Source: an optimization exercise on an open RTL-to-GDS flow (aim: small area, a short achievable clock period and few clock cycles). Production flows keep margins and buffers that such runs may drop.
RTL that was checked went through simulation tests only; none was proved equivalent to the original.
Some runs may be left out. An edit can pass the tests and still lose a function that they never use.
For runs 2 to 6 and 8 to 11, only the layout was checked, not whether the RTL still works.
Power is estimated from default activity; no workload was simulated.

### flow/run.sh
#!/bin/bash
# synth_recipe.tcl (not shown) runs the flow's synth.tcl, then flattens the netlist and writes it again
# the make line also repeats each setting of config.mk as NAME=value (left out here)
make -C /OpenROAD-flow-scripts/flow DESIGN_CONFIG=/design/flow/config.mk WORK_HOME=/design/flow/orfs CLKGATE_MAP_FILE= SYNTH_SCRIPT=/design/flow/synth_recipe.tcl finish
### flow/design.v
module huffman(clk, reset, gray_data, gray_valid, CNT_valid, CNT1, CNT2, CNT3, CNT4, CNT5, CNT6,
    code_valid, HC1, HC2, HC3, HC4, HC5, HC6, M1, M2, M3, M4, M5, M6);
input clk;
input reset;
input gray_valid;
input [2:0] gray_data;
output reg CNT_valid;
output reg [7:0] CNT1, CNT2, CNT3, CNT4, CNT5, CNT6;
output reg code_valid;
output reg [7:0] HC1, HC2, HC3, HC4, HC5, HC6;
output reg [7:0] M1, M2, M3, M4, M5, M6;
parameter idle           = 3'd0;    
parameter rec            = 3'd1;    
parameter CNT_OUT        = 3'd2;    
parameter merge          = 3'd3;    
parameter split_1        = 3'd4;    
parameter code_valid_OUT = 3'd5;    
reg [2:0] cs, ns;
reg [6:0] node_cnt [1:6];
reg [5:0] node_idx [1:6];
reg [2:0] merge_count;
function smaller;
	input [6:0] cnt_a;
	input [5:0] idx_a;
	input [6:0] cnt_b;
	input [5:0] idx_b;
	begin
		if (idx_b == 6'd0)
			smaller = 1'b1;
		else if (idx_a == 6'd0)
			smaller = 1'b0;
		else if (cnt_a != cnt_b)
			smaller = (cnt_a < cnt_b);
		else
			smaller = (idx_a > idx_b);
	end
endfunction
reg [2:0] rank [1:6];
reg [5:0] first_sel, second_sel;    
reg [6:0] first_cnt, second_cnt;
reg [5:0] first_idx, second_idx;
integer i, j;
always @(*) begin
	for (i = 1; i <= 6; i = i + 1) begin
		rank[i] = 3'd0;
		for (j = 1; j <= 6; j = j + 1)
			if (j != i && smaller(node_cnt[j], node_idx[j], node_cnt[i], node_idx[i]))
				rank[i] = rank[i] + 3'd1;
	end
	first_cnt  = 7'd0;
	first_idx  = 6'd0;
	second_cnt = 7'd0;
	second_idx = 6'd0;
	for (i = 1; i <= 6; i = i + 1) begin
		first_sel[i-1]  = (rank[i] == 3'd0);
		second_sel[i-1] = (rank[i] == 3'd1);
		if (rank[i] == 3'd0) begin
			first_cnt = first_cnt | node_cnt[i];
			first_idx = first_idx | node_idx[i];
		end
		if (rank[i] == 3'd1) begin
			second_cnt = second_cnt | node_cnt[i];
			second_idx = second_idx | node_idx[i];
		end
	end
end
wire [6:0] merge_cnt   = first_cnt + second_cnt;
wire [5:0] merge_index = first_idx | second_idx;
wire split_finish = M1[0] & M2[0] & M3[0] & M4[0] & M5[0] & M6[0];
always @(*) begin
	case (cs)
		idle :
			if (gray_valid)
				ns = rec;
			else
				ns = idle;
		rec :
			if (!gray_valid)
				ns = CNT_OUT;
			else
				ns = rec;
		CNT_OUT :
			ns = merge;
		merge :
			if (merge_count == 3'd4)
				ns = split_1;
			else
				ns = merge;
		split_1 :
			if (split_finish)
				ns = code_valid_OUT;
			else
				ns = split_1;
		code_valid_OUT :
			ns = code_valid_OUT;
		default :
			ns = idle;
	endcase
end
always @(posedge clk) begin
	if (reset) cs <= idle;
	else cs <= ns;
end
always @(*) begin
	CNT_valid = (cs == CNT_OUT);
end
always @(posedge clk) begin
	if (reset) begin
		CNT1 <= 8'd0;
		CNT2 <= 8'd0;
		CNT3 <= 8'd0;
		CNT4 <= 8'd0;
		CNT5 <= 8'd0;
		CNT6 <= 8'd0;
	end
	else if (gray_valid && (cs == idle || cs == rec)) begin
		case (gray_data)
			3'd1 : CNT1 <= CNT1 + 8'd1;
			3'd2 : CNT2 <= CNT2 + 8'd1;
			3'd3 : CNT3 <= CNT3 + 8'd1;
			3'd4 : CNT4 <= CNT4 + 8'd1;
			3'd5 : CNT5 <= CNT5 + 8'd1;
			3'd6 : CNT6 <= CNT6 + 8'd1;
			default : ;
		endcase
	end
end
always @(posedge clk) begin
	if (reset) begin
		for (i = 1; i <= 6; i = i + 1) begin
			node_cnt[i] <= 7'd0;
			node_idx[i] <= 6'd0;
		end
		merge_count <= 3'd0;
	end
	else if (cs == CNT_OUT) begin
		node_cnt[1] <= CNT1[6:0];
		node_cnt[2] <= CNT2[6:0];
		node_cnt[3] <= CNT3[6:0];
		node_cnt[4] <= CNT4[6:0];
		node_cnt[5] <= CNT5[6:0];
		node_cnt[6] <= CNT6[6:0];
		for (i = 1; i <= 6; i = i + 1)
			node_idx[i] <= 6'd1 << (i - 1);
		merge_count <= 3'd0;
	end
	else if (cs == merge) begin
		for (i = 1; i <= 6; i = i + 1) begin
			if (second_sel[i-1]) begin
				node_cnt[i] <= merge_cnt;
				node_idx[i] <= merge_index;
			end
			else if (first_sel[i-1]) begin
				node_cnt[i] <= 7'd0;
				node_idx[i] <= 6'd0;
			end
		end
		merge_count <= merge_count + 3'd1;
	end
end
always @(posedge clk) begin
	if (reset)
		code_valid <= 1'b0;
	else if (cs == split_1 && split_finish)
		code_valid <= 1'b1;
end
always @(posedge clk) begin
	if (reset) begin
		HC1 <= 8'd0;  M1 <= 8'd0;
		HC2 <= 8'd0;  M2 <= 8'd0;
		HC3 <= 8'd0;  M3 <= 8'd0;
		HC4 <= 8'd0;  M4 <= 8'd0;
		HC5 <= 8'd0;  M5 <= 8'd0;
		HC6 <= 8'd0;  M6 <= 8'd0;
	end
	else if (cs == merge) begin
		if (merge_index[0]) begin HC1 <= {first_idx[0], HC1[7:1]}; M1 <= {1'b1, M1[7:1]}; end
		if (merge_index[1]) begin HC2 <= {first_idx[1], HC2[7:1]}; M2 <= {1'b1, M2[7:1]}; end
		if (merge_index[2]) begin HC3 <= {first_idx[2], HC3[7:1]}; M3 <= {1'b1, M3[7:1]}; end
		if (merge_index[3]) begin HC4 <= {first_idx[3], HC4[7:1]}; M4 <= {1'b1, M4[7:1]}; end
		if (merge_index[4]) begin HC5 <= {first_idx[4], HC5[7:1]}; M5 <= {1'b1, M5[7:1]}; end
		if (merge_index[5]) begin HC6 <= {first_idx[5], HC6[7:1]}; M6 <= {1'b1, M6[7:1]}; end
	end
	else if (cs == split_1) begin
		if (!M1[0]) begin HC1 <= {1'b0, HC1[7:1]}; M1 <= {1'b0, M1[7:1]}; end
		if (!M2[0]) begin HC2 <= {1'b0, HC2[7:1]}; M2 <= {1'b0, M2[7:1]}; end
		if (!M3[0]) begin HC3 <= {1'b0, HC3[7:1]}; M3 <= {1'b0, M3[7:1]}; end
		if (!M4[0]) begin HC4 <= {1'b0, HC4[7:1]}; M4 <= {1'b0, M4[7:1]}; end
		if (!M5[0]) begin HC5 <= {1'b0, HC5[7:1]}; M5 <= {1'b0, M5[7:1]}; end
		if (!M6[0]) begin HC6 <= {1'b0, HC6[7:1]}; M6 <= {1'b0, M6[7:1]}; end
	end
end
endmodule
### flow/config.mk
export PLATFORM = sky130hd
export DESIGN_NAME = huffman
export DESIGN_NICKNAME = huffman
export VERILOG_FILES = /design/flow/design.v
export SDC_FILE = /design/flow/constraint.sdc
export NUM_CORES = 4
export LEC_CHECK = 0
export CAP_MARGIN = 20
export CORE_MARGIN = 2
export CORE_UTILIZATION = 40
export SLEW_MARGIN = 20
### flow/constraint.sdc
create_clock -name core_clock -period 9.0 [get_ports {clk}]
set_input_delay 1.8000 -clock core_clock [delete_from_list [all_inputs] [get_ports {clk}]]
set_output_delay 1.8000 -clock core_clock [all_outputs]
set_load 0.01 [all_outputs]
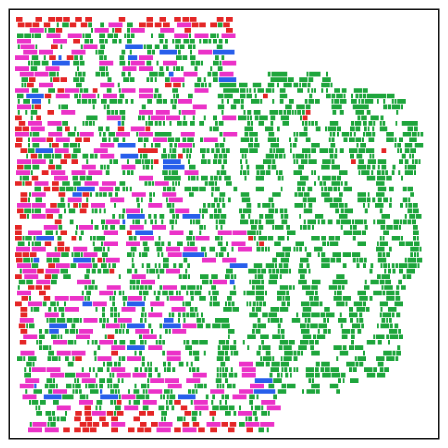
Fig. 1. Cell classes on the final placement (run 1).
| color | class | cells | share of their area |
|---|---|---|---|
| green | all other logic | 1816 | 63% |
| blue | clock drivers and dummy loads | 43 | 4.5% |
| magenta | flops | 229 | 23% |
| red | other buffers and delay cells | 173 | 8.7% |
Layout Utilization: 47.2%
Finished Cell Area: 20300 um2
# rows: 76

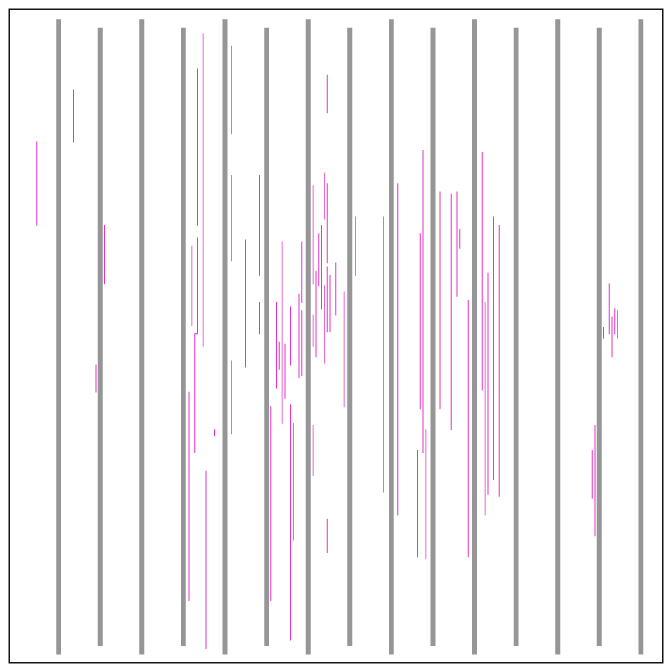
Fig. 2. Metal 4 (run 1).
Supply wires on this layer in gray.
nets with wire on the layer: 56
main direction: vertical
detailed-route wire length: 63300 um
vias: 17400

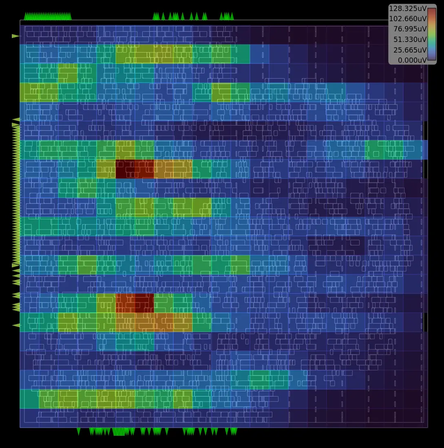
Fig. 3. IR drop map (run 1).
internal power: 1940 uW
Cell Pwr Density: 143 nW/um2
NetSw: 973 uW
total power: 2910 uW

==> impl_results.md, run 1 <==
* Residual DRC at 0
* Netlist cell types at 89
* Compound-Gate Fraction of Synth Area at a little over a fifth
* Gpl congestion at 0.968
* Final nets at 2486
* Post-synthesis sequential area ratio at 26.3%
* Clock tree buffer depth at 3
* Largest cell class: multi-input combinational cells
* Tcrit/Tclk final at 86.9%
* N_taps at 585
* Die area at 45300 um2
* Top Metal Used: met4
* Initial core utilization at about two fifths
* CP Max Fanout at 12
* Global routing's busiest layer: met2
* Multi-In Gates at 1711
* Met1 usage at 37.4%
* Top power group: clock
* R2r endpoint: node_cnt[6][6]$_SDFFE_PP0P_
* Final-layout fill cell count at 4203
* Core ar. at 43100 um2
* Number of global-route vias before repair at ~17000
* Reg with most FFs: node_cnt
* Seq pwr share at 36.3%
* Die H at 213 um
* Largest net degree at the start of global routing at 98
* Crit path arrival time at 8.27 ns
* Area of the multi-input gates at 12000 um2
* Net Sw Frac at about 33%
* Termination of the worst setup path: node_cnt[6][6]$_SDFFE_PP0P_
* Detail Route Antenna Nets at 0
* Tmin final at 7.83 ns
* Clk_skew at 0.0158 ns
* Fraction of area in registers at 22.6%
* Synth top area cells: dfxtp_1 (26%), ha_1 (17%), nand2_1 (5.2%)
* Simple-gate share of the synthesized area at 22.9%
* Gr usage total at 27.5%
* Layout sequential cell count at 229
* Most frequent cells in the layout: nand2_1 (240), ha_1 (235), dfxtp_1 (229)
* WHS at 0.474 ns
* Synth Area in XOR/XNOR at 4.25%
* Dpl cells at 2801
* Final Hold Fails at 0
* First-pass GRT wire length at 97200 um
* CP delay by family, top: compound AO/OA/AOI/OAI gates
* Share of cells above drive strength 1 at 5.22%
* NonClk Buf Share at 8.36%
* Inverters at 105
* Ports at 152
* Slew Viols, Final at 0
* Mux contribution to synthesized area at 3.69%
* Global-route met3 utilization at 4.03%
* Post-Place Setup Slack at between 1 and 1.5 ns
* WP data required at 9.45 ns
* Post-synthesis cell area at 17400 um2
* Min setup slack post-route at between 1 and 1.5 ns
* Final HPWL DP at 47300 um
* CTS tree: done
* Drt wl/cell at 22.2 um
* Storage cell area at around 4600 um2
* Clock share of power at a little under two fifths
* Synth Flop Type: dfxtp_1
* Dpl cell area at 19400 um2
* Leak pwr at 0.00820 uW
* Hold_buf cts at 0
* Mean Syn Cell Area at 8.11 um2
* Detailed Route Iter0 Violations at between 1500 and 2000
* EDFF count, synth at 0
* Status: timing/DRC/antenna clean
* CTS Buf Count at 24
* CP peak stage delay at 0.53 ns
* CP endpoint kind: flop
* RSZ-0062 raised after global routing: false
* Yosys reg bits at 229
* Max Freq at between 100 and 150 MHz
* Setup-failing EPs final at 0
* Hold WC Path Type: flop to flop
* Clk slew on worst S/H paths at 0.06 ns
* Wl on met1 at 27700 um
* Clkbuf count at 33
* Share of the synthesized area in the top cell type at 26.3%
* Hold path endpoint: HC2[0]$_SDFFE_PP0P_
* Combinational gate power at between 700 and 800 uW
* Peak VDD IR at 0.159 mV
* DR vias/cell at 6.12
* Die X at approximately 210 um
* 1st-pass router iterations at 10
* Grt total ovfl at 0
* Hold depth at 2
* Critical path depth at 35
* Leading cell type in the layout, fill and taps excluded: nand2_1
* Synth cell count leaders: nand2_1 (241), ha_1 (235), dfxtp_1 (229), nor2_1 (192)
* Initial antenna violation count at 0
* Worst slew pin tran at 1.13 ns
* Post-CTS sizing at 0
* Regs by FF count: node_cnt: 42 flops, node_idx: 36 flops
* Met2 layer usage reported by global route at 44.1%
* Multi-input combinational area share at 59.2%
* Synth async-reset ratio at 0%
* Clock root cell: clkbuf_16
* MaxCap Viol Count at 0
* H-tree depth at 1
* Post-CTS setup repair buffer count at 0
* Met3 WL at 5080 um
* Adder-Cell Fraction of Synth Area at roughly 17%
* Max FFs per register at 42
* Mapped Cells at 2149
* Yosys warnings at 4
* Clock network power at about 1100 uW
* Final non-filler cell total at around 2800
* Max_slew headroom at 23.7%
* RR Startpoint: node_cnt[3][1]$_SDFFE_PP0P_
* Diode count at 0
* Metal2 WL at 28000 um
* Largest area contributor in the netlist: dfxtp_1
* Clk cell area share at 4.30%
* Clk sink count at 229
* Buffers and inverters on the worst path at 2
* Clock latency (worst-skew pair) at 0.54 ns
* Setup CP Type: flop to flop
* Worst path slowest cell: dfxtp_1
* Critical Path Source Type: flop
* Synthesis-to-layout area growth at 16.6%
* Largest family of logic cells by synthesized area: simple AND/OR/NAND/NOR gates
* Buffers excl. clock at roughly 170
* Seq pwr at 1050 uW
* Worst Setup SP: node_cnt[3][1]$_SDFFE_PP0P_
* Hold Crit Start: HC2[0]$_SDFFE_PP0P_
* Port bufs at 151
* Register-to-register setup slack at 1.17 ns
* Setup TNS at 0 ns
* Count leader, synth: nand2_1
* Logic pwr share at about a quarter
* R2R cell count at 35
Testbench counts for the RTL of run 1, summed over its fixed seeds: cycles 28,006.
Fig. 4: run 1, signal wires on met3
Scale bar: 50 um.
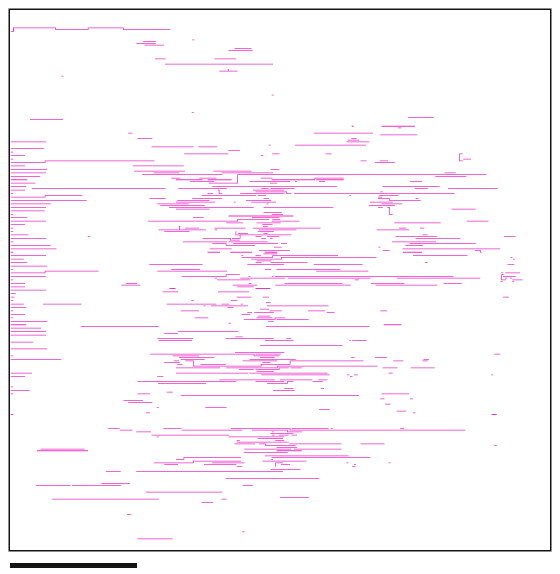

==> run 2: changes to the inputs <==
==> flow/design.v (replaced) <==
module huffman(clk, reset, gray_data, gray_valid, CNT_valid, CNT1, CNT2, CNT3, CNT4, CNT5, CNT6,
    code_valid, HC1, HC2, HC3, HC4, HC5, HC6, M1, M2, M3, M4, M5, M6);
input clk;
input reset;
input gray_valid;
input [2:0] gray_data;
output CNT_valid;
output [7:0] CNT1, CNT2, CNT3, CNT4, CNT5, CNT6;
output code_valid;
output [7:0] HC1, HC2, HC3, HC4, HC5, HC6;
output [7:0] M1, M2, M3, M4, M5, M6;
reg        seen;                 
reg [6:0]  w   [1:6];            
reg [6:1]  v;                    
reg [6:1]  mem [1:6];            
reg [4:0]  hc  [1:6];            
reg [4:0]  m   [1:6];            
integer i, j;
reg [6:1] sm [1:6];
always @(*) begin
	for (i = 1; i <= 6; i = i + 1)
		for (j = 1; j <= 6; j = j + 1)
			if (j == i)
				sm[i][j] = 1'b0;
			else if (i < j)
				sm[i][j] = !(v[i] && (!v[j] || w[i] < w[j]));
			else
				sm[i][j] = v[j] && (!v[i] || w[j] < w[i]);
end
reg [6:1] sel_a, sel_ab, sel_b;
always @(*) begin
	for (i = 1; i <= 6; i = i + 1) begin
		sel_a[i]  = (sm[i] == 6'd0);
		sel_ab[i] = ((sm[i] & (sm[i] - 6'd1)) == 6'd0);    
	end
	sel_b = sel_ab & ~sel_a;
end
reg [6:0] wa, wb;
reg [6:1] in_a, in_ab;
always @(*) begin
	wa = 7'd0;
	wb = 7'd0;
	for (i = 1; i <= 6; i = i + 1) begin
		if (sel_a[i]) wa = wa | w[i];
		if (sel_b[i]) wb = wb | w[i];
	end
	for (j = 1; j <= 6; j = j + 1) begin
		in_a[j]  = sel_a[j];
		in_ab[j] = sel_ab[j];
		for (i = j + 1; i <= 6; i = i + 1) begin
			in_a[j]  = in_a[j]  | (sel_a[i]  & mem[i][j]);
			in_ab[j] = in_ab[j] | (sel_ab[i] & mem[i][j]);
		end
	end
end
wire [6:0] wsum = wa + wb;
wire done = (v[5:1] == 5'd0);
wire merge = seen && !gray_valid && !done;
assign CNT_valid = seen && !gray_valid && (v == 6'b111111);
assign code_valid = done;
assign CNT1 = {1'b0, w[1]};
assign CNT2 = {1'b0, w[2]};
assign CNT3 = {1'b0, w[3]};
assign CNT4 = {1'b0, w[4]};
assign CNT5 = {1'b0, w[5]};
assign CNT6 = {1'b0, w[6]};
assign HC1 = {3'd0, hc[1]};
assign HC2 = {3'd0, hc[2]};
assign HC3 = {3'd0, hc[3]};
assign HC4 = {3'd0, hc[4]};
assign HC5 = {3'd0, hc[5]};
assign HC6 = {3'd0, hc[6]};
assign M1 = {3'd0, m[1]};
assign M2 = {3'd0, m[2]};
assign M3 = {3'd0, m[3]};
assign M4 = {3'd0, m[4]};
assign M5 = {3'd0, m[5]};
assign M6 = {3'd0, m[6]};
always @(posedge clk) begin
	if (reset)
		seen <= 1'b0;
	else if (gray_valid)
		seen <= 1'b1;
end
always @(posedge clk) begin
	for (i = 1; i <= 6; i = i + 1) begin
		if (reset) begin
			w[i]   <= 7'd0;
			v[i]   <= 1'b1;
			mem[i] <= 6'd0;
			hc[i]  <= 5'd0;
			m[i]   <= 5'd0;
		end else if (merge) begin
			if (sel_ab[i]) w[i] <= wsum;
			for (j = i + 1; j <= 6; j = j + 1)
				if (sel_ab[i] && sel_ab[j]) v[i] <= 1'b0;
			if (sel_ab[i]) mem[i] <= mem[i] | in_ab;
			if (in_ab[i]) begin
				m[i]  <= {m[i][3:0], 1'b1};
				hc[i] <= hc[i] | ({5{in_a[i]}} & ~m[i] & {m[i][3:0], 1'b1});
			end
		end else if (gray_valid && gray_data == i)
			w[i] <= w[i] + 7'd1;
	end
end
endmodule
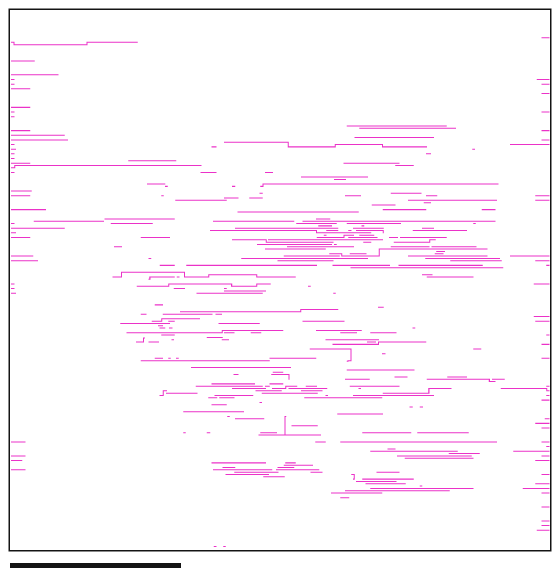
Fig. 5. Signal wires on met3 (run 2).
Scale bar: 50 um.
nets with wire on the layer: 190
share of all routed wire: 8.8%
wire length on this layer: 2860 um
longest straight run: 68.8 um
main direction: horizontal
vias: 9335
global-route met3 utilization: 6.10%
detailed-route wire length: 32700 um

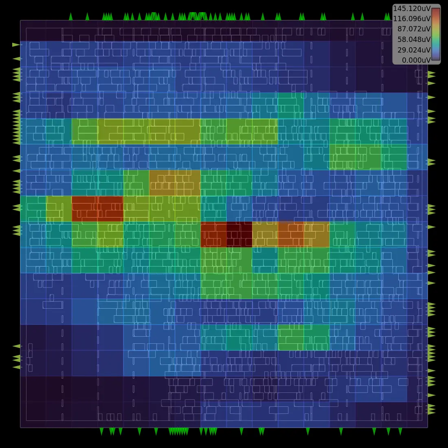
Fig. 6. IR drop map (run 2).
Cell Pwr Density: 221 nW/um2
total power: 2490 uW

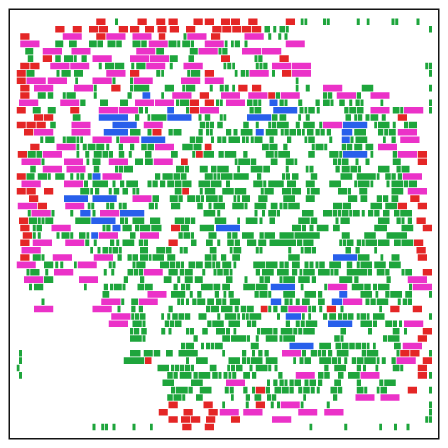
Fig. 7. Cell classes on the final placement (run 2).
| color | class | cells | share of their area |
|---|---|---|---|
| magenta | flops | 123 | 23% |
| blue | clock drivers and dummy loads | 32 | 5.5% |
| red | other buffers and delay cells | 116 | 10% |
| green | all other logic | 1008 | 61% |
# rows: 56
Finished Cell Area: 11300 um2
fraction of area in registers: 21.9%

==> impl_results.md, run 2 <==
* Die area at between 20000 and 25000 um2
* Final-layout fill cell count at 2307
* Buffers excl. clock at 116
* Synth top area cells: dfxtp_1 (26%), ha_1 (13%), a21oi_1 (5.9%)
* Met2 layer usage reported by global route at 41.1%
* Met1 usage at 34.8%
* Final Hold Fails at 0
* Storage cell area at 2460 um2
* Net Sw Frac at 45.5%
* Synthesis-to-layout area growth at 18.7%
* Worst path slowest cell: and2_1
* Share of the synthesized area in the top cell type at ~26%
* CP delay by family, top: simple AND/OR/NAND/NOR gates
* Multi-input combinational area share at 57.1%
* 1st-pass router iterations at 9
* Regs by FF count: w: 42 flops, hc: 30 flops, m: 30 flops
* H-tree depth at 4
* Synth Flop Type: dfxtp_1
* Critical Path Source Type: flop
* Top power group: combinational logic
* Most used cell, CP: inv_1
* Buffers and inverters on the worst path at 3
* WP data required at 9.35 ns
* EDFF count, synth at 0
* Hold_buf cts at 0
* DR vias/cell at 5.84
* Hold path endpoint: hc[4][3]$_SDFFE_PP0P_
* Max Freq at roughly 180 MHz
* Internal power at 1360 uW
* Clk slew on worst S/H paths at 0.07 ns
* Critical path, cell by cell: inv_1 > ha_1 > and3_1 > nand3_1 > o221a_2 > nor3_2 > and2_1 > nor2b_1 > a222oi_1 > nand2_1 > ha_1 > inv_1 > fa_1 > inv_1 > a21oi_1 > o21bai_1 > a21o_1 > a21o_1 > or3b_4 > nand2_4 > or4_1 > o211ai_1
* Hold depth at 1
* Global routing's busiest layer: met2
* Register-to-register setup slack at between 3 and 4 ns
* Combinational gate power at 1150 uW
* Leak pwr at 0.00454 uW
* Post-Place Setup Slack at 3.55 ns
* Slew Viols, Final at 0
* Tmin final at 5.58 ns
* Tcrit/Tclk final at 62.0%
* NonClk Buf Share at 10.1%
* Largest area contributor in the netlist: dfxtp_1
* Leading cell type in the layout, fill and taps excluded: dfxtp_1
* Termination of the worst setup path: w[6][6]$_SDFFE_PP0P_
* Seq pwr share at approximately 25%
* Adder-Cell Fraction of Synth Area at roughly 14%
* Hold WC Path Type: flop to flop
* Die X at about 160 um
* Largest net degree at the start of global routing at 65
* WHS at 0.464 ns
* Final nets at 1375
* Port bufs at 109
* Share of cells above drive strength 1 at 7.58%
* Clock root cell: clkbuf_16
* CP endpoint kind: flop
* Simple-gate share of the synthesized area at 20.0%
* Dpl cell area at 10700 um2
* Count leader, synth: dfxtp_1
* Clkbuf count at 17
* Yosys reg bits at about 120
* Final HPWL DP at 23900 um
* Crit path arrival time at 5.94 ns
* Final non-filler cell total at between 1500 and 2000
* Multi-In Gates at ~940
* Layout Utilization at 48.2%
* Seq pwr at around 630 uW
* Yosys warnings at 6
* Ports at 152
* N_taps at ~320
* Clk sink count at 123
* Post-synthesis sequential area ratio at 25.9%
* Initial antenna violation count at 0
* Clk_skew at 0.0135 ns
* Core ar. at ~23000 um2
* Mux contribution to synthesized area at 2.32%
* Detailed Route Iter0 Violations at 1033
* Setup CP Type: flop to flop
* Clock network power at 710 uW
* MaxCap Viol Count at 0
* Drt wl/cell at 20.5 um
* RR Startpoint: w[5][6]$_SDFFE_PP0P_
* Setup-failing EPs final at 0
* Gr usage total at 26.5%
* Compound-Gate Fraction of Synth Area at 28.7%
* Worst slew pin tran at 1.08 ns
* Wl on met1 at 14100 um
* Die H at 158 um
* R2R cell count at 22
* Mean Syn Cell Area at 8.07 um2
* Clock share of power at 28.5%
* Max_slew headroom at 27.7%
* Peak VDD IR at 0.128 mV
* Synth cell count leaders: dfxtp_1 (123), nand2_1 (116), nor2_1 (114), a21oi_1 (111), ha_1 (102)
* Min setup slack post-route at 3.42 ns
* Layout sequential cell count at 123
* Post-CTS setup repair buffer count at 0
* R2r endpoint: w[6][6]$_SDFFE_PP0P_
* Netlist cell types at between 90 and 100
* Synth Area in XOR/XNOR at 0.923%
* Initial core utilization at 40.6%
* Metal2 WL at 14400 um
* Met3 WL at 2860 um
* CTS Buf Count at 17
* Residual DRC at 0
* Worst Setup SP: w[5][6]$_SDFFE_PP0P_
* Setup TNS at 0 ns
* Status: timing/DRC/antenna clean
* Largest family of logic cells by synthesized area: compound AO/OA/AOI/OAI gates
* Most frequent cells in the layout: dfxtp_1 (123), nand2_1 (116), nor2_1 (113)
* Diode count at 0
* Number of global-route vias before repair at around 9000
* Mapped Cells at around 1200
* CTS tree: done
* First-pass GRT wire length at 50600 um
* RSZ-0062 raised after global routing: false
* Clock latency (worst-skew pair) at between 0.4 and 0.5 ns
* Reg with most FFs: w
* Inverters at 64
* Critical path depth at 22
* Grt total ovfl at 0
* Top Metal Used: met4
* Largest cell class: multi-input combinational cells
* Logic pwr share at 46.1%
* Max FFs per register at 42
* Post-synthesis cell area at around 9500 um2
* Area of the multi-input gates at 6430 um2
* CP Max Fanout at 12
* Hold Crit Start: hc[4][3]$_SDFFE_PP0P_
* Clk cell area share at 5.26%
* Synth async-reset ratio at 0%
* CP peak stage delay at slightly below 0.6 ns
* Dpl cells at 1566
* Post-CTS sizing at 0
* Clock tree buffer depth at 2
* Gpl congestion at 0.928
* NetSw at 1130 uW
* Detail Route Antenna Nets at 0
Fig. 8: run 2, port wiring
Scale bar: 50 um.
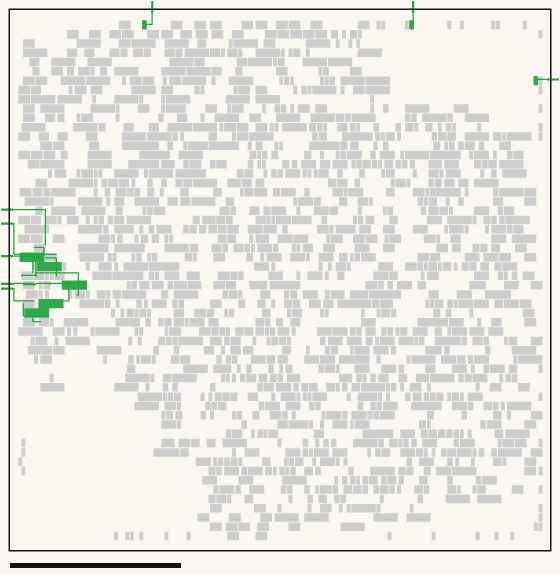

==> run 3: changes to the inputs <==
==> flow/design.v (replaced) <==
module huffman(clk, reset, gray_data, gray_valid, CNT_valid, CNT1, CNT2, CNT3, CNT4, CNT5, CNT6,
    code_valid, HC1, HC2, HC3, HC4, HC5, HC6, M1, M2, M3, M4, M5, M6);
input clk;
input reset;
input gray_valid;
input [2:0] gray_data;
output CNT_valid;
output [7:0] CNT1, CNT2, CNT3, CNT4, CNT5, CNT6;
output code_valid;
output [7:0] HC1, HC2, HC3, HC4, HC5, HC6;
output [7:0] M1, M2, M3, M4, M5, M6;
reg        mg;                   
reg        ph;                   
reg [6:1]  sa, sb;               
reg [6:0]  w   [1:6];            
reg [6:1]  v;                    
reg [6:1]  mem [1:6];            
reg [4:0]  hc  [1:6];            
reg [4:1]  m   [1:6];            
reg [6:1]  m0;                   
integer i, j;
function lt7;
	input [6:0] a, b;
	integer n;
	reg br;
	begin
		br = 1'b0;
		for (n = 0; n < 7; n = n + 1)
			br = (~a[n] & b[n]) | (~a[n] & br) | (b[n] & br);
		lt7 = br;
	end
endfunction
reg [6:1] sm [1:6];
always @(*) begin
	for (i = 1; i <= 6; i = i + 1)
		sm[i][i] = 1'b0;
	for (i = 1; i <= 6; i = i + 1)
		for (j = i + 1; j <= 6; j = j + 1) begin
			sm[j][i] = v[i] && (!v[j] || lt7(w[i], w[j]));
			sm[i][j] = !sm[j][i];
		end
end
reg [6:1] r0, r1, dec;
always @(*) begin
	for (i = 1; i <= 6; i = i + 1) begin
		r0[i] = (sm[i] == 6'd0);
		r1[i] = (sm[i] != 6'd0) && ((sm[i] & (sm[i] - 6'd1)) == 6'd0);
		dec[i] = gray_valid && !reset && (gray_data == i);
	end
end
reg [6:0] wa, wb;
reg [6:1] sab, lo, in_a, in_ab;
always @(*) begin
	wa = 7'd0;
	wb = 7'd0;
	sab = sa | sb;
	for (i = 1; i <= 6; i = i + 1) begin
		if (sa[i]) wa = wa | w[i];
		if (sb[i]) wb = wb | w[i];
		lo[i] = 1'b0;
		for (j = i + 1; j <= 6; j = j + 1)
			lo[i] = lo[i] | (sab[i] & sab[j]);
	end
	for (j = 1; j <= 6; j = j + 1) begin
		in_a[j]  = sa[j];
		in_ab[j] = sab[j];
		for (i = j + 1; i <= 6; i = i + 1) begin
			in_a[j]  = in_a[j]  | (sa[i]  & mem[i][j]);
			in_ab[j] = in_ab[j] | (sab[i] & mem[i][j]);
		end
	end
	for (i = 1; i <= 6; i = i + 1)
		m0[i] = !v[i] || (mem[i] != 6'd0);
end
wire [6:0] wsum = wa + wb + {6'd0, !mg};
wire wen = !mg || ph;
wire done = (v[5:1] == 5'd0);
assign CNT_valid = ph && (v == 6'b111111);
assign code_valid = done;
assign CNT1 = {1'b0, w[1]};
assign CNT2 = {1'b0, w[2]};
assign CNT3 = {1'b0, w[3]};
assign CNT4 = {1'b0, w[4]};
assign CNT5 = {1'b0, w[5]};
assign CNT6 = {1'b0, w[6]};
assign HC1 = {3'd0, hc[1]};
assign HC2 = {3'd0, hc[2]};
assign HC3 = {3'd0, hc[3]};
assign HC4 = {3'd0, hc[4]};
assign HC5 = {3'd0, hc[5]};
assign HC6 = {3'd0, hc[6]};
assign M1 = {3'd0, m[1], m0[1]};
assign M2 = {3'd0, m[2], m0[2]};
assign M3 = {3'd0, m[3], m0[3]};
assign M4 = {3'd0, m[4], m0[4]};
assign M5 = {3'd0, m[5], m0[5]};
assign M6 = {3'd0, m[6], m0[6]};
always @(posedge clk) begin
	if (reset) begin
		mg <= 1'b0;
		ph <= 1'b0;
	end else begin
		mg <= mg || (!gray_valid && sa != 6'd0);
		ph <= mg && !ph && !done;
	end
	sa <= (mg && !reset) ? r0 : dec;
	sb <= (mg && !reset) ? r1 : 6'd0;
end
always @(posedge clk) begin
	for (i = 1; i <= 6; i = i + 1) begin
		if (reset) begin
			w[i]   <= 7'd0;
			v[i]   <= 1'b1;
			mem[i] <= 6'd0;
		end else begin
			if (wen && sab[i]) w[i] <= wsum;
			if (ph && lo[i]) v[i] <= 1'b0;
			if (ph && sab[i]) mem[i] <= mem[i] | in_ab;
		end
		if (ph && in_ab[i]) begin
			m[i]  <= {m[i][3:1] & {3{m0[i]}}, m0[i]};
			hc[i] <= m0[i] ? hc[i] | ({5{in_a[i]}} & {m[i][3:1], 2'b11} & ~{m[i], 1'b1})
			               : {4'd0, in_a[i]};
		end
	end
end
endmodule
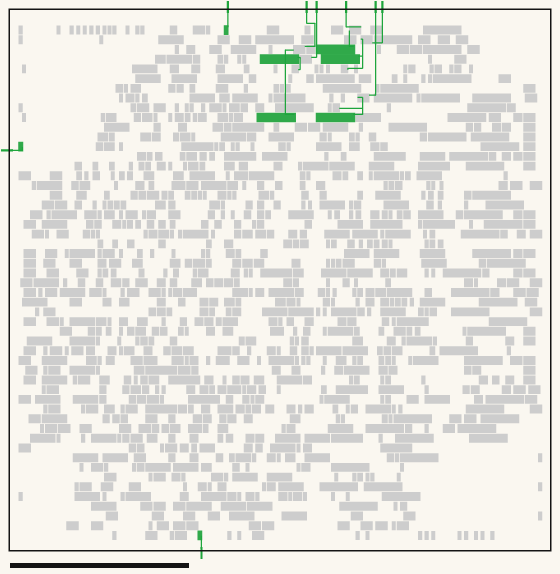
Fig. 9. Port wiring (run 3).
Scale bar: 50 um.
| color | port | direction | edge | end cells | wire |
|---|---|---|---|---|---|
| green | `HC5` | output | 6 top, 1 bottom, 1 left | 8 | 149 um |
port bufs: 109
Ports: 152

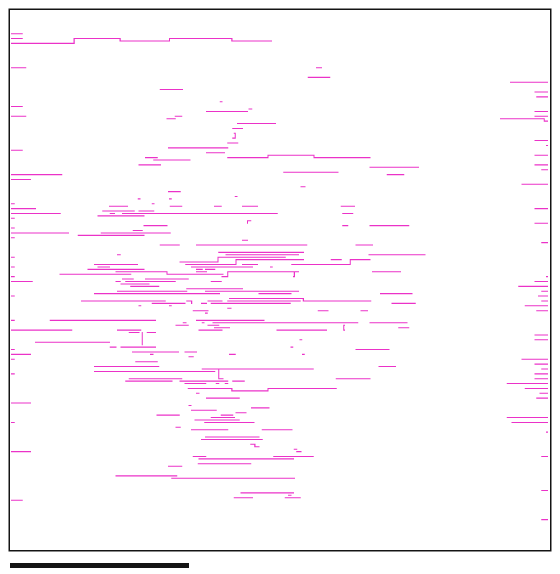
Fig. 10. Signal wires on met3 (run 3).
Scale bar: 50 um.
share of all routed wire: 7.3%
nets with wire on the layer: 168
vias: 7894
detailed-route wire length: 27300 um
global-route met3 utilization: 4.85%

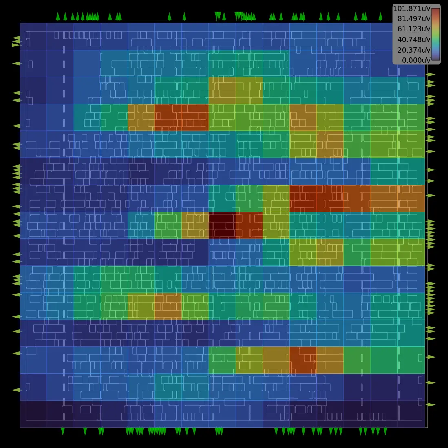
Fig. 11. IR drop map (run 3).
internal power: 1140 uW
total power: 1600 uW
Cell Pwr Density: 155 nW/um2
NetSw: 457 uW

==> impl_results.md, run 3 <==
* Detailed Route Iter0 Violations at between 800 and 900
* Hold path endpoint: mem[4][6]$_SDFFE_PP0P_
* Net Sw Frac at 28.6%
* Post-CTS setup repair buffer count at 0
* Seq pwr share at 45.9%
* Register-to-register setup slack at 5.65 ns
* Core ar. at ~21000 um2
* Residual DRC at 0
* Die area at between 20000 and 25000 um2
* Adder-Cell Fraction of Synth Area at 3.54%
* Min setup slack post-route at 4.78 ns
* Detail Route Antenna Nets at 0
* Clk cell area share at 5.30%
* Clock latency (worst-skew pair) at roughly 0.43 ns
* Post-CTS sizing at 0
* Fraction of area in registers at 34.6%
* Peak VDD IR at 0.122 mV
* MaxCap Viol Count at 0
* Layout Utilization at 48.6%
* Initial core utilization at 40.9%
* Seq pwr at 734 uW
* Die X at 151 um
* Clkbuf count at 17
* CTS tree: done
* Post-synthesis sequential area ratio at a little over 40%
* Synth top area cells: dfxtp_1 (22%), edfxtp_1 (19%), nor2_1 (6.8%)
* WHS at 0.469 ns
* Drt wl/cell at 19.9 um
* # rows at 53
* Hold_buf cts at 0
* Yosys reg bits at 151
* Leak pwr at 0.00375 uW
* Buffers excl. clock at 117
* Most frequent cells in the layout: nor2_1 (153), clkdlybuf4s50_1 (108), dfxtp_1 (97)
* Mean Syn Cell Area at 8.55 um2
* Inverters at 57
* R2R cell count at 12
* Largest net degree at the start of global routing at 88
* Top Metal Used: met4
* Buffers and inverters on the worst path at 1
* Number of global-route vias before repair at 7334
* Status: timing/DRC/antenna clean
* Clk sink count at 151
* Multi-input combinational area share at 43.5%
* Clk_skew at around 0.0062 ns
* Clock network power at about 670 uW
* Gr usage total at 23.9%
* Met2 layer usage reported by global route at a little under 40%
* Final-layout fill cell count at ~2100
* NonClk Buf Share at 11.2%
* Final HPWL DP at around 19000 um
* Share of cells above drive strength 1 at 5.03%
* Regs by FF count: w: 42 flops, mem: 36 flops, hc: 30 flops
* CP endpoint kind: primary output
* Slew Viols, Final at 0
* Worst slew pin tran at 1.12 ns
* Met3 WL at 2000 um
* Finished Cell Area at 10300 um2
* Layout sequential cell count at about 150
* Synthesis-to-layout area growth at 18.8%
* Setup TNS at 0 ns
* Worst Setup SP: v[2]$_SDFFE_PP1P_
* Critical path depth at 3
* Simple-gate share of the synthesized area at 21.5%
* Clock root cell: clkbuf_16
* Gpl congestion at between 0.9 and 1
* Global routing's busiest layer: met2
* DR vias/cell at 5.77
* Final non-filler cell total at 1369
* Setup CP Type: flop to primary output
* Worst path slowest cell: dfxtp_1
* Dpl cell area at 9730 um2
* Post-synthesis cell area at 8660 um2
* 1st-pass router iterations at 5
* Critical Path Source Type: flop
* Synth cell count leaders: nor2_1 (156), dfxtp_1 (97), clkbuf_1 (61), inv_1 (55), edfxtp_1 (54)
* N_taps at 275
* Count leader, synth: nor2_1
* Critical path, cell by cell: nor4b_1 > nand2_1 > clkdlybuf4s50_1
* Clock share of power at 42.1%
* Area of the multi-input gates at about 4500 um2
* Final nets at 1094
* Max FFs per register at 42
* Hold WC Path Type: flop to flop
* Largest cell class: multi-input combinational cells
* Tmin final at 4.22 ns
* Metal2 WL at 12900 um
* Crit path arrival time at around 2.4 ns
* Max Freq at 237 MHz
* CTS Buf Count at 17
* Grt total ovfl at 0
* Hold Crit Start: mem[4][6]$_SDFFE_PP0P_
* Dpl cells at 1336
* Reg with most FFs: w
* Leading cell type in the layout, fill and taps excluded: nor2_1
* Netlist cell types at about 70
* First-pass GRT wire length at 41300 um
* CP Max Fanout at 13
* Termination of the worst setup path: M3[0]
* H-tree depth at 4
* Share of the synthesized area in the top cell type at 22.4%
* Max_slew headroom at 24.4%
* Wl on met1 at 11400 um
* Initial antenna violation count at 0
* Largest family of logic cells by synthesized area: simple AND/OR/NAND/NOR gates
* RSZ-0062 raised after global routing: false
* CP delay by family, top: simple AND/OR/NAND/NOR gates
* Clock tree buffer depth at 2
* Multi-In Gates at between 700 and 800
* Clk slew on worst S/H paths at around 0.06 ns
* RR Startpoint: sa[1]$_DFF_P_
* Logic pwr share at 12.0%
* Hold depth at 2
* Met1 usage at 31.0%
* Largest area contributor in the netlist: dfxtp_1
* Synth async-reset ratio at 0%
* CP peak stage delay at 0.71 ns
* R2r endpoint: w[5][6]$_SDFFE_PP0P_
* Post-Place Setup Slack at around 5.2 ns
* Combinational gate power at 192 uW
* Die H at roughly 150 um
* Synth Area in XOR/XNOR at 1.01%
* Mux contribution to synthesized area at 2.89%
* WP data required at 7.20 ns
* Setup-failing EPs final at 0
* Mapped Cells at 1013
* Tcrit/Tclk final at 46.9%
* Top power group: sequential cells
* Final Hold Fails at 0
* Yosys warnings at 6
* Storage cell area at 3560 um2
* Compound-Gate Fraction of Synth Area at 20.8%
* EDFF count, synth at 54
* Synth Flop Type: dfxtp_1
* Diode count at 0
Fig. 12: run 3, metal 4
Supply wires on this layer in gray.
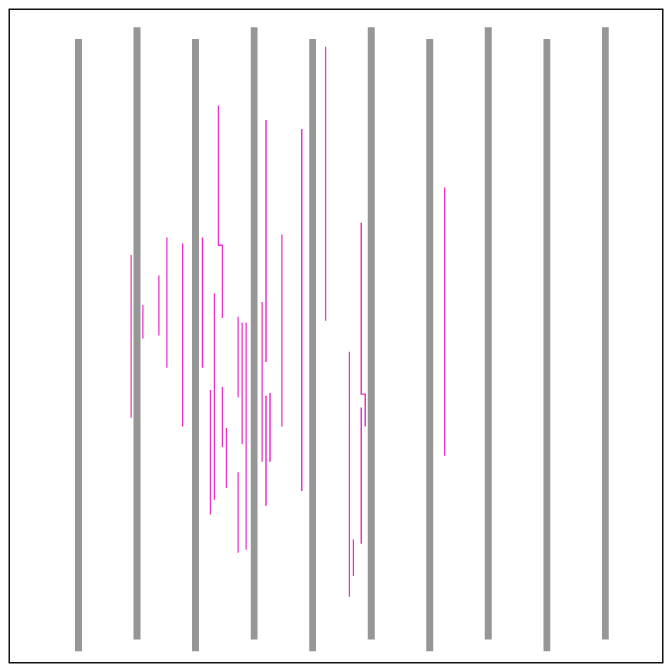

==> run 4: changes to the inputs <==
--- a/flow/config.mk
+++ b/flow/config.mk
@@ -6,6 +6,8 @@
 export NUM_CORES = 4
 export LEC_CHECK = 0
+export ABC_CLOCK_PERIOD_IN_PS = 2800
 export CAP_MARGIN = 20
 export CORE_MARGIN = 2
 export CORE_UTILIZATION = 40
+export SETUP_SLACK_MARGIN = 5.0
 export SLEW_MARGIN = 20
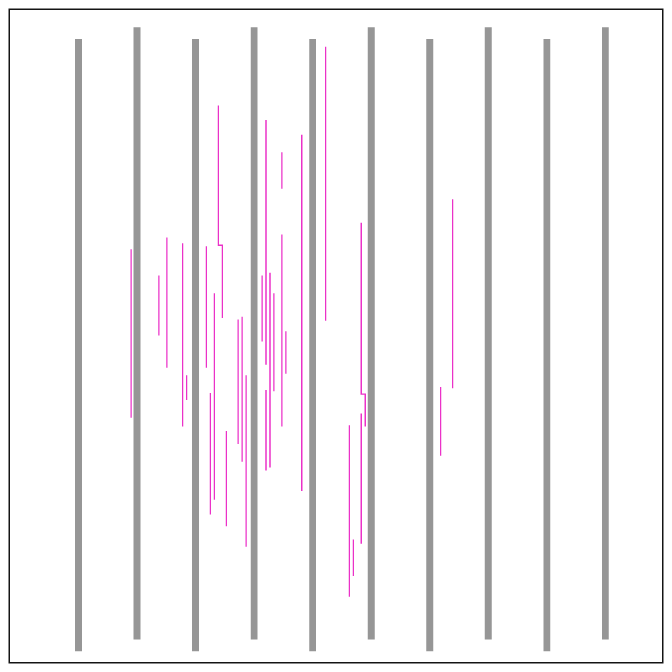
Fig. 13. Metal 4 (run 4).
Supply wires on this layer in gray.
detailed-route wire length: 27400 um
vias: 7884

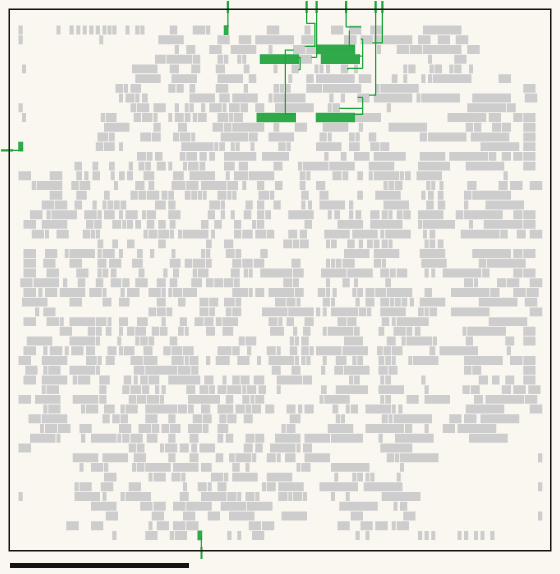
Fig. 14. Port wiring (run 4).
Scale bar: 50 um.
| color | port | direction | edge | end cells | wire |
|---|---|---|---|---|---|
| green | `HC5` | output | 6 top, 1 bottom, 1 left | 8 | 149 um |

==> impl_results.md, run 4 <==
* MaxCap Viol Count at 0
* 1st-pass router iterations at 6
* Yosys warnings at 6
* CP delay by family, top: buffers and inverters
* Clkbuf count at 17
* DR vias/cell at 5.75
* Yosys reg bits at approximately 150
* Slew Viols, Final at 0
* Critical Path Source Type: flop
* Crit path arrival time at 2.11 ns
* CTS Buf Count at 17
* Clock latency (worst-skew pair) at around 0.43 ns
* Net Sw Frac at 28.5%
* NetSw at 455 uW
* CP endpoint kind: primary output
* Met1 usage at 31.0%
* Synthesis-to-layout area growth at 19.2%
* Internal power at 1140 uW
* Share of the synthesized area in the top cell type at about 22%
* WHS at roughly 0.47 ns
* # rows at between 50 and 60
* Worst slew pin tran at 1.09 ns
* Multi-input combinational area share at 43.5%
* Fraction of area in registers at 34.6%
* Synth Area in XOR/XNOR at 1.01%
* RR Startpoint: sa[1]$_DFF_P_
* Diode count at 0
* Seq pwr share at 45.9%
* Simple-gate share of the synthesized area at 21.5%
* Met2 layer usage reported by global route at 39.5%
* NonClk Buf Share at 11.2%
* Global routing's busiest layer: met2
* Leak pwr at approximately 0.0038 uW
* Final HPWL DP at 18900 um
* Max Freq at 255 MHz
* Synth cell count leaders: nor2_1 (156), dfxtp_1 (97), clkbuf_1 (61), inv_1 (55), edfxtp_1 (54)
* Initial antenna violation count at 0
* Seq pwr at between 700 and 800 uW
* Post-CTS setup repair buffer count at 1
* Clock tree buffer depth at 2
* Port bufs at roughly 110
* Hold_buf cts at 0
* Layout Utilization at approximately half
* Max FFs per register at 42
* Post-synthesis sequential area ratio at roughly 41%
* Cell Pwr Density at 155 nW/um2
* Register-to-register setup slack at 5.67 ns
* WP data required at 7.20 ns
* Hold depth at 2
* Combinational gate power at approximately 190 uW
* Finished Cell Area at around 10000 um2
* Most frequent cells in the layout: nor2_1 (153), clkdlybuf4s50_1 (107), dfxtp_1 (94)
* Final nets at 1095
* H-tree depth at 4
* Top power group: sequential cells
* Setup-failing EPs final at 0
* Post-synthesis cell area at 8660 um2
* Min setup slack post-route at between 5 and 6 ns
* Clk slew on worst S/H paths at 0.06 ns
* Die H at 151 um
* R2R cell count at 12
* Compound-Gate Fraction of Synth Area at 20.8%
* Number of global-route vias before repair at about 7400
* Status: timing/DRC/antenna clean
* CP peak stage delay at roughly 0.53 ns
* Buffers and inverters on the worst path at 2
* Post-CTS sizing at 4
* Clock network power at 672 uW
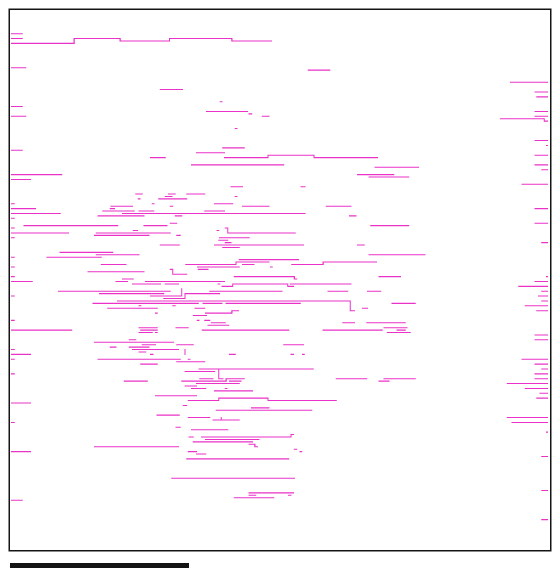
Fig. 15. Signal wires on met3 (run 4).
Scale bar: 50 um.

Fig. 16: run 4, cell classes on the final placement
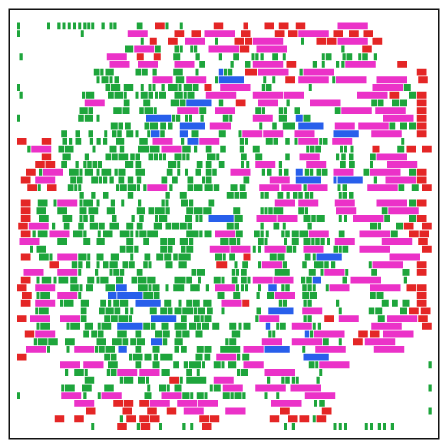

==> run 5: changes to the inputs <==
--- a/flow/design.v
+++ b/flow/design.v
@@ -5,7 +5,7 @@
 input gray_valid;
 input [2:0] gray_data;
-output CNT_valid;
+output reg CNT_valid;
 output [7:0] CNT1, CNT2, CNT3, CNT4, CNT5, CNT6;
-output code_valid;
+output reg code_valid;
 output [7:0] HC1, HC2, HC3, HC4, HC5, HC6;
 output [7:0] M1, M2, M3, M4, M5, M6;
@@ -76,6 +76,4 @@
 wire wen = !mg || ph;
 wire done = (v[5:1] == 5'd0);
-assign CNT_valid = ph && (v == 6'b111111);
-assign code_valid = done;
 assign CNT1 = {1'b0, w[1]};
 assign CNT2 = {1'b0, w[2]};
@@ -90,10 +88,10 @@
 assign HC5 = {3'd0, hc[5]};
 assign HC6 = {3'd0, hc[6]};
-assign M1 = {3'd0, m[1], m0[1]};
-assign M2 = {3'd0, m[2], m0[2]};
-assign M3 = {3'd0, m[3], m0[3]};
-assign M4 = {3'd0, m[4], m0[4]};
-assign M5 = {3'd0, m[5], m0[5]};
-assign M6 = {3'd0, m[6], m0[6]};
+assign M1 = {3'd0, m[1], 1'b1};    
+assign M2 = {3'd0, m[2], 1'b1};    
+assign M3 = {3'd0, m[3], 1'b1};    
+assign M4 = {3'd0, m[4], 1'b1};    
+assign M5 = {3'd0, m[5], 1'b1};    
+assign M6 = {3'd0, m[6], 1'b1};    
 always @(posedge clk) begin
 	if (reset) begin
@@ -104,4 +102,6 @@
 		ph <= mg && !ph && !done;
 	end
+	CNT_valid <= !reset && !mg && !gray_valid && sa != 6'd0;
+	code_valid <= !reset && mg && (done || (ph && v[5:1] == lo[5:1]));
 	sa <= (mg && !reset) ? r0 : dec;
 	sb <= (mg && !reset) ? r1 : 6'd0;
@@ -116,5 +116,5 @@
 			if (wen && sab[i]) w[i] <= wsum;
 			if (ph && lo[i]) v[i] <= 1'b0;
-			if (ph && sab[i]) mem[i] <= mem[i] | in_ab;
+			if (ph && sab[i]) mem[i] <= (mem[i] | in_ab) & ((6'd1 << (i - 1)) - 6'd1);
 		end
 		if (ph && in_ab[i]) begin
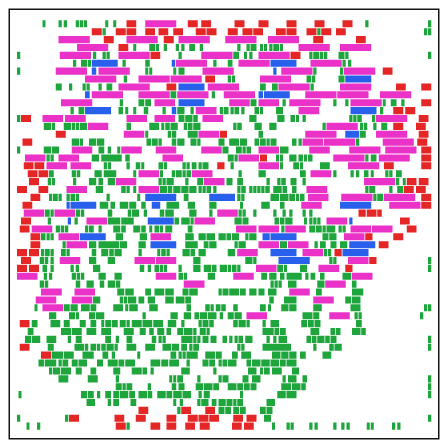
Fig. 17. Cell classes on the final placement (run 5).
| color | class | cells | share of their area |
|---|---|---|---|
| blue | clock drivers and dummy loads | 32 | 6.2% |
| green | all other logic | 806 | 49% |
| red | other buffers and delay cells | 111 | 11% |
| magenta | flops | 132 | 34% |
fraction of area in registers: 32.5%
Layout Utilization: 48.5%
# rows: 52
Core ar.: 20200 um2
Finished Cell Area: 9800 um2

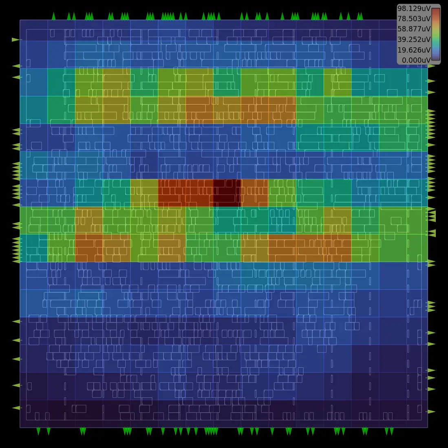
Fig. 18. IR drop map (run 5).
total power: 1570 uW
NetSw: 417 uW
internal power: 1150 uW

==> impl_results.md, run 5 <==
* Status: timing/DRC/antenna clean
* Hold path endpoint: CNT_valid$_DFF_P_
* Hold WC Path Type: flop to flop
* Setup TNS at 0 ns
* Mux contribution to synthesized area at less than 1%
* Logic pwr share at 14.3%
* Hold_buf cts at 0
* Residual DRC at 0
* Max_slew headroom at 29.0%
* Synth cell count leaders: nand2_1 (107), nor2_1 (101), dfxtp_1 (78), inv_1 (73), a21oi_1 (70)
* Final-layout fill cell count at 1962
* Global routing's busiest layer: met2
* Gpl congestion at 0.949
* 1st-pass router iterations at 5
* Multi-input combinational area share at 44.2%
* Number of global-route vias before repair at 7058
* Leak pwr at 0.00366 uW
* NonClk Buf Share at about 11%
* First-pass GRT wire length at roughly 41000 um
* Drt wl/cell at slightly below 20 um
* Seq pwr at 650 uW
* DR vias/cell at 5.68
* Yosys warnings at 6
* Synthesis-to-layout area growth at 18.9%
* R2r endpoint: w[3][6]$_SDFFE_PP0P_
* Buffers excl. clock at approximately 110
* Synth async-reset ratio at 0%
* Global-route met3 utilization at 5.65%
* Register-to-register setup slack at between 5 and 6 ns
* Met2 layer usage reported by global route at 36.0%
* Final HPWL DP at about 18000 um
* Diode count at 0
* Share of cells above drive strength 1 at under 10%
* RR Startpoint: sa[3]$_DFF_P_
* Cell Pwr Density at 160 nW/um2
* Leading cell type in the layout, fill and taps excluded: nand2_1
* Final non-filler cell total at 1351
* Clock root cell: clkbuf_16
* Combinational gate power at 224 uW
* Met1 usage at 35.5%
* Critical path, cell by cell: clkdlybuf4s50_1
* Count leader, synth: nand2_1
* Grt total ovfl at 0
* Detailed-route wire length at 26600 um
* Simple-gate share of the synthesized area at 21.0%
* Post-CTS sizing at 0
* Worst slew pin tran at between 1 and 1.5 ns
* CP endpoint kind: primary output
* Top Metal Used: met4
* Mean Syn Cell Area at ~8.2 um2
* Peak VDD IR at 0.128 mV
* Final nets at 1081
* Post-synthesis cell area at slightly above 8000 um2
* Max Freq at 277 MHz
* Tmin final at between 3 and 4 ns
* RSZ-0062 raised after global routing: false
* Post-synthesis sequential area ratio at 38.6%
* Largest cell class: multi-input combinational cells
* Critical path depth at 1
* Dpl cell area at 9220 um2
* Critical Path Source Type: flop
* Die H at about 150 um
* Synth top area cells: edfxtp_1 (20%), dfxtp_1 (19%), nand2_1 (4.9%)
* Synth Area in XOR/XNOR at about 1.6%
* Buffers and inverters on the worst path at 1
* Net Sw Frac at 26.6%
* Inverters at 75
* Clock network power at 692 uW
* CTS Buf Count at 17
* Yosys reg bits at around 130
* Area of the multi-input gates at approximately 4300 um2
* Vias at ~7700
* Most frequent cells in the layout: nand2_1 (107), clkdlybuf4s50_1 (102), nor2_1 (101)
* CP Max Fanout at 13
* Met3 WL at 2590 um
* Wl on met1 at approximately 12000 um
* Post-CTS setup repair buffer count at 0
* Clk_skew at 0.00728 ns
* Share of the synthesized area in the top cell type at 19.7%
* CP peak stage delay at 0.73 ns
* Seq pwr share at 41.5%
* Initial antenna violation count at 0
* Max FFs per register at 42
* Detail Route Antenna Nets at 0
* WHS at 0.512 ns
* Min setup slack post-route at 5.39 ns
* CTS tree: done
* Compound-Gate Fraction of Synth Area at 22.7%
* Gr usage total at approximately 24%
* Worst path slowest cell: dfxtp_1
* Worst Setup SP: w[6][4]$_SDFFE_PP0P_
* Clock share of power at 44.2%
* Clock tree buffer depth at 2
* Die area at 21800 um2
* Slew Viols, Final at 0
* Clk slew on worst S/H paths at 0.06 ns
* Adder-Cell Fraction of Synth Area at 4.95%
* Tcrit/Tclk final at 40.1%
* Storage cell area at 3180 um2
* Setup-failing EPs final at 0
* Post-Place Setup Slack at 5.60 ns
* Clk sink count at approximately 130
* Ports at 152
* Clock latency (worst-skew pair) at 0.42 ns
* Synth Flop Type: dfxtp_1
* Reg with most FFs: w
* Clk cell area share at 5.96%
* Detailed Route Iter0 Violations at 692
* Multi-In Gates at ~730
* Final Hold Fails at 0
* Die X at 148 um
* Largest area contributor in the netlist: edfxtp_1
* Hold Crit Start: mg$_SDFF_PP0_
* Layout sequential cell count at between 100 and 150
* Metal2 WL at 11600 um
* Netlist cell types at 71
* Regs by FF count: w: 42 flops, hc: 30 flops, m: 24 flops
* H-tree depth at 4
* CP delay by family, top: flip-flops
* Top power group: clock
* MaxCap Viol Count at 0
* Mapped Cells at approximately 1000
* Clkbuf count at 21
* WP data required at 7.20 ns
* N_taps at 270
* R2R cell count at 12
* Crit path arrival time at 1.81 ns
* Largest net degree at the start of global routing at 64
* Initial core utilization at 40.7%
* Termination of the worst setup path: CNT6[4]
* Dpl cells at 1319
* Setup CP Type: flop to primary output
* Hold depth at 1
* EDFF count, synth at 54
* Largest family of logic cells by synthesized area: compound AO/OA/AOI/OAI gates
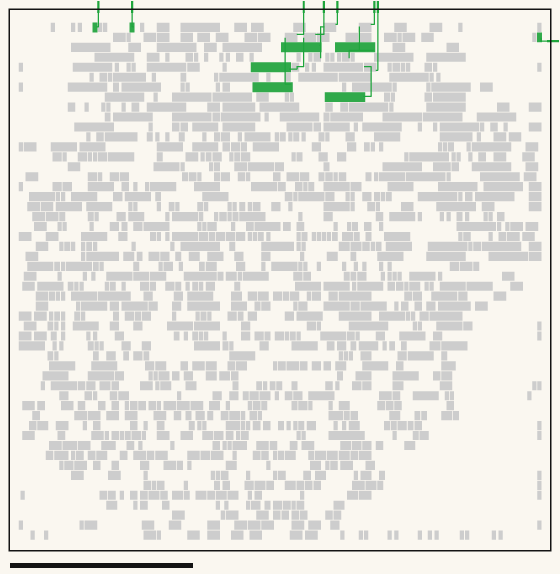
Fig. 19. Port wiring (run 5).
Scale bar: 50 um.
| color | port | direction | edge | end cells | wire |
|---|---|---|---|---|---|
| green | `HC5` | output | 7 top, 1 right | 8 | 118 um |
port bufs: 103

Fig. 20: run 5, signal wires on met3
Scale bar: 50 um.
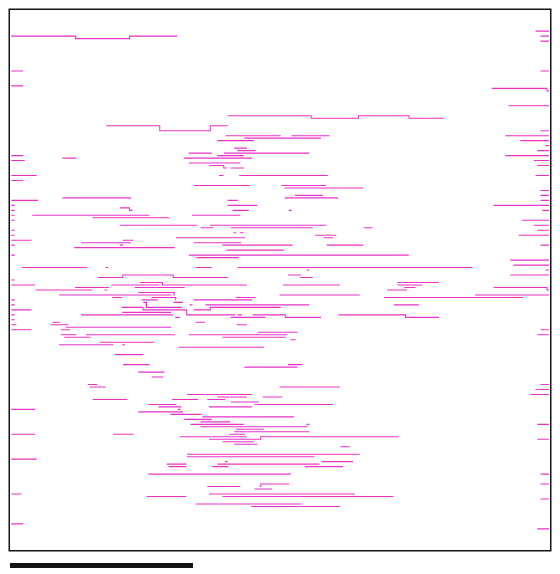

==> run 6: changes to the inputs <==
==> flow/flow/run.sh (new file) <==
#!/bin/bash
# The standard layout, with each port buffered by a plain buffer (buf_2) instead of the
# delay-cell buffer buffer_ports picks by default. Full make output goes to flow.log here;
# each ORFS step's log is under orfs/logs/.
set -euo pipefail
export BUFFER_PORTS_ARGS="-buffer_cell sky130_fd_sc_hd__buf_2"
bash standard.sh > flow.log 2>&1
==> flow/standard.sh (new file) <==
#!/bin/bash
# synth_recipe.tcl (not shown) runs the flow's synth.tcl, then flattens the netlist and writes it again
# the make line also repeats each setting of config.mk as NAME=value (left out here)
make -C /OpenROAD-flow-scripts/flow DESIGN_CONFIG=/design/flow/config.mk WORK_HOME=/design/flow/orfs CLKGATE_MAP_FILE= SYNTH_SCRIPT=/design/flow/synth_recipe.tcl "${@:-finish}"
removed: flow/run.sh
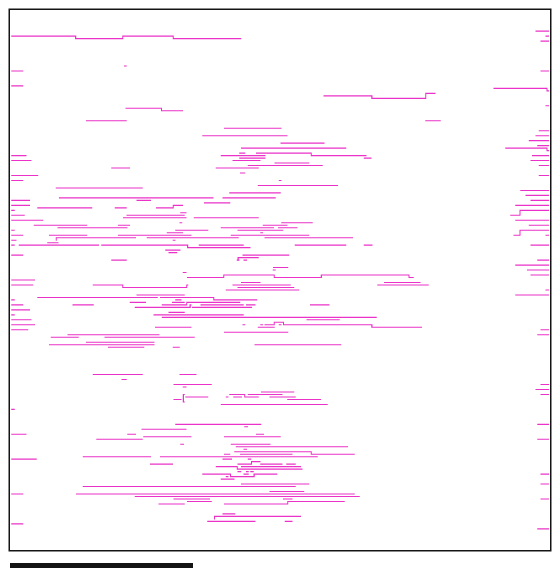
Fig. 21. Signal wires on met3 (run 6).
Scale bar: 50 um.
nets with wire on the layer: 160
main direction: horizontal
longest straight run: 75.9 um
wire length on this layer: 2570 um
share of all routed wire: 9.8%
global-route met3 utilization: 6.60%
vias: 7662

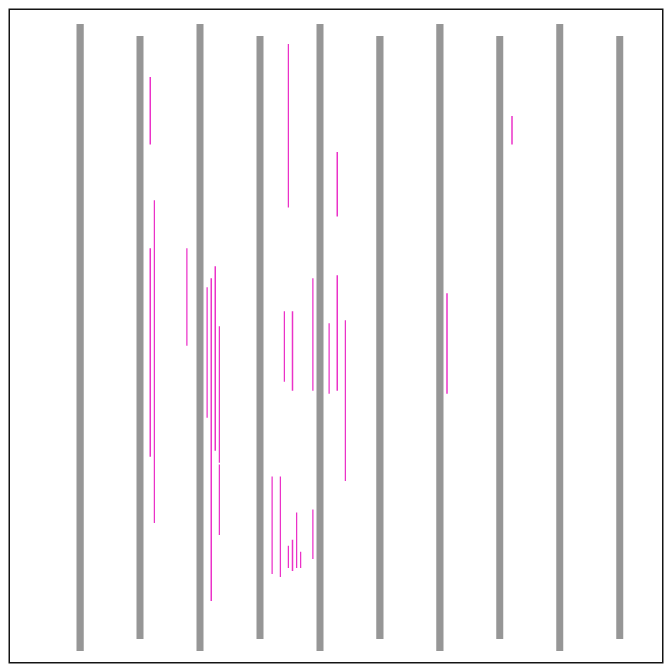
Fig. 22. Metal 4 (run 6).
Supply wires on this layer in gray.
main direction: vertical
longest straight run: 72.8 um
share of all routed wire: 2.5%
wire length on this layer: 644 um
detailed-route wire length: 26100 um

==> impl_results.md, run 6 <==
* Inverters at 75
* Clock tree buffer depth at 2
* Post-synthesis cell area at 8240 um2
* Clk slew on worst S/H paths at about 0.060 ns
* Post-Place Setup Slack at 5.56 ns
* Post-synthesis sequential area ratio at 38.6%
* Compound-Gate Fraction of Synth Area at 22.7%
* Clk cell area share at just over 7%
* Multi-In Gates at 731
* Critical Path Source Type: flop
* R2r endpoint: w[3][6]$_SDFFE_PP0P_
* # rows at 52
* EDFF count, synth at 54
* Drt wl/cell at slightly below 20 um
* Combinational gate power at 214 uW
* Worst slew pin tran at ~1 ns
* N_taps at 270
* Yosys warnings at 6
* Post-CTS sizing at 0
* Mux contribution to synthesized area at 0.137%
* Setup-failing EPs final at 0
* Largest family of logic cells by synthesized area: compound AO/OA/AOI/OAI gates
* Status: timing/DRC/antenna clean
* Regs by FF count: w: 42 flops, hc: 30 flops, m: 24 flops
* Clk sink count at 132
* Synthesis-to-layout area growth at 13.5%
* Largest net degree at the start of global routing at 64
* Synth Area in XOR/XNOR at under 10%
* Layout sequential cell count at between 100 and 150
* Worst Setup SP: w[2][4]$_SDFFE_PP0P_
* Hold_buf cts at 0
* Clkbuf count at 19
* First-pass GRT wire length at approximately 41000 um
* NonClk Buf Share at approximately 6%
* Dpl cell area at 8690 um2
* Dpl cells at 1317
* Setup TNS at 0 ns
* WP data required at ~7.2 ns
* Max FFs per register at 42
* Clock share of power at between 40% and 50%
* Clock network power at 786 uW
* CTS tree: done
* Final nets at 1079
* Initial antenna violation count at 0
* Worst path slowest cell: dfxtp_1
* Die H at 148 um
* Detailed Route Iter0 Violations at 882
* Finished Cell Area at 9360 um2
* Netlist cell types at 71
* Core ar. at a little over 20000 um2
* Crit path arrival time at 1.42 ns
* MaxCap Viol Count at 0
* Leading cell type in the layout, fill and taps excluded: nand2_1
* CP peak stage delay at 0.75 ns
* Metal2 WL at 11300 um
* Min setup slack post-route at 5.78 ns
* Peak VDD IR at 0.140 mV
* Top power group: clock
* Final Hold Fails at 0
* Clk_skew at between 0.009 and 0.01 ns
* Mean Syn Cell Area at 8.19 um2
* Tcrit/Tclk final at 35.8%
* Wl on met1 at around 12000 um
* Reg with most FFs: w
* Hold Crit Start: mg$_SDFF_PP0_
* Mapped Cells at 1007
* Synth cell count leaders: nand2_1 (107), nor2_1 (101), dfxtp_1 (78), inv_1 (73), a21oi_1 (70)
* Gpl congestion at 0.922
* Detail Route Antenna Nets at 0
* Slew Viols, Final at 0
* Tmin final at approximately 3.2 ns
* RSZ-0062 raised after global routing: false
* WHS at 0.522 ns
* Global routing's busiest layer: met2
* H-tree depth at 4
* Synth async-reset ratio at 0%
* Termination of the worst setup path: CNT2[4]
* Buffers and inverters on the worst path at 1
* Die X at 148 um
* DR vias/cell at 5.68
* Register-to-register setup slack at approximately 5.8 ns
* Storage cell area at 3180 um2
* Buffers excl. clock at 109
* Final HPWL DP at 18300 um
* Met1 usage at 34.1%
* Met2 layer usage reported by global route at 34.9%
* Hold depth at 1
* Leak pwr at roughly 0.0038 uW
* Simple-gate share of the synthesized area at 21.0%
* Logic pwr share at 13.0%
* RR Startpoint: sa[5]$_DFF_P_
* CTS Buf Count at 17
* Hold WC Path Type: flop to flop
* Grt total ovfl at 0
* Multi-input combinational area share at 46.3%
* Total power at 1650 uW
* Largest area contributor in the netlist: edfxtp_1
* Final non-filler cell total at 1349
* Count leader, synth: nand2_1
* Adder-Cell Fraction of Synth Area at 4.95%
* Setup CP Type: flop to primary output
* Critical path depth at 1
* Port bufs at 103
* Top Metal Used: met4
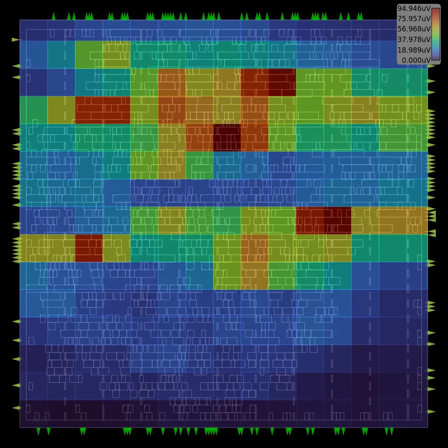
Fig. 23. IR drop map (run 6).
NetSw: 429 uW
internal power: 1220 uW
Cell Pwr Density: 177 nW/um2

Fig. 24: run 6, cell classes on the final placement
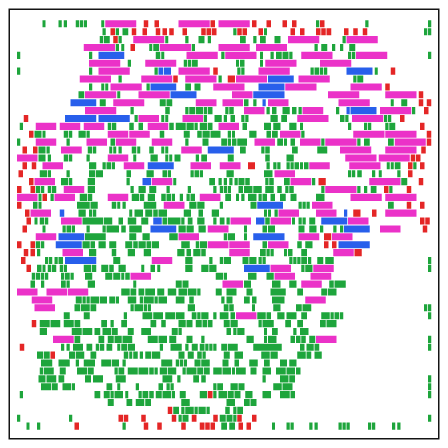

==> run 7: changes to the inputs <==
--- a/flow/design.v
+++ b/flow/design.v
@@ -10,14 +10,28 @@
 output [7:0] HC1, HC2, HC3, HC4, HC5, HC6;
 output [7:0] M1, M2, M3, M4, M5, M6;
+reg        rq;                   
 reg        mg;                   
 reg        ph;                   
 reg [6:1]  sa, sb;               
 reg [6:0]  w   [1:6];            
-reg [6:1]  v;                    
-reg [6:1]  mem [1:6];            
+reg [5:1]  mem [2:6];            
 reg [4:0]  hc  [1:6];            
 reg [4:1]  m   [1:6];            
-reg [6:1]  m0;                   
 integer i, j;
+reg  [6:1] v;                    
+always @(*) begin
+	v[6] = 1'b1;
+	for (i = 1; i <= 5; i = i + 1) begin
+		v[i] = 1'b1;
+		for (j = i + 1; j <= 6; j = j + 1)
+			v[i] = v[i] & !mem[j][i];
+	end
+end
+function inset;
+	input integer i, s;
+	begin
+		inset = (s < i) ? mem[i][s] : 1'b0;
+	end
+endfunction
 function lt7;
 	input [6:0] a, b;
@@ -50,5 +64,5 @@
 end
 reg [6:0] wa, wb;
-reg [6:1] sab, lo, in_a, in_ab;
+reg [6:1] sab, lo, in_a, in_ab, m0;
 always @(*) begin
 	wa = 7'd0;
@@ -66,10 +80,13 @@
 		in_ab[j] = sab[j];
 		for (i = j + 1; i <= 6; i = i + 1) begin
-			in_a[j]  = in_a[j]  | (sa[i]  & mem[i][j]);
-			in_ab[j] = in_ab[j] | (sab[i] & mem[i][j]);
+			in_a[j]  = in_a[j]  | (sa[i]  & inset(i, j));
+			in_ab[j] = in_ab[j] | (sab[i] & inset(i, j));
 		end
 	end
-	for (i = 1; i <= 6; i = i + 1)
-		m0[i] = !v[i] || (mem[i] != 6'd0);
+	for (i = 1; i <= 6; i = i + 1) begin
+		m0[i] = !v[i];
+		for (j = 1; j < i; j = j + 1)
+			m0[i] = m0[i] | inset(i, j);
+	end
 end
 wire [6:0] wsum = wa + wb + {6'd0, !mg};
@@ -88,11 +105,12 @@
 assign HC5 = {3'd0, hc[5]};
 assign HC6 = {3'd0, hc[6]};
-assign M1 = {3'd0, m[1], 1'b1};    
-assign M2 = {3'd0, m[2], 1'b1};    
-assign M3 = {3'd0, m[3], 1'b1};    
-assign M4 = {3'd0, m[4], 1'b1};    
-assign M5 = {3'd0, m[5], 1'b1};    
-assign M6 = {3'd0, m[6], 1'b1};    
+assign M1 = {3'd0, m[1], 1'b1};
+assign M2 = {3'd0, m[2], 1'b1};
+assign M3 = {3'd0, m[3], 1'b1};
+assign M4 = {3'd0, m[4], 1'b1};
+assign M5 = {3'd0, m[5], 1'b1};
+assign M6 = {3'd0, m[6], 1'b1};
 always @(posedge clk) begin
+	rq <= reset;
 	if (reset) begin
 		mg <= 1'b0;
@@ -109,17 +127,19 @@
 always @(posedge clk) begin
 	for (i = 1; i <= 6; i = i + 1) begin
-		if (reset) begin
-			w[i]   <= 7'd0;
-			v[i]   <= 1'b1;
-			mem[i] <= 6'd0;
-		end else begin
-			if (wen && sab[i]) w[i] <= wsum;
-			if (ph && lo[i]) v[i] <= 1'b0;
-			if (ph && sab[i]) mem[i] <= (mem[i] | in_ab) & ((6'd1 << (i - 1)) - 6'd1);
-		end
-		if (ph && in_ab[i]) begin
-			m[i]  <= {m[i][3:1] & {3{m0[i]}}, m0[i]};
-			hc[i] <= m0[i] ? hc[i] | ({5{in_a[i]}} & {m[i][3:1], 2'b11} & ~{m[i], 1'b1})
-			               : {4'd0, in_a[i]};
+		if (rq)
+			w[i] <= 7'd0;
+		else if (wen && sab[i])
+			w[i] <= wsum;
+		for (j = 1; j < i; j = j + 1)
+			if (rq)
+				mem[i][j] <= 1'b0;
+			else if (ph && sab[i] && in_ab[j])
+				mem[i][j] <= 1'b1;
+		if (rq) begin
+			m[i]  <= 4'd0;
+			hc[i] <= 5'd0;
+		end else if (ph && in_ab[i]) begin
+			m[i]  <= m[i] | {m[i][3:1], m0[i]};
+			hc[i] <= hc[i] | ({5{in_a[i]}} & {m[i][3:1], m0[i], 1'b1} & ~{m[i], m0[i]});
 		end
 	end
==> flow/flow/run.sh (replaced) <==
#!/bin/bash
# The standard layout, with each port buffered by a plain buffer (buf_2) instead of the
# delay-cell buffer buffer_ports picks by default, a clock tree of fewer, larger clusters
# without dummy loads, and timing repair aimed at a 2.8 ns period.
# Full make output goes to flow.log here; each ORFS step's log is under orfs/logs/.
set -euo pipefail
export BUFFER_PORTS_ARGS="-buffer_cell sky130_fd_sc_hd__buf_2"
export CTS_ARGS="-sink_clustering_enable -repair_clock_nets -sink_clustering_size 30 -sink_clustering_max_diameter 100 -buf_list sky130_fd_sc_hd__clkbuf_8 -dont_use_dummy_load"
bash standard.sh SETUP_SLACK_MARGIN=6.2 finish > flow.log 2>&1
--- a/flow/config.mk
+++ b/flow/config.mk
@@ -10,4 +10,3 @@
 export CORE_MARGIN = 2
 export CORE_UTILIZATION = 40
-export SETUP_SLACK_MARGIN = 5.0
 export SLEW_MARGIN = 20
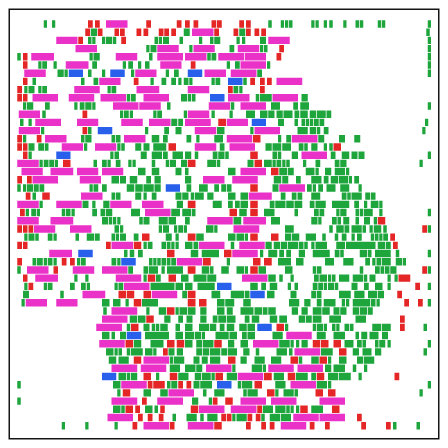
Fig. 25. Cell classes on the final placement (run 7).
| color | class | cells | share of their area |
|---|---|---|---|
| blue | cells driving clock nets | 17 | 2.7% |
| magenta | flops | 128 | 32% |
| green | all other logic | 801 | 53% |
| red | other buffers and delay cells | 173 | 12% |
Finished Cell Area: 9120 um2
# rows: 50

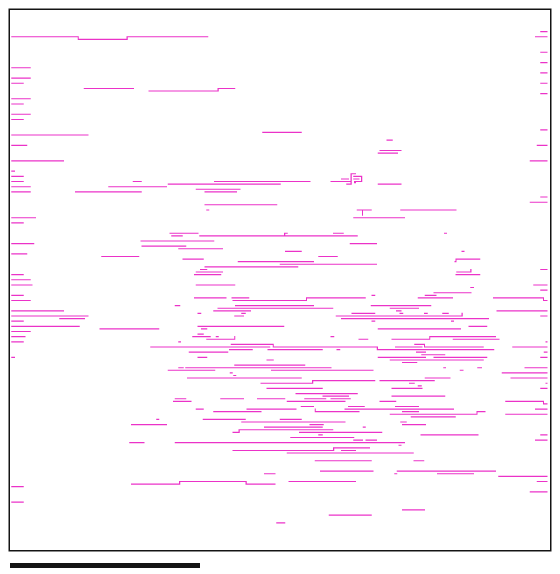
Fig. 26. Signal wires on met3 (run 7).
Scale bar: 50 um.
share of all routed wire: 8.9%
longest straight run: 60.3 um
main direction: horizontal
wire length on this layer: 2340 um
nets with wire on the layer: 185
vias: 7867
global-route met3 utilization: 5.55%

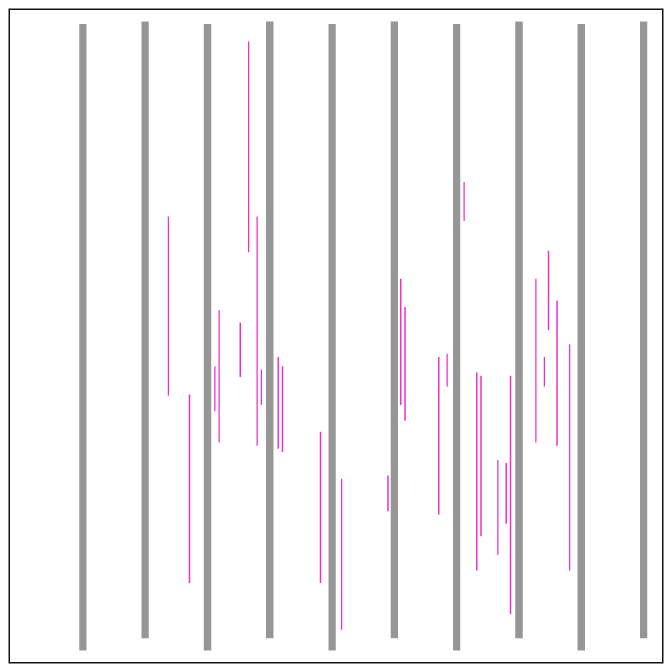
Fig. 27. Metal 4 (run 7).
Supply wires on this layer in gray.
share of all routed wire: 2.8%
main direction: vertical
longest straight run: 51.7 um
detailed-route wire length: 26300 um

==> impl_results.md, run 7 <==
* CP peak stage delay at roughly 0.39 ns
* Register-to-register setup slack at 6.31 ns
* Reg with most FFs: w
* Initial core utilization at 40.7%
* Hold path endpoint: hc[1][3]$_SDFFE_PP0P_
* Regs by FF count: w: 42 flops, hc: 30 flops, m: 24 flops
* Share of the synthesized area in the top cell type at between 30% and 40%
* Termination of the worst setup path: CNT1[0]
* Critical Path Source Type: flop
* Largest family of logic cells by synthesized area: compound AO/OA/AOI/OAI gates
* WP data required at between 7 and 8 ns
* Clock share of power at roughly 30%
* NonClk Buf Share at 11.6%
* Final-layout fill cell count at 1893
* Max Freq at 361 MHz
* Detail Route Antenna Nets at 0
* Detailed Route Iter0 Violations at between 800 and 900
* Final Hold Fails at 0
* N_taps at 234
* Top power group: sequential cells
* Diode count at 0
* Met2 layer usage reported by global route at roughly two fifths
* Clk_skew at between 0.02 and 0.03 ns
* Core ar. at about 19000 um2
* Worst Setup SP: w[1][0]$_SDFFE_PP0P_
* Most frequent cells in the layout: nor2_1 (151), buf_2 (100), a21oi_1 (71)
* Combinational gate power at roughly 250 uW
* Post-Place Setup Slack at between 5 and 6 ns
* Ports at 152
* Seq pwr at 579 uW
* Buffers excl. clock at 173
* Synth Area in XOR/XNOR at 1.49%
* Tcrit/Tclk final at a little under a third
* Wl on met1 at 11500 um
* Simple-gate share of the synthesized area at a little over a fifth
* Dpl cells at 1268
* Clk sink count at ~130
* Hold Crit Start: hc[1][3]$_SDFFE_PP0P_
* Largest cell class: multi-input combinational cells
* Hold_buf cts at 0
* Metal2 WL at 11700 um
* Die area at 20200 um2
* R2r endpoint: sa[5]$_DFF_P_
* Compound-Gate Fraction of Synth Area at 24.4%
* Seq pwr share at about half
* Grt total ovfl at 0
* Critical path, cell by cell: buf_2
* Fraction of area in registers at 31.0%
* Layout Utilization at 48.7%
* RSZ-0062 raised after global routing: true
* Number of global-route vias before repair at between 7000 and 8000
* Worst slew pin tran at about 1.2 ns
* Gpl congestion at slightly above 0.9
* Worst path slowest cell: dfxtp_4
* Status: timing/DRC/antenna clean
* Crit path arrival time at 0.97 ns
* Multi-In Gates at 741
* Synth top area cells: dfxtp_1 (34%), nor2_1 (7.4%), a21oi_1 (4.9%)
* Clk slew on worst S/H paths at ~0.07 ns
* Residual DRC at 0
* Post-synthesis sequential area ratio at 33.6%
* Clock root cell: clkbuf_8
* Global routing's busiest layer: met2
* Drt wl/cell at roughly 19 um
* Gr usage total at 25.9%
* Port bufs at between 100 and 150
* Yosys warnings at 6
* Leak pwr at 0.00379 uW
* R2R cell count at 8
* Max_slew headroom at 22.6%
* CP endpoint kind: primary output
* Mapped Cells at 997
* Die X at 142 um
* Initial antenna violation count at 0
* Clock network power at 360 uW
* Net Sw Frac at roughly 31%
* CP delay by family, top: flip-flops
* Mean Syn Cell Area at between 7 and 8 um2
* Adder-Cell Fraction of Synth Area at 5.60%
* Inverters at 60
* Clock tree buffer depth at 2
* RR Startpoint: w[5][0]$_SDFFE_PP0P_
* Final nets at 1134
* Cell Pwr Density at about 130 nW/um2
* Tmin final at 2.77 ns
* Post-CTS setup repair buffer count at 40
* Clock latency (worst-skew pair) at roughly 0.45 ns
* Total power at ~1200 uW
* Setup CP Type: flop to primary output
* Layout sequential cell count at 128
* DR vias/cell at 5.81
* WHS at between 0.4 and 0.5 ns
* Synth Flop Type: dfxtp_1
* Met1 usage at 35.2%
* Peak VDD IR at roughly 0.086 mV
* Buffers and inverters on the worst path at 1
* Synth cell count leaders: nor2_1 (151), dfxtp_1 (128), a21oi_1 (74), clkbuf_1 (63), inv_1 (59)
* Met3 WL at 2340 um
* 1st-pass router iterations at 5
* Post-synthesis cell area at 7620 um2
* Dpl cell area at 8020 um2
* Die H at between 100 and 150 um
* Mux contribution to synthesized area at 2.76%
* Clk cell area share at under 10%
* Count leader, synth: nor2_1
* NetSw at 362 uW
* First-pass GRT wire length at slightly above 40000 um
* Setup-failing EPs final at 0
* CTS Buf Count at 17
* Clkbuf count at 17
* CTS tree: done
* Largest area contributor in the netlist: dfxtp_1
* Largest net degree at the start of global routing at 79
* H-tree depth at 4
* Critical path depth at 1
* Share of cells above drive strength 1 at 27.0%
* MaxCap Viol Count at 0
Testbench counts for the RTL of run 7, summed over its fixed seeds: cycles 27,112.
Fig. 28: run 7, IR drop map
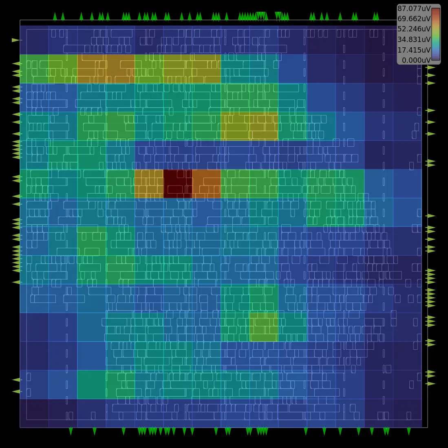

==> run 8: changes to the inputs <==
--- a/flow/design.v
+++ b/flow/design.v
@@ -15,17 +15,10 @@
 reg [6:1]  sa, sb;               
 reg [6:0]  w   [1:6];            
+reg [5:1]  vr;                   
 reg [5:1]  mem [2:6];            
 reg [4:0]  hc  [1:6];            
 reg [4:1]  m   [1:6];            
 integer i, j;
-reg  [6:1] v;                    
-always @(*) begin
-	v[6] = 1'b1;
-	for (i = 1; i <= 5; i = i + 1) begin
-		v[i] = 1'b1;
-		for (j = i + 1; j <= 6; j = j + 1)
-			v[i] = v[i] & !mem[j][i];
-	end
-end
+wire [6:1] v = {1'b1, vr};
 function inset;
 	input integer i, s;
@@ -92,5 +85,5 @@
 wire [6:0] wsum = wa + wb + {6'd0, !mg};
 wire wen = !mg || ph;
-wire done = (v[5:1] == 5'd0);
+wire done = (vr == 5'd0);
 assign CNT1 = {1'b0, w[1]};
 assign CNT2 = {1'b0, w[2]};
@@ -121,5 +114,5 @@
 	end
 	CNT_valid <= !reset && !mg && !gray_valid && sa != 6'd0;
-	code_valid <= !reset && mg && (done || (ph && v[5:1] == lo[5:1]));
+	code_valid <= !reset && mg && (done || (ph && vr == lo[5:1]));
 	sa <= (mg && !reset) ? r0 : dec;
 	sb <= (mg && !reset) ? r1 : 6'd0;
@@ -131,4 +124,10 @@
 		else if (wen && sab[i])
 			w[i] <= wsum;
+		if (i <= 5) begin
+			if (rq)
+				vr[i] <= 1'b1;
+			else if (ph && lo[i])
+				vr[i] <= 1'b0;
+		end
 		for (j = 1; j < i; j = j + 1)
 			if (rq)
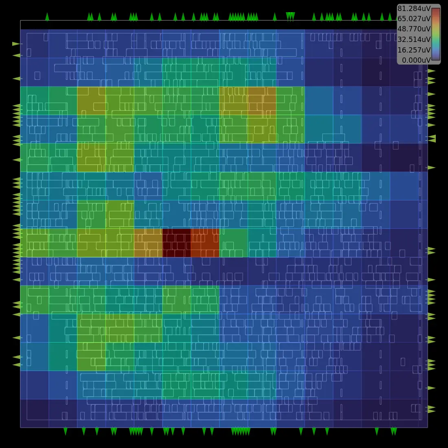
Fig. 29. IR drop map (run 8).
total power: 1200 uW
Cell Pwr Density: 132 nW/um2
internal power: 844 uW

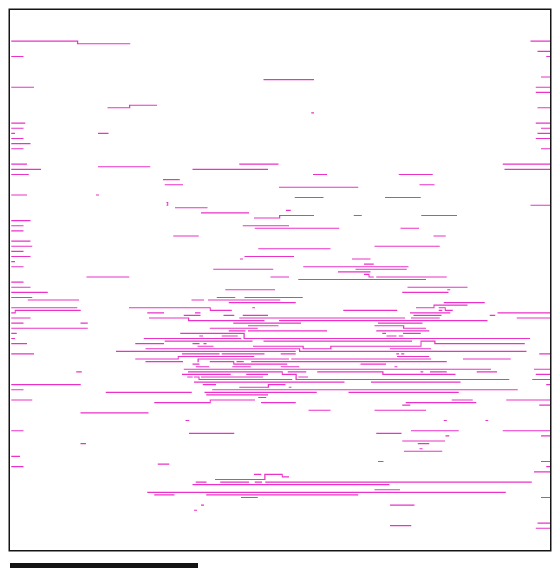
Fig. 30. Signal wires on met3 (run 8).
Scale bar: 50 um.
main direction: horizontal
wire length on this layer: 2980 um
nets with wire on the layer: 178
global-route met3 utilization: 9.02%
vias: 7822
detailed-route wire length: 26800 um

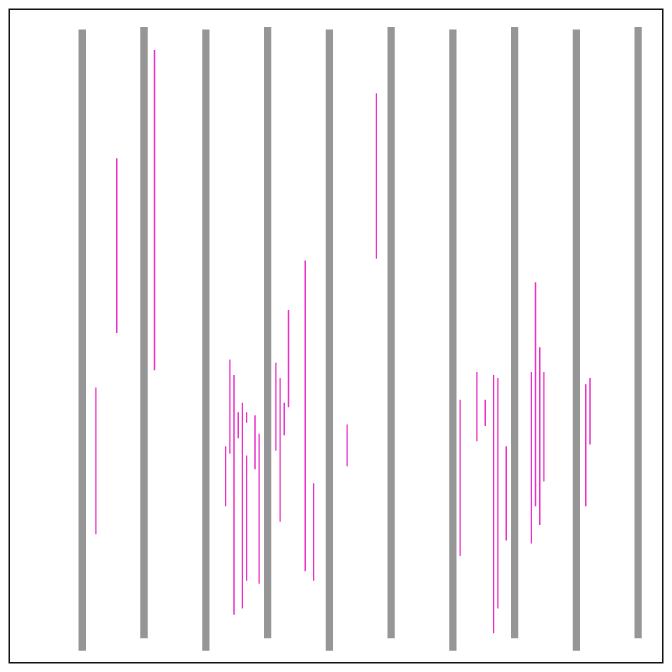
Fig. 31. Metal 4 (run 8).
Supply wires on this layer in gray.
wire length on this layer: 933 um
share of all routed wire: 3.5%
main direction: vertical

==> impl_results.md, run 8 <==
* Simple-gate share of the synthesized area at between 20% and 30%
* Wl on met1 at ~12000 um
* Share of the synthesized area in the top cell type at 34.3%
* Combinational gate power at 238 uW
* Detail Route Antenna Nets at 0
* Hold_buf cts at 0
* Area of the multi-input gates at 4510 um2
* Final HPWL DP at 17500 um
* Synth Area in XOR/XNOR at between 1 and 1.5%
* Synth async-reset ratio at 0%
* Final-layout fill cell count at 1935
* Worst slew pin tran at 1.09 ns
* Die area at approximately 21000 um2
* Top power group: sequential cells
* Worst path slowest cell: dfxtp_2
* Count leader, synth: nor2_1
* Netlist cell types at 67
* Clkbuf count at 17
* Synth Flop Type: dfxtp_1
* Diode count at 1
* Metal2 WL at 11200 um
* Crit path arrival time at 0.99 ns
* Dpl cell area at 8180 um2
* Buffers and inverters on the worst path at 2
* Clk cell area share at 2.56%
* Synthesis-to-layout area growth at 17.7%
* Inverters at between 50 and 60
* Post-CTS sizing at 115
* Die X at 143 um
* Number of global-route vias before repair at 7031
* Critical Path Source Type: flop
* Yosys warnings at 6
* Yosys reg bits at 133
* Multi-input combinational area share at 49.4%
* Seq pwr share at between 50% and 60%
* Synth top area cells: dfxtp_1 (34%), nor2_1 (7.9%), a22oi_1 (4.8%)
* First-pass GRT wire length at 40800 um
* Seq pwr at 602 uW
* Largest net degree at the start of global routing at 108
* CP peak stage delay at 0.32 ns
* Setup TNS at 0 ns
* Critical path depth at 2
* Multi-In Gates at 747
* Clock share of power at 30.0%
* Slew Viols, Final at 0
* Top Metal Used: met4
* Setup CP Type: flop to primary output
* MaxCap Viol Count at 0
* Clock latency (worst-skew pair) at 0.45 ns
* Status: timing/DRC/antenna clean
* Post-synthesis sequential area ratio at 34.3%
* Port bufs at 103
* RR Startpoint: w[4][0]$_SDFFE_PP0P_
* Drt wl/cell at 19.6 um
* Hold depth at 2
* R2r endpoint: sb[6]$_SDFF_PN0_
* Layout sequential cell count at roughly 130
* WHS at 0.464 ns
* Mapped Cells at 1005
* Clock network power at 361 uW
* Hold Crit Start: hc[4][4]$_SDFFE_PP0P_
* Dpl cells at 1302
* Worst Setup SP: w[6][3]$_SDFFE_PP0P_
* Gr usage total at between 20% and 30%
* Most used cell, CP: buf_6
* Buffers excl. clock at 155
* Clk slew on worst S/H paths at 0.07 ns
* Share of cells above drive strength 1 at 25.0%
* Hold path endpoint: hc[4][4]$_SDFFE_PP0P_
* Clk sink count at 133
* Layout Utilization at 48.3%
* Final non-filler cell total at 1369
* Hold WC Path Type: flop to flop
* Gpl congestion at 0.961
* Mean Syn Cell Area at about 7.7 um2
* Max FFs per register at 42
* Regs by FF count: w: 42 flops, hc: 30 flops, m: 24 flops
* Leak pwr at about 0.0037 uW
* Residual DRC at 0
* # rows at 50
* N_taps at between 200 and 300
* NetSw at 356 uW
* Global routing's busiest layer: met1
* Met3 WL at 2980 um
* Net Sw Frac at 29.7%
* Ports at 152
* CP endpoint kind: primary output
* Detailed Route Iter0 Violations at around 1000
* WP data required at 7.20 ns
* Core ar. at 18900 um2
Fig. 32: run 8, port wiring
Scale bar: 50 um.
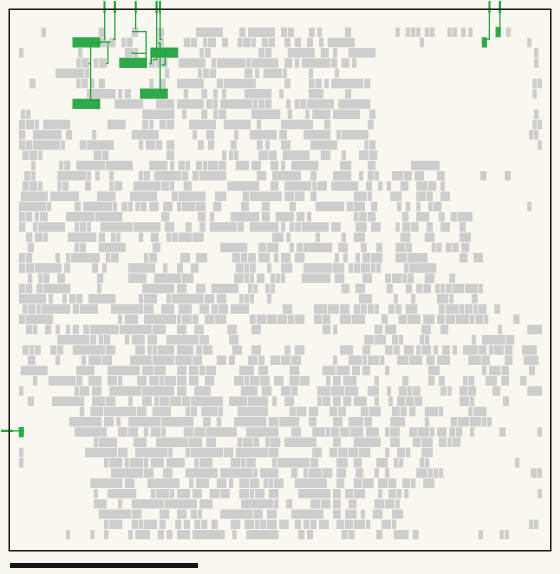

==> run 9: changes to the inputs <==
--- a/flow/flow/run.sh
+++ b/flow/flow/run.sh
@@ -6,4 +6,4 @@
 set -euo pipefail
 export BUFFER_PORTS_ARGS="-buffer_cell sky130_fd_sc_hd__buf_2"
-export CTS_ARGS="-sink_clustering_enable -repair_clock_nets -sink_clustering_size 30 -sink_clustering_max_diameter 100 -buf_list sky130_fd_sc_hd__clkbuf_8 -dont_use_dummy_load"
+export CTS_ARGS="-sink_clustering_enable -repair_clock_nets -sink_clustering_size 40 -sink_clustering_max_diameter 150 -buf_list sky130_fd_sc_hd__clkbuf_16 -dont_use_dummy_load"
 bash standard.sh SETUP_SLACK_MARGIN=6.2 finish > flow.log 2>&1
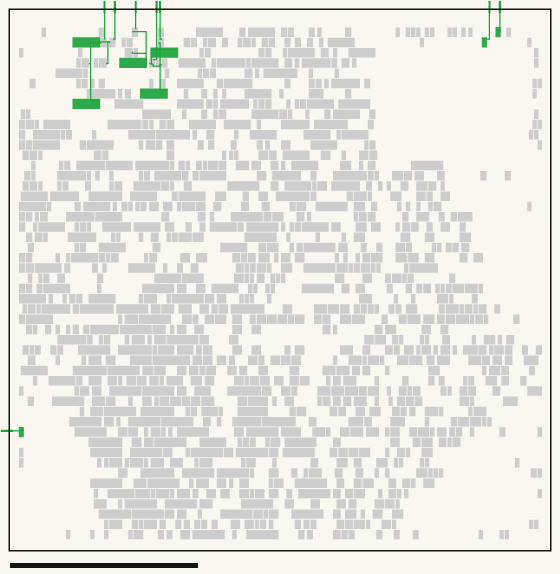
Fig. 33. Port wiring (run 9).
Scale bar: 50 um.
| color | port | direction | edge | end cells | wire |
|---|---|---|---|---|---|
| green | `HC5` | output | 7 top, 1 left | 8 | 135 um |

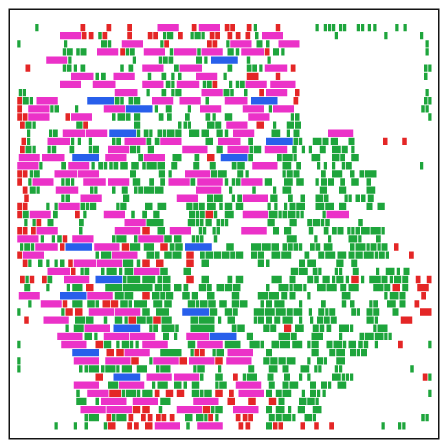
Fig. 34. Cell classes on the final placement (run 9).
| color | class | cells | share of their area |
|---|---|---|---|
| green | all other logic | 803 | 53% |
| blue | cells driving clock nets | 17 | 4.8% |
| magenta | flops | 133 | 32% |
| red | other buffers and delay cells | 145 | 9.7% |
Finished Cell Area: 9200 um2
Core ar.: 18900 um2
Layout Utilization: 48.7%

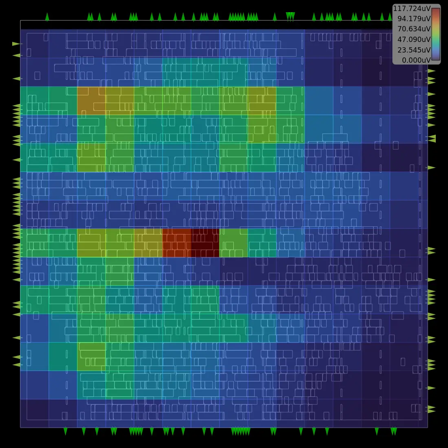
Fig. 35. IR drop map (run 9).
total power: 1370 uW
Cell Pwr Density: 149 nW/um2
internal power: 999 uW

==> impl_results.md, run 9 <==
* Status: timing/DRC/antenna clean
* Largest cell class: multi-input combinational cells
* Residual DRC at 0
* Yosys warnings at 6
* Detailed-route wire length at ~26000 um
* NonClk Buf Share at a little under a tenth
* Hold WC Path Type: flop to flop
* CP endpoint kind: primary output
* Detail Route Antenna Nets at 0
* Share of cells above drive strength 1 at 23.5%
* Largest area contributor in the netlist: dfxtp_1
* Number of global-route vias before repair at 6945
* Mux contribution to synthesized area at 3.36%
* Clock tree buffer depth at 2
* N_taps at 260
* R2r endpoint: w[2][6]$_SDFFE_PP0P_
* Compound-Gate Fraction of Synth Area at 25.0%
* Fraction of area in registers at between 30% and 40%
* Post-CTS sizing at 94
* Synth Flop Type: dfxtp_1
* Net Sw Frac at between 20% and 30%
* Simple-gate share of the synthesized area at 20.6%
* Clock share of power at 39.5%
* Multi-In Gates at 747
* Synth Area in XOR/XNOR at 1.36%
* Initial core utilization at 41.0%
* Netlist cell types at 67
* Drt wl/cell at ~19 um
* Clk slew on worst S/H paths at 0.05 ns
* Tcrit/Tclk final at 30.8%
* R2R cell count at 10
* Clk_skew at about 0.028 ns
* Setup-failing EPs final at 0
* Termination of the worst setup path: CNT4[2]
* Synth top area cells: dfxtp_1 (34%), nor2_1 (7.9%), a22oi_1 (4.8%)
* Die X at ~140 um
* Buffers and inverters on the worst path at 1
* Die area at 20500 um2
* Critical path, cell by cell: buf_2
* Clk cell area share at 4.62%
* Final Hold Fails at 0
* CP peak stage delay at 0.42 ns
* H-tree depth at 4
* Largest net degree at the start of global routing at 108
* Multi-input combinational area share at 48.9%
* Gpl congestion at 0.961
* Peak VDD IR at 0.124 mV
* CP Max Fanout at 7
* Max_slew headroom at 28.5%
* Final HPWL DP at 17500 um
* Clkbuf count at 17
* Clock root cell: clkbuf_16
* Metal2 WL at 11000 um
* Logic pwr share at between 15 and 20%
* Port bufs at a little over 100
* Wl on met1 at 11600 um
* Initial antenna violation count at 2
* Critical Path Source Type: flop
* Count leader, synth: nor2_1
* Post-Place Setup Slack at 6.00 ns
* Adder-Cell Fraction of Synth Area at 4.60%
* WP data required at about 7 ns
* Final non-filler cell total at 1359
* Combinational gate power at between 200 and 250 uW
* Gr usage total at 25.5%
* Detailed Route Iter0 Violations at 893
* Leak pwr at 0.00374 uW
* CTS tree: done
* Top power group: sequential cells
* Crit path arrival time at between 0.9 and 1 ns
* Synth cell count leaders: nor2_1 (164), dfxtp_1 (133), a21oi_1 (67), clkbuf_1 (64), inv_1 (55)
* Met3 WL at roughly 2700 um
* Largest family of logic cells by synthesized area: compound AO/OA/AOI/OAI gates
* Seq pwr at slightly above 600 uW
* Final-layout fill cell count at around 1900
* Hold_buf cts at 0
* Diode count at 1
* Synthesis-to-layout area growth at 18.6%
* CTS Buf Count at 17
* Min setup slack post-route at 6.23 ns
* Register-to-register setup slack at 6.27 ns
* Top Metal Used: met4
* Post-synthesis cell area at about 7800 um2
* Tmin final at about 2.8 ns
* WHS at about 0.46 ns
* Hold Crit Start: hc[4][4]$_SDFFE_PP0P_
* NetSw at approximately 380 uW
* Clock latency (worst-skew pair) at ~0.42 ns
* Seq pwr share at 44.2%
* DR vias/cell at around 5.7
* 1st-pass router iterations at 6
* Max FFs per register at 42
* RSZ-0062 raised after global routing: false
* Setup CP Type: flop to primary output
* Setup TNS at 0 ns
* CP delay by family, top: flip-flops
* Yosys reg bits at 133
* RR Startpoint: sa[5]$_DFF_P_
* EDFF count, synth at 0
* Share of the synthesized area in the top cell type at between 30 and 40%
* Global-route met3 utilization at 7.24%
* Most frequent cells in the layout: nor2_1 (164), buf_2 (100), a21oi_1 (64)
* Global routing's busiest layer: met1
* Hold path endpoint: hc[4][4]$_SDFFE_PP0P_
* Mapped Cells at ~1000
* Met2 layer usage reported by global route at a little over a third
* Critical path depth at 1
* Final nets at roughly 1100
* First-pass GRT wire length at 40100 um
* Worst Setup SP: w[4][2]$_SDFFE_PP0P_
* Inverters at 56
* Post-synthesis sequential area ratio at 34.3%
* Hold depth at 2
* Reg with most FFs: w
* Die H at 143 um
* Dpl cells at 1302
* Met1 usage at 36.3%
* Vias at a little under 8000
* Regs by FF count: w: 42 flops, hc: 30 flops, m: 24 flops
* Synth async-reset ratio at 0%
* Grt total ovfl at 0
* # rows at 50
* Buffers excl. clock at 145
* Worst path slowest cell: dfxtp_4
* MaxCap Viol Count at 0
* Mean Syn Cell Area at ~7.7 um2
* Slew Viols, Final at 0
* Post-CTS setup repair buffer count at 25
* Dpl cell area at 8180 um2
* Clock network power at 542 uW
* Leading cell type in the layout, fill and taps excluded: nor2_1
* Area of the multi-input gates at 4500 um2
* Worst slew pin tran at 1.07 ns
* Max Freq at 361 MHz
* Layout sequential cell count at between 100 and 150
* Ports at 152
* Storage cell area at approximately 2900 um2
* Clk sink count at 133
Fig. 36: run 9, signal wires on met3
Scale bar: 50 um.
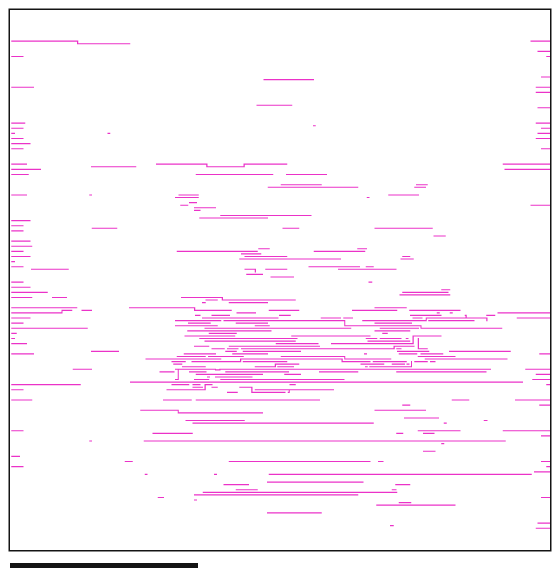

==> run 10: changes to the inputs <==
==> flow/flow/run.sh (replaced) <==
#!/bin/bash
# The standard layout, with each port buffered by a plain buffer (buf_2) instead of the
# delay-cell buffer buffer_ports picks by default, and timing repair aimed at a 2.8 ns period.
# Full make output goes to flow.log here; each ORFS step's log is under orfs/logs/.
set -euo pipefail
export BUFFER_PORTS_ARGS="-buffer_cell sky130_fd_sc_hd__buf_2"
bash standard.sh SETUP_SLACK_MARGIN=6.2 finish > flow.log 2>&1
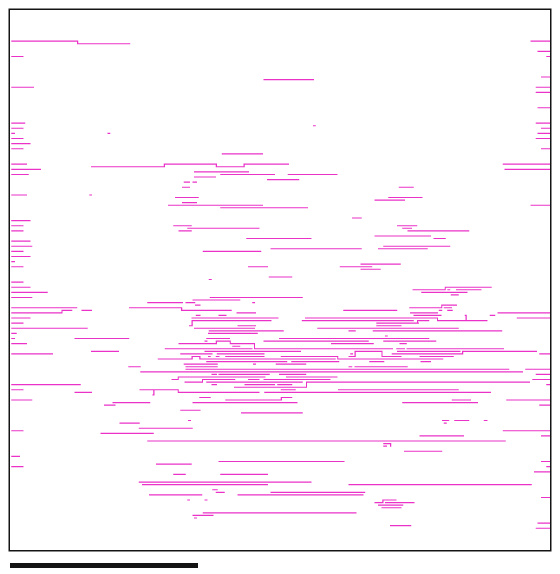
Fig. 37. Signal wires on met3 (run 10).
Scale bar: 50 um.
share of all routed wire: 11%
main direction: horizontal
longest straight run: 101 um
nets with wire on the layer: 175
global-route met3 utilization: 7.95%
vias: 7767
detailed-route wire length: 26600 um

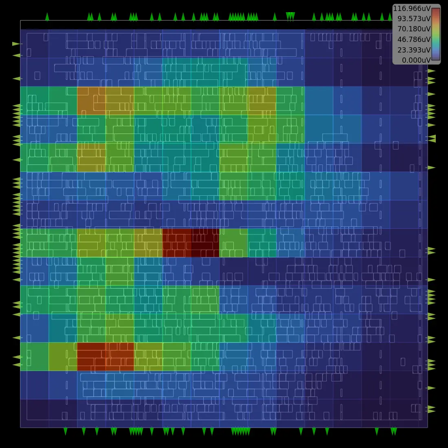
Fig. 38. IR drop map (run 10).
internal power: 1120 uW
Cell Pwr Density: 164 nW/um2
total power: 1530 uW
NetSw: 408 uW

==> impl_results.md, run 10 <==
* Critical Path Source Type: flop
* Top Metal Used: met4
* Hold_buf cts at 0
* Final HPWL DP at about 18000 um
* Largest net degree at the start of global routing at 108
* Dpl cell area at 8180 um2
* Logic pwr share at between 10% and 20%
* DR vias/cell at 5.66
* Detail Route Antenna Nets at 0
* Grt total ovfl at 0
* Worst slew pin tran at about 1.1 ns
* N_taps at 260
* Count leader, synth: nor2_1
* Dpl cells at 1302
* Top power group: clock
* Largest area contributor in the netlist: dfxtp_1
* Diode count at 0
* Mux contribution to synthesized area at 3.36%
* Status: timing/DRC/antenna clean
* Post-CTS setup repair buffer count at 28
* Wl on met1 at 11700 um
* Mean Syn Cell Area at 7.72 um2
* First-pass GRT wire length at 40400 um
* Area of the multi-input gates at 4480 um2
* Gpl congestion at 0.961
* Clock share of power at 45.7%
* Clk sink count at between 100 and 150
* Synth Flop Type: dfxtp_1
* Tmin final at 2.79 ns
* Synth Area in XOR/XNOR at approximately 1.4%
* Fraction of area in registers at 30.8%
* Die X at 143 um
* Synthesis-to-layout area growth at 20.5%
* Largest cell class: multi-input combinational cells
* Clk slew on worst S/H paths at ~0.05 ns
* Hold Crit Start: hc[4][4]$_SDFFE_PP0P_
* R2R cell count at 12
* Setup TNS at 0 ns
* Met2 layer usage reported by global route at 36.3%
* Net Sw Frac at 26.7%
* WP data required at 7.20 ns
* Ports at about 150
* 1st-pass router iterations at 8
* Residual DRC at 0
* Register-to-register setup slack at 6.23 ns
* Seq pwr share at a little under 40%
* Yosys warnings at 6
* Simple-gate share of the synthesized area at ~21%
* Final-layout fill cell count at 1891
* Leak pwr at 0.00381 uW
* Core ar. at 18900 um2
* MaxCap Viol Count at 0
* Clock tree buffer depth at 2
* Post-CTS sizing at 97
* Final nets at 1112
* Critical path, cell by cell: buf_2
* CTS Buf Count at 17
* Clock latency (worst-skew pair) at 0.42 ns
* Metal2 WL at around 11000 um
* Post-synthesis cell area at just under 8000 um2
* Drt wl/cell at 19.4 um
* Multi-In Gates at between 700 and 800
* Share of cells above drive strength 1 at 23.9%
* Tcrit/Tclk final at between 30% and 40%
* Reg with most FFs: w
* Layout Utilization at 49.5%
* Met1 usage at 36.6%
* Post-Place Setup Slack at ~6.0 ns
* Multi-input combinational area share at 47.9%
* Storage cell area at between 2000 and 3000 um2
* Worst Setup SP: w[4][2]$_SDFFE_PP0P_
* Most frequent cells in the layout: nor2_1 (164), buf_2 (101), a21oi_1 (65)
* RSZ-0062 raised after global routing: true
* Max_slew headroom at 27.4%
* Compound-Gate Fraction of Synth Area at roughly a quarter
* CTS tree: done
* Setup CP Type: flop to primary output
* Clk cell area share at 6.39%
* Min setup slack post-route at 6.21 ns
* Finished Cell Area at 9350 um2
* Clk_skew at 0.0164 ns
* Synth async-reset ratio at 0%
* Max FFs per register at 42
* Hold path endpoint: hc[4][4]$_SDFFE_PP0P_
* Share of the synthesized area in the top cell type at between 30% and 40%
* R2r endpoint: w[4][6]$_SDFFE_PP0P_
* Global routing's busiest layer: met1
* Number of global-route vias before repair at between 6000 and 7000
* Worst path slowest cell: dfxtp_4
* Hold WC Path Type: flop to flop
* Hold depth at 2
* Gr usage total at 25.8%
* Synth cell count leaders: nor2_1 (164), dfxtp_1 (133), a21oi_1 (67), clkbuf_1 (64), inv_1 (55)
* Slew Viols, Final at 0
* Detailed Route Iter0 Violations at 872
* Met3 WL at 2930 um
* H-tree depth at 4
* Netlist cell types at 67
* Seq pwr at 606 uW
* Critical path depth at 1
* Adder-Cell Fraction of Synth Area at 4.60%
* Max Freq at 358 MHz
* Die area at 20500 um2
* Setup-failing EPs final at 0
* Regs by FF count: w: 42 flops, hc: 30 flops, m: 24 flops
* Port bufs at 103
* NonClk Buf Share at 9.16%
* Clkbuf count at 24
* Layout sequential cell count at 133
* Crit path arrival time at 0.99 ns
* Inverters at 56
* Buffers excl. clock at between 100 and 150
* CP Max Fanout at 7
* Final Hold Fails at 0
* Clock root cell: clkbuf_16
* WHS at 0.461 ns
* Synth top area cells: dfxtp_1 (34%), nor2_1 (7.9%), a22oi_1 (4.8%)
* # rows at 50
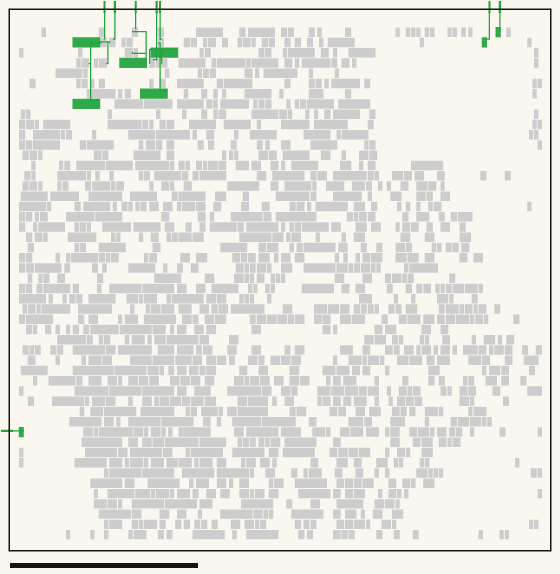
Fig. 39. Port wiring (run 10).
Scale bar: 50 um.

Fig. 40: run 10, metal 4
Supply wires on this layer in gray.
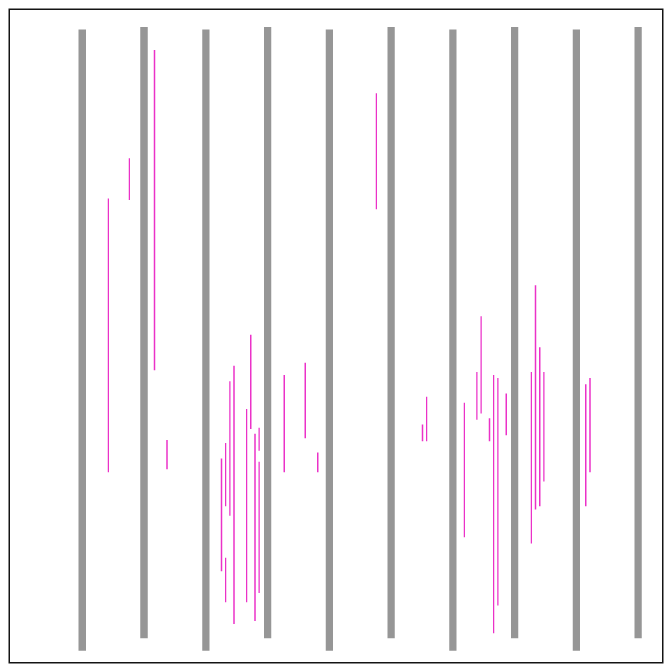

==> run 11: changes to the inputs <==
==> flow/flow/run.sh (replaced) <==
#!/bin/bash
# The standard layout, with each port buffered by a plain buffer (buf_2) instead of the
# delay-cell buffer buffer_ports picks by default, and timing repair aimed at a 4 ns period.
# Full make output goes to flow.log here; each ORFS step's log is under orfs/logs/.
set -euo pipefail
export BUFFER_PORTS_ARGS="-buffer_cell sky130_fd_sc_hd__buf_2"
bash standard.sh SETUP_SLACK_MARGIN=5.0 finish > flow.log 2>&1
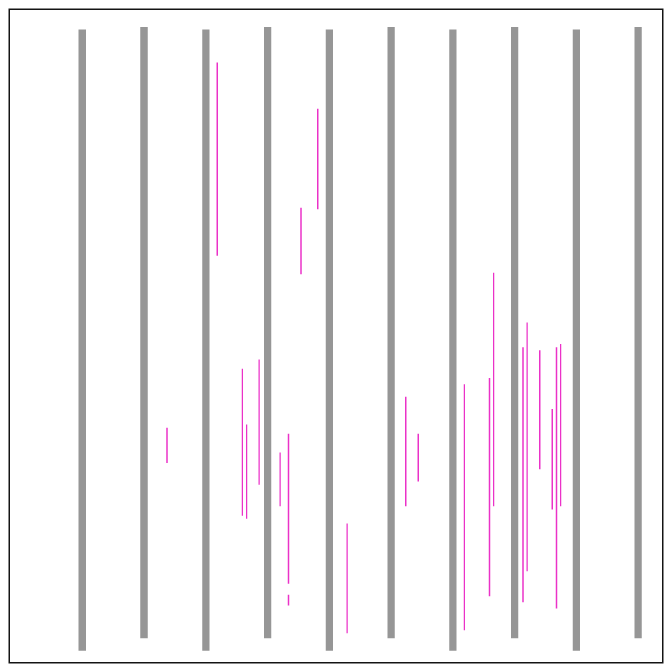
Fig. 41. Metal 4 (run 11).
Supply wires on this layer in gray.
share of all routed wire: 2.7%
main direction: vertical
wire length on this layer: 672 um
nets with wire on the layer: 17
vias: 7505
detailed-route wire length: 24800 um

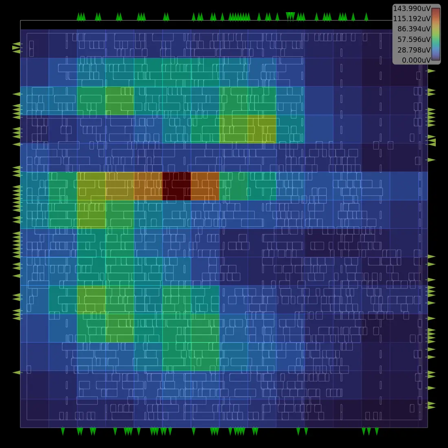
Fig. 42. IR drop map (run 11).
total power: 1510 uW
internal power: 1090 uW
Cell Pwr Density: 172 nW/um2
NetSw: 413 uW

==> impl_results.md, run 11 <==
* Met2 layer usage reported by global route at roughly a third
* Detail Route Antenna Nets at 0
* RSZ-0062 raised after global routing: false
* Max_slew headroom at 24.7%
* Tmin final at 3.26 ns
* Seq pwr at 625 uW
* Port bufs at 103
* Final nets at 1073
* Synth cell count leaders: nor2_1 (164), dfxtp_1 (133), a21oi_1 (67), clkbuf_1 (64), inv_1 (55)
* First-pass GRT wire length at 38300 um
* Clock latency (worst-skew pair) at 0.41 ns
* Core ar. at between 15000 and 20000 um2
* Combinational gate power at ~210 uW
* Clk cell area share at 6.61%
* Adder-Cell Fraction of Synth Area at 4.60%
* NonClk Buf Share at 6.07%
* Simple-gate share of the synthesized area at between 20% and 30%
* N_taps at 260
* H-tree depth at 4
* Hold Crit Start: hc[4][2]$_SDFFE_PP0P_
* Mapped Cells at between 1000 and 1500
* Post-CTS setup repair buffer count at 0
* Netlist cell types at 67
* CP delay by family, top: flip-flops
* Synth top area cells: dfxtp_1 (34%), nor2_1 (7.9%), a22oi_1 (4.8%)
* Top power group: clock
* Layout sequential cell count at 133
* Die H at 143 um
* Largest family of logic cells by synthesized area: compound AO/OA/AOI/OAI gates
* Yosys reg bits at between 100 and 150
* CP Max Fanout at 15
* Wl on met1 at 11500 um
* Clock tree buffer depth at 2
* Tcrit/Tclk final at about 36%
* Final Hold Fails at 0
* CP endpoint kind: primary output
* Count leader, synth: nor2_1
* Clk sink count at 133
* Inverters at 56
* # rows at 50
* Grt total ovfl at 0
* Net Sw Frac at between 20% and 30%
* Area of the multi-input gates at 4440 um2
* Leading cell type in the layout, fill and taps excluded: nor2_1
* Worst Setup SP: w[1][6]$_SDFFE_PP0P_
* Clk slew on worst S/H paths at 0.06 ns
* Residual DRC at 0
* Hold_buf cts at 0
* Peak VDD IR at 0.0929 mV
* Max Freq at 307 MHz
* 1st-pass router iterations at 7
* Clkbuf count at 21
* Mean Syn Cell Area at 7.72 um2
* Setup-failing EPs final at 0
* Synth Flop Type: dfxtp_1
* Die X at 143 um
* Share of cells above drive strength 1 at 14.0%
* Termination of the worst setup path: CNT1[6]
* Post-synthesis cell area at 7750 um2
* Hold WC Path Type: flop to flop
* CP peak stage delay at 0.78 ns
* Final non-filler cell total at between 1000 and 1500
* EDFF count, synth at 0
* Crit path arrival time at between 1 and 1.5 ns
* Critical path depth at 1
* Critical Path Source Type: flop
* Detailed Route Iter0 Violations at ~800
* Status: timing/DRC/antenna clean
* Global routing's busiest layer: met1
* Register-to-register setup slack at 5.76 ns
* Synth Area in XOR/XNOR at 1.36%
* Logic pwr share at 13.6%
* Slew Viols, Final at 0
* RR Startpoint: sa[6]$_DFF_P_
* Mux contribution to synthesized area at 3.36%
* Gpl congestion at 0.929
* Final-layout fill cell count at 1894
* Layout Utilization at 46.3%
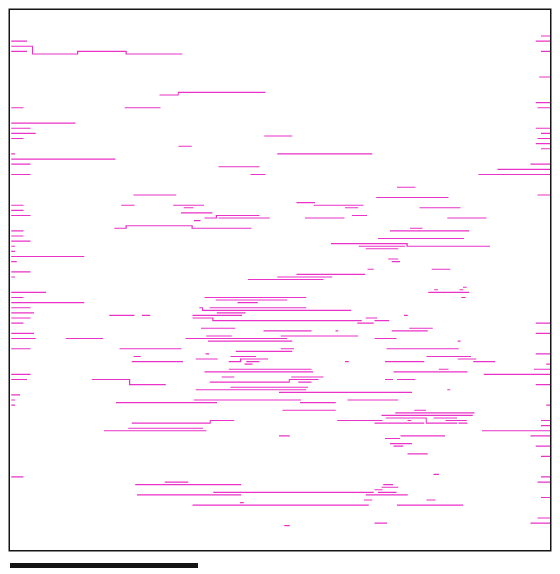
Fig. 43. Signal wires on met3 (run 11).
Scale bar: 50 um.
main direction: horizontal
longest straight run: 46.5 um
nets with wire on the layer: 162
wire length on this layer: 2050 um
share of all routed wire: 8.3%
global-route met3 utilization: 5.26%

Fig. 44: run 11, cell classes on the final placement
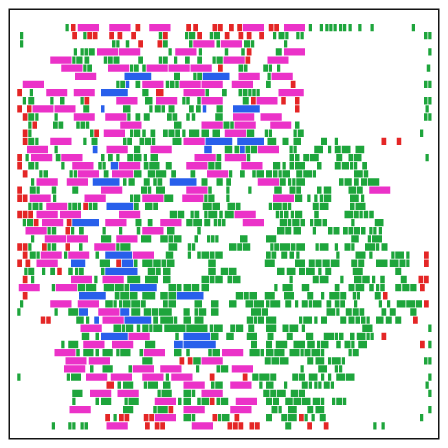

==> run 12: changes to the inputs <==
--- a/flow/design.v
+++ b/flow/design.v
@@ -15,10 +15,17 @@
 reg [6:1]  sa, sb;               
 reg [6:0]  w   [1:6];            
-reg [5:1]  vr;                   
 reg [5:1]  mem [2:6];            
 reg [4:0]  hc  [1:6];            
 reg [4:1]  m   [1:6];            
 integer i, j;
-wire [6:1] v = {1'b1, vr};
+reg  [6:1] v;                    
+always @(*) begin
+	v[6] = 1'b1;
+	for (i = 1; i <= 5; i = i + 1) begin
+		v[i] = 1'b1;
+		for (j = i + 1; j <= 6; j = j + 1)
+			v[i] = v[i] & !mem[j][i];
+	end
+end
 function inset;
 	input integer i, s;
@@ -85,5 +92,5 @@
 wire [6:0] wsum = wa + wb + {6'd0, !mg};
 wire wen = !mg || ph;
-wire done = (vr == 5'd0);
+wire done = (v[5:1] == 5'd0);
 assign CNT1 = {1'b0, w[1]};
 assign CNT2 = {1'b0, w[2]};
@@ -114,5 +121,5 @@
 	end
 	CNT_valid <= !reset && !mg && !gray_valid && sa != 6'd0;
-	code_valid <= !reset && mg && (done || (ph && vr == lo[5:1]));
+	code_valid <= !reset && mg && (done || (ph && v[5:1] == lo[5:1]));
 	sa <= (mg && !reset) ? r0 : dec;
 	sb <= (mg && !reset) ? r1 : 6'd0;
@@ -124,10 +131,4 @@
 		else if (wen && sab[i])
 			w[i] <= wsum;
-		if (i <= 5) begin
-			if (rq)
-				vr[i] <= 1'b1;
-			else if (ph && lo[i])
-				vr[i] <= 1'b0;
-		end
 		for (j = 1; j < i; j = j + 1)
 			if (rq)
==> flow/flow/run.sh (replaced) <==
#!/bin/bash
# The standard layout, with each port buffered by a plain buffer (buf_2) instead of the
# delay-cell buffer buffer_ports picks by default, a clock tree of fewer, larger clusters
# without dummy loads, and timing repair aimed at a 2.8 ns period.
# Full make output goes to flow.log here; each ORFS step's log is under orfs/logs/.
set -euo pipefail
export BUFFER_PORTS_ARGS="-buffer_cell sky130_fd_sc_hd__buf_2"
export CTS_ARGS="-sink_clustering_enable -repair_clock_nets -sink_clustering_size 30 -sink_clustering_max_diameter 100 -root_buf sky130_fd_sc_hd__clkbuf_16 -buf_list sky130_fd_sc_hd__clkbuf_4 -dont_use_dummy_load"
bash standard.sh SETUP_SLACK_MARGIN=6.2 finish > flow.log 2>&1
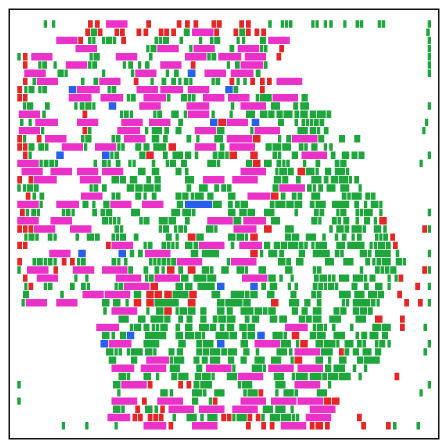
Fig. 45. Cell classes on the final placement (run 12).
| color | class | cells | share of their area |
|---|---|---|---|
| blue | cells driving clock nets | 17 | 1.7% |
| red | other buffers and delay cells | 136 | 9.1% |
| green | all other logic | 801 | 56% |
| magenta | flops | 128 | 33% |
Layout Utilization: 46.3%
fraction of area in registers: 31.8%
Finished Cell Area: 8660 um2
Core ar.: 18700 um2

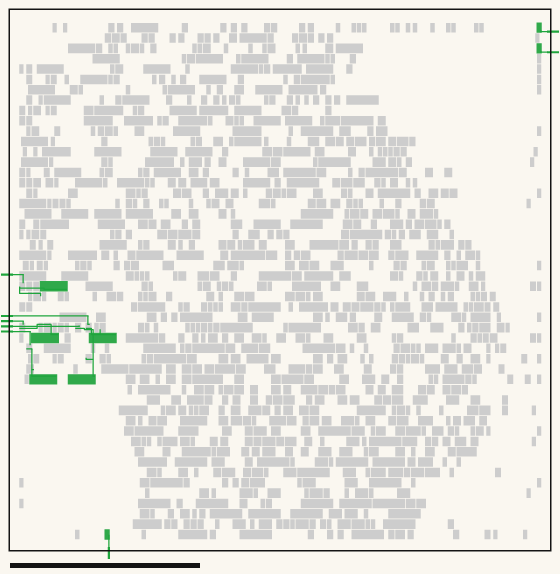
Fig. 46. Port wiring (run 12).
Scale bar: 50 um.
| color | port | direction | edge | end cells | wire |
|---|---|---|---|---|---|
| green | `HC5` | output | 5 left, 2 right, 1 bottom | 8 | 146 um |

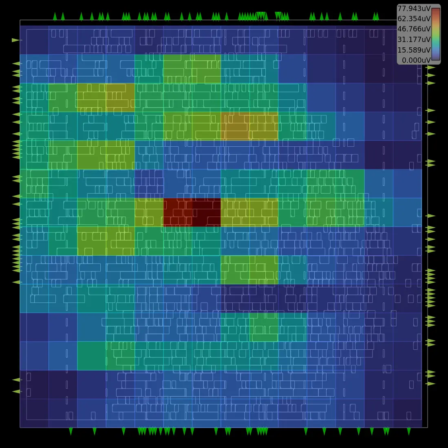
Fig. 47. IR drop map (run 12).
NetSw: 343 uW
Cell Pwr Density: 127 nW/um2

==> impl_results.md, run 12 <==
* Wl on met1 at 10800 um
* Detailed-route wire length at between 20000 and 30000 um
* Slew Viols, Final at 0
* Buffers excl. clock at 136
* Buffers and inverters on the worst path at 1
* NonClk Buf Share at 8.81%
* Largest net degree at the start of global routing at 79
* Crit path arrival time at 0.97 ns
* CP delay by family, top: flip-flops
* Post-CTS sizing at 90
* Gr usage total at 25.0%
* Mux contribution to synthesized area at 2.76%
* Min setup slack post-route at ~6.2 ns
* Drt wl/cell at 19.2 um
* Final nets at 1097
* Netlist cell types at 68
* Met3 WL at 2330 um
* Clock latency (worst-skew pair) at roughly 0.37 ns
* Post-synthesis sequential area ratio at 33.6%
* Net Sw Frac at 31.1%
* WHS at 0.476 ns
* Ports at 152
* CTS Buf Count at 17
* Clock share of power at 25.7%
* Clk cell area share at 1.68%
* Post-CTS setup repair buffer count at 11
* RSZ-0062 raised after global routing: true
* Clkbuf count at 17
* Post-Place Setup Slack at 5.84 ns
* Area of the multi-input gates at 4480 um2
* Clk_skew at 0.0378 ns
* Final HPWL DP at approximately 17000 um
* CP Max Fanout at 13
* R2r endpoint: sa[5]$_DFF_P_
* Die area at 20200 um2
* Tmin final at 2.77 ns
* Count leader, synth: nor2_1
* Simple-gate share of the synthesized area at 21.1%
* Hold WC Path Type: flop to flop
* Detailed Route Iter0 Violations at 632
* H-tree depth at 4
* Clk sink count at between 100 and 150
* Synth Area in XOR/XNOR at 1.49%
* Final-layout fill cell count at slightly below 2000
* CP peak stage delay at 0.45 ns
* Post-synthesis cell area at 7620 um2
* Internal power at 757 uW
* Tcrit/Tclk final at 30.8%
* Largest family of logic cells by synthesized area: compound AO/OA/AOI/OAI gates
* Mapped Cells at 997
* Top power group: sequential cells
* Met1 usage at 33.3%
* RR Startpoint: w[5][0]$_SDFFE_PP0P_
* Combinational gate power at around 230 uW
* Die X at between 100 and 150 um
* Multi-In Gates at 741
* Seq pwr at 592 uW
* Compound-Gate Fraction of Synth Area at 24.4%
* Synth cell count leaders: nor2_1 (151), dfxtp_1 (128), a21oi_1 (74), clkbuf_1 (63), inv_1 (59)
* Clk slew on worst S/H paths at approximately 0.11 ns
* Share of cells above drive strength 1 at 23.7%
* Register-to-register setup slack at 6.29 ns
* Final Hold Fails at 0
* Share of the synthesized area in the top cell type at roughly a third
* Initial antenna violation count at 0
* Die H at 142 um
* Worst path slowest cell: dfxtp_4
* Layout sequential cell count at 128
* Worst slew pin tran at 1.10 ns
* Critical Path Source Type: flop
* Largest area contributor in the netlist: dfxtp_1
* Worst Setup SP: w[2][6]$_SDFFE_PP0P_
* Seq pwr share at 53.8%
* Max Freq at 361 MHz
* Hold depth at 2
* Regs by FF count: w: 42 flops, hc: 30 flops, m: 24 flops
* Multi-input combinational area share at 51.7%
* Synth Flop Type: dfxtp_1
* EDFF count, synth at 0
* N_taps at 234
* Peak VDD IR at 0.0833 mV
* Vias at 7614
* Largest cell class: multi-input combinational cells
* 1st-pass router iterations at 6
* Dpl cell area at about 8000 um2
* CP endpoint kind: primary output
* Initial core utilization at around 41%
* Max_slew headroom at 26.6%
* Diode count at 0
* Adder-Cell Fraction of Synth Area at 5.60%
* Clock root cell: clkbuf_16
* WP data required at 7.20 ns
* Setup-failing EPs final at 0
* Final non-filler cell total at between 1000 and 1500
* DR vias/cell at 5.79
* Reg with most FFs: w
* First-pass GRT wire length at approximately 40000 um
* Most frequent cells in the layout: nor2_1 (151), buf_2 (103), a21oi_1 (72)
* Status: timing/DRC/antenna clean
* Hold_buf cts at 0
* Synth async-reset ratio at 0%
* Leading cell type in the layout, fill and taps excluded: nor2_1
* Global routing's busiest layer: met2
* CTS tree: done
* Number of global-route vias before repair at 7090
* Grt total ovfl at 0
* Detail Route Antenna Nets at 0
* Yosys warnings at 6
* Termination of the worst setup path: CNT2[6]
* Dpl cells at 1268
* Clock tree buffer depth at 2
* Clock network power at about 280 uW
* Critical path, cell by cell: buf_2
* MaxCap Viol Count at 0
* Max FFs per register at 42
* Gpl congestion at 0.926
* Setup TNS at 0 ns
* Hold path endpoint: hc[1][3]$_SDFFE_PP0P_
* Mean Syn Cell Area at 7.64 um2
* # rows at 50
* Port bufs at around 100
* Residual DRC at 0
* Metal2 WL at 11600 um
* Synthesis-to-layout area growth at 13.7%
* Global-route met3 utilization at just under 6%
* R2R cell count at 8
* Top Metal Used: met4
* Met2 layer usage reported by global route at 39.0%
* Yosys reg bits at 128
Testbench counts for the RTL of run 12, summed over its fixed seeds: cycles 27,112.

separate check: timing with driven ports:
No port has a modelled driver above. Below, the same layouts with a new extraction and two added sets of constraints.
Step 1 sets driving cells, clkbuf_16 on the clock port and buf_2 on the other inputs (assumed; they add their load-dependent delay and slew).
Step 2 times the ports against the registers' clock, not the clock port: input delays grow and output delays shrink by t, the midpoint of the rising clock arrivals with the driver on.
a / b / c = no drivers / after step 1 / after step 2; a / b = the first two.
| run | shift t [ns] | slack for setup (ns) | worst register clock-pin slew, ns | worst slew at a driven data input, ns |
|---|---|---|---|---|
| run 1 | 0.587 | 1.175 / 1.175 / 1.175 | 0.07 / 0.07 | 0.05 |
| run 2 | 0.480 | 3.416 / 3.416 / 3.416 | 0.07 / 0.07 | 0.05 |
| run 3 | 0.472 | 4.776 / 4.729 / 5.200 | 0.07 / 0.07 | 0.05 |
| run 4 | 0.470 | 5.086 / 5.038 / 5.294 | 0.07 / 0.07 | 0.05 |
| run 5 | 0.458 | 5.389 / 5.345 / 5.562 | 0.06 / 0.06 | 0.04 |
| run 6 | 0.463 | 5.776 / 5.737 / 5.571 | 0.06 / 0.06 | 0.06 |
| run 7 | 0.474 | 6.231 / 6.197 / 5.965 | 0.08 / 0.08 | 0.04 |
| run 8 | 0.476 | 6.210 / 6.170 / 5.949 | 0.07 / 0.07 | 0.04 |
| run 9 | 0.454 | 6.230 / 6.186 / 5.951 | 0.06 / 0.06 | 0.04 |
| run 10 | 0.463 | 6.210 / 6.164 / 5.904 | 0.06 / 0.06 | 0.04 |
| run 11 | 0.448 | 5.745 / 5.705 / 5.763 | 0.06 / 0.06 | 0.04 |
| run 12 | 0.394 | 6.227 / 6.184 / 5.969 | 0.12 / 0.12 | 0.04 |
After both steps setup and hold are still met in every run listed. For run 10, which loses most, drivers alone change the setup slack by -0.046 ns; drivers and shift together by -0.306 ns.
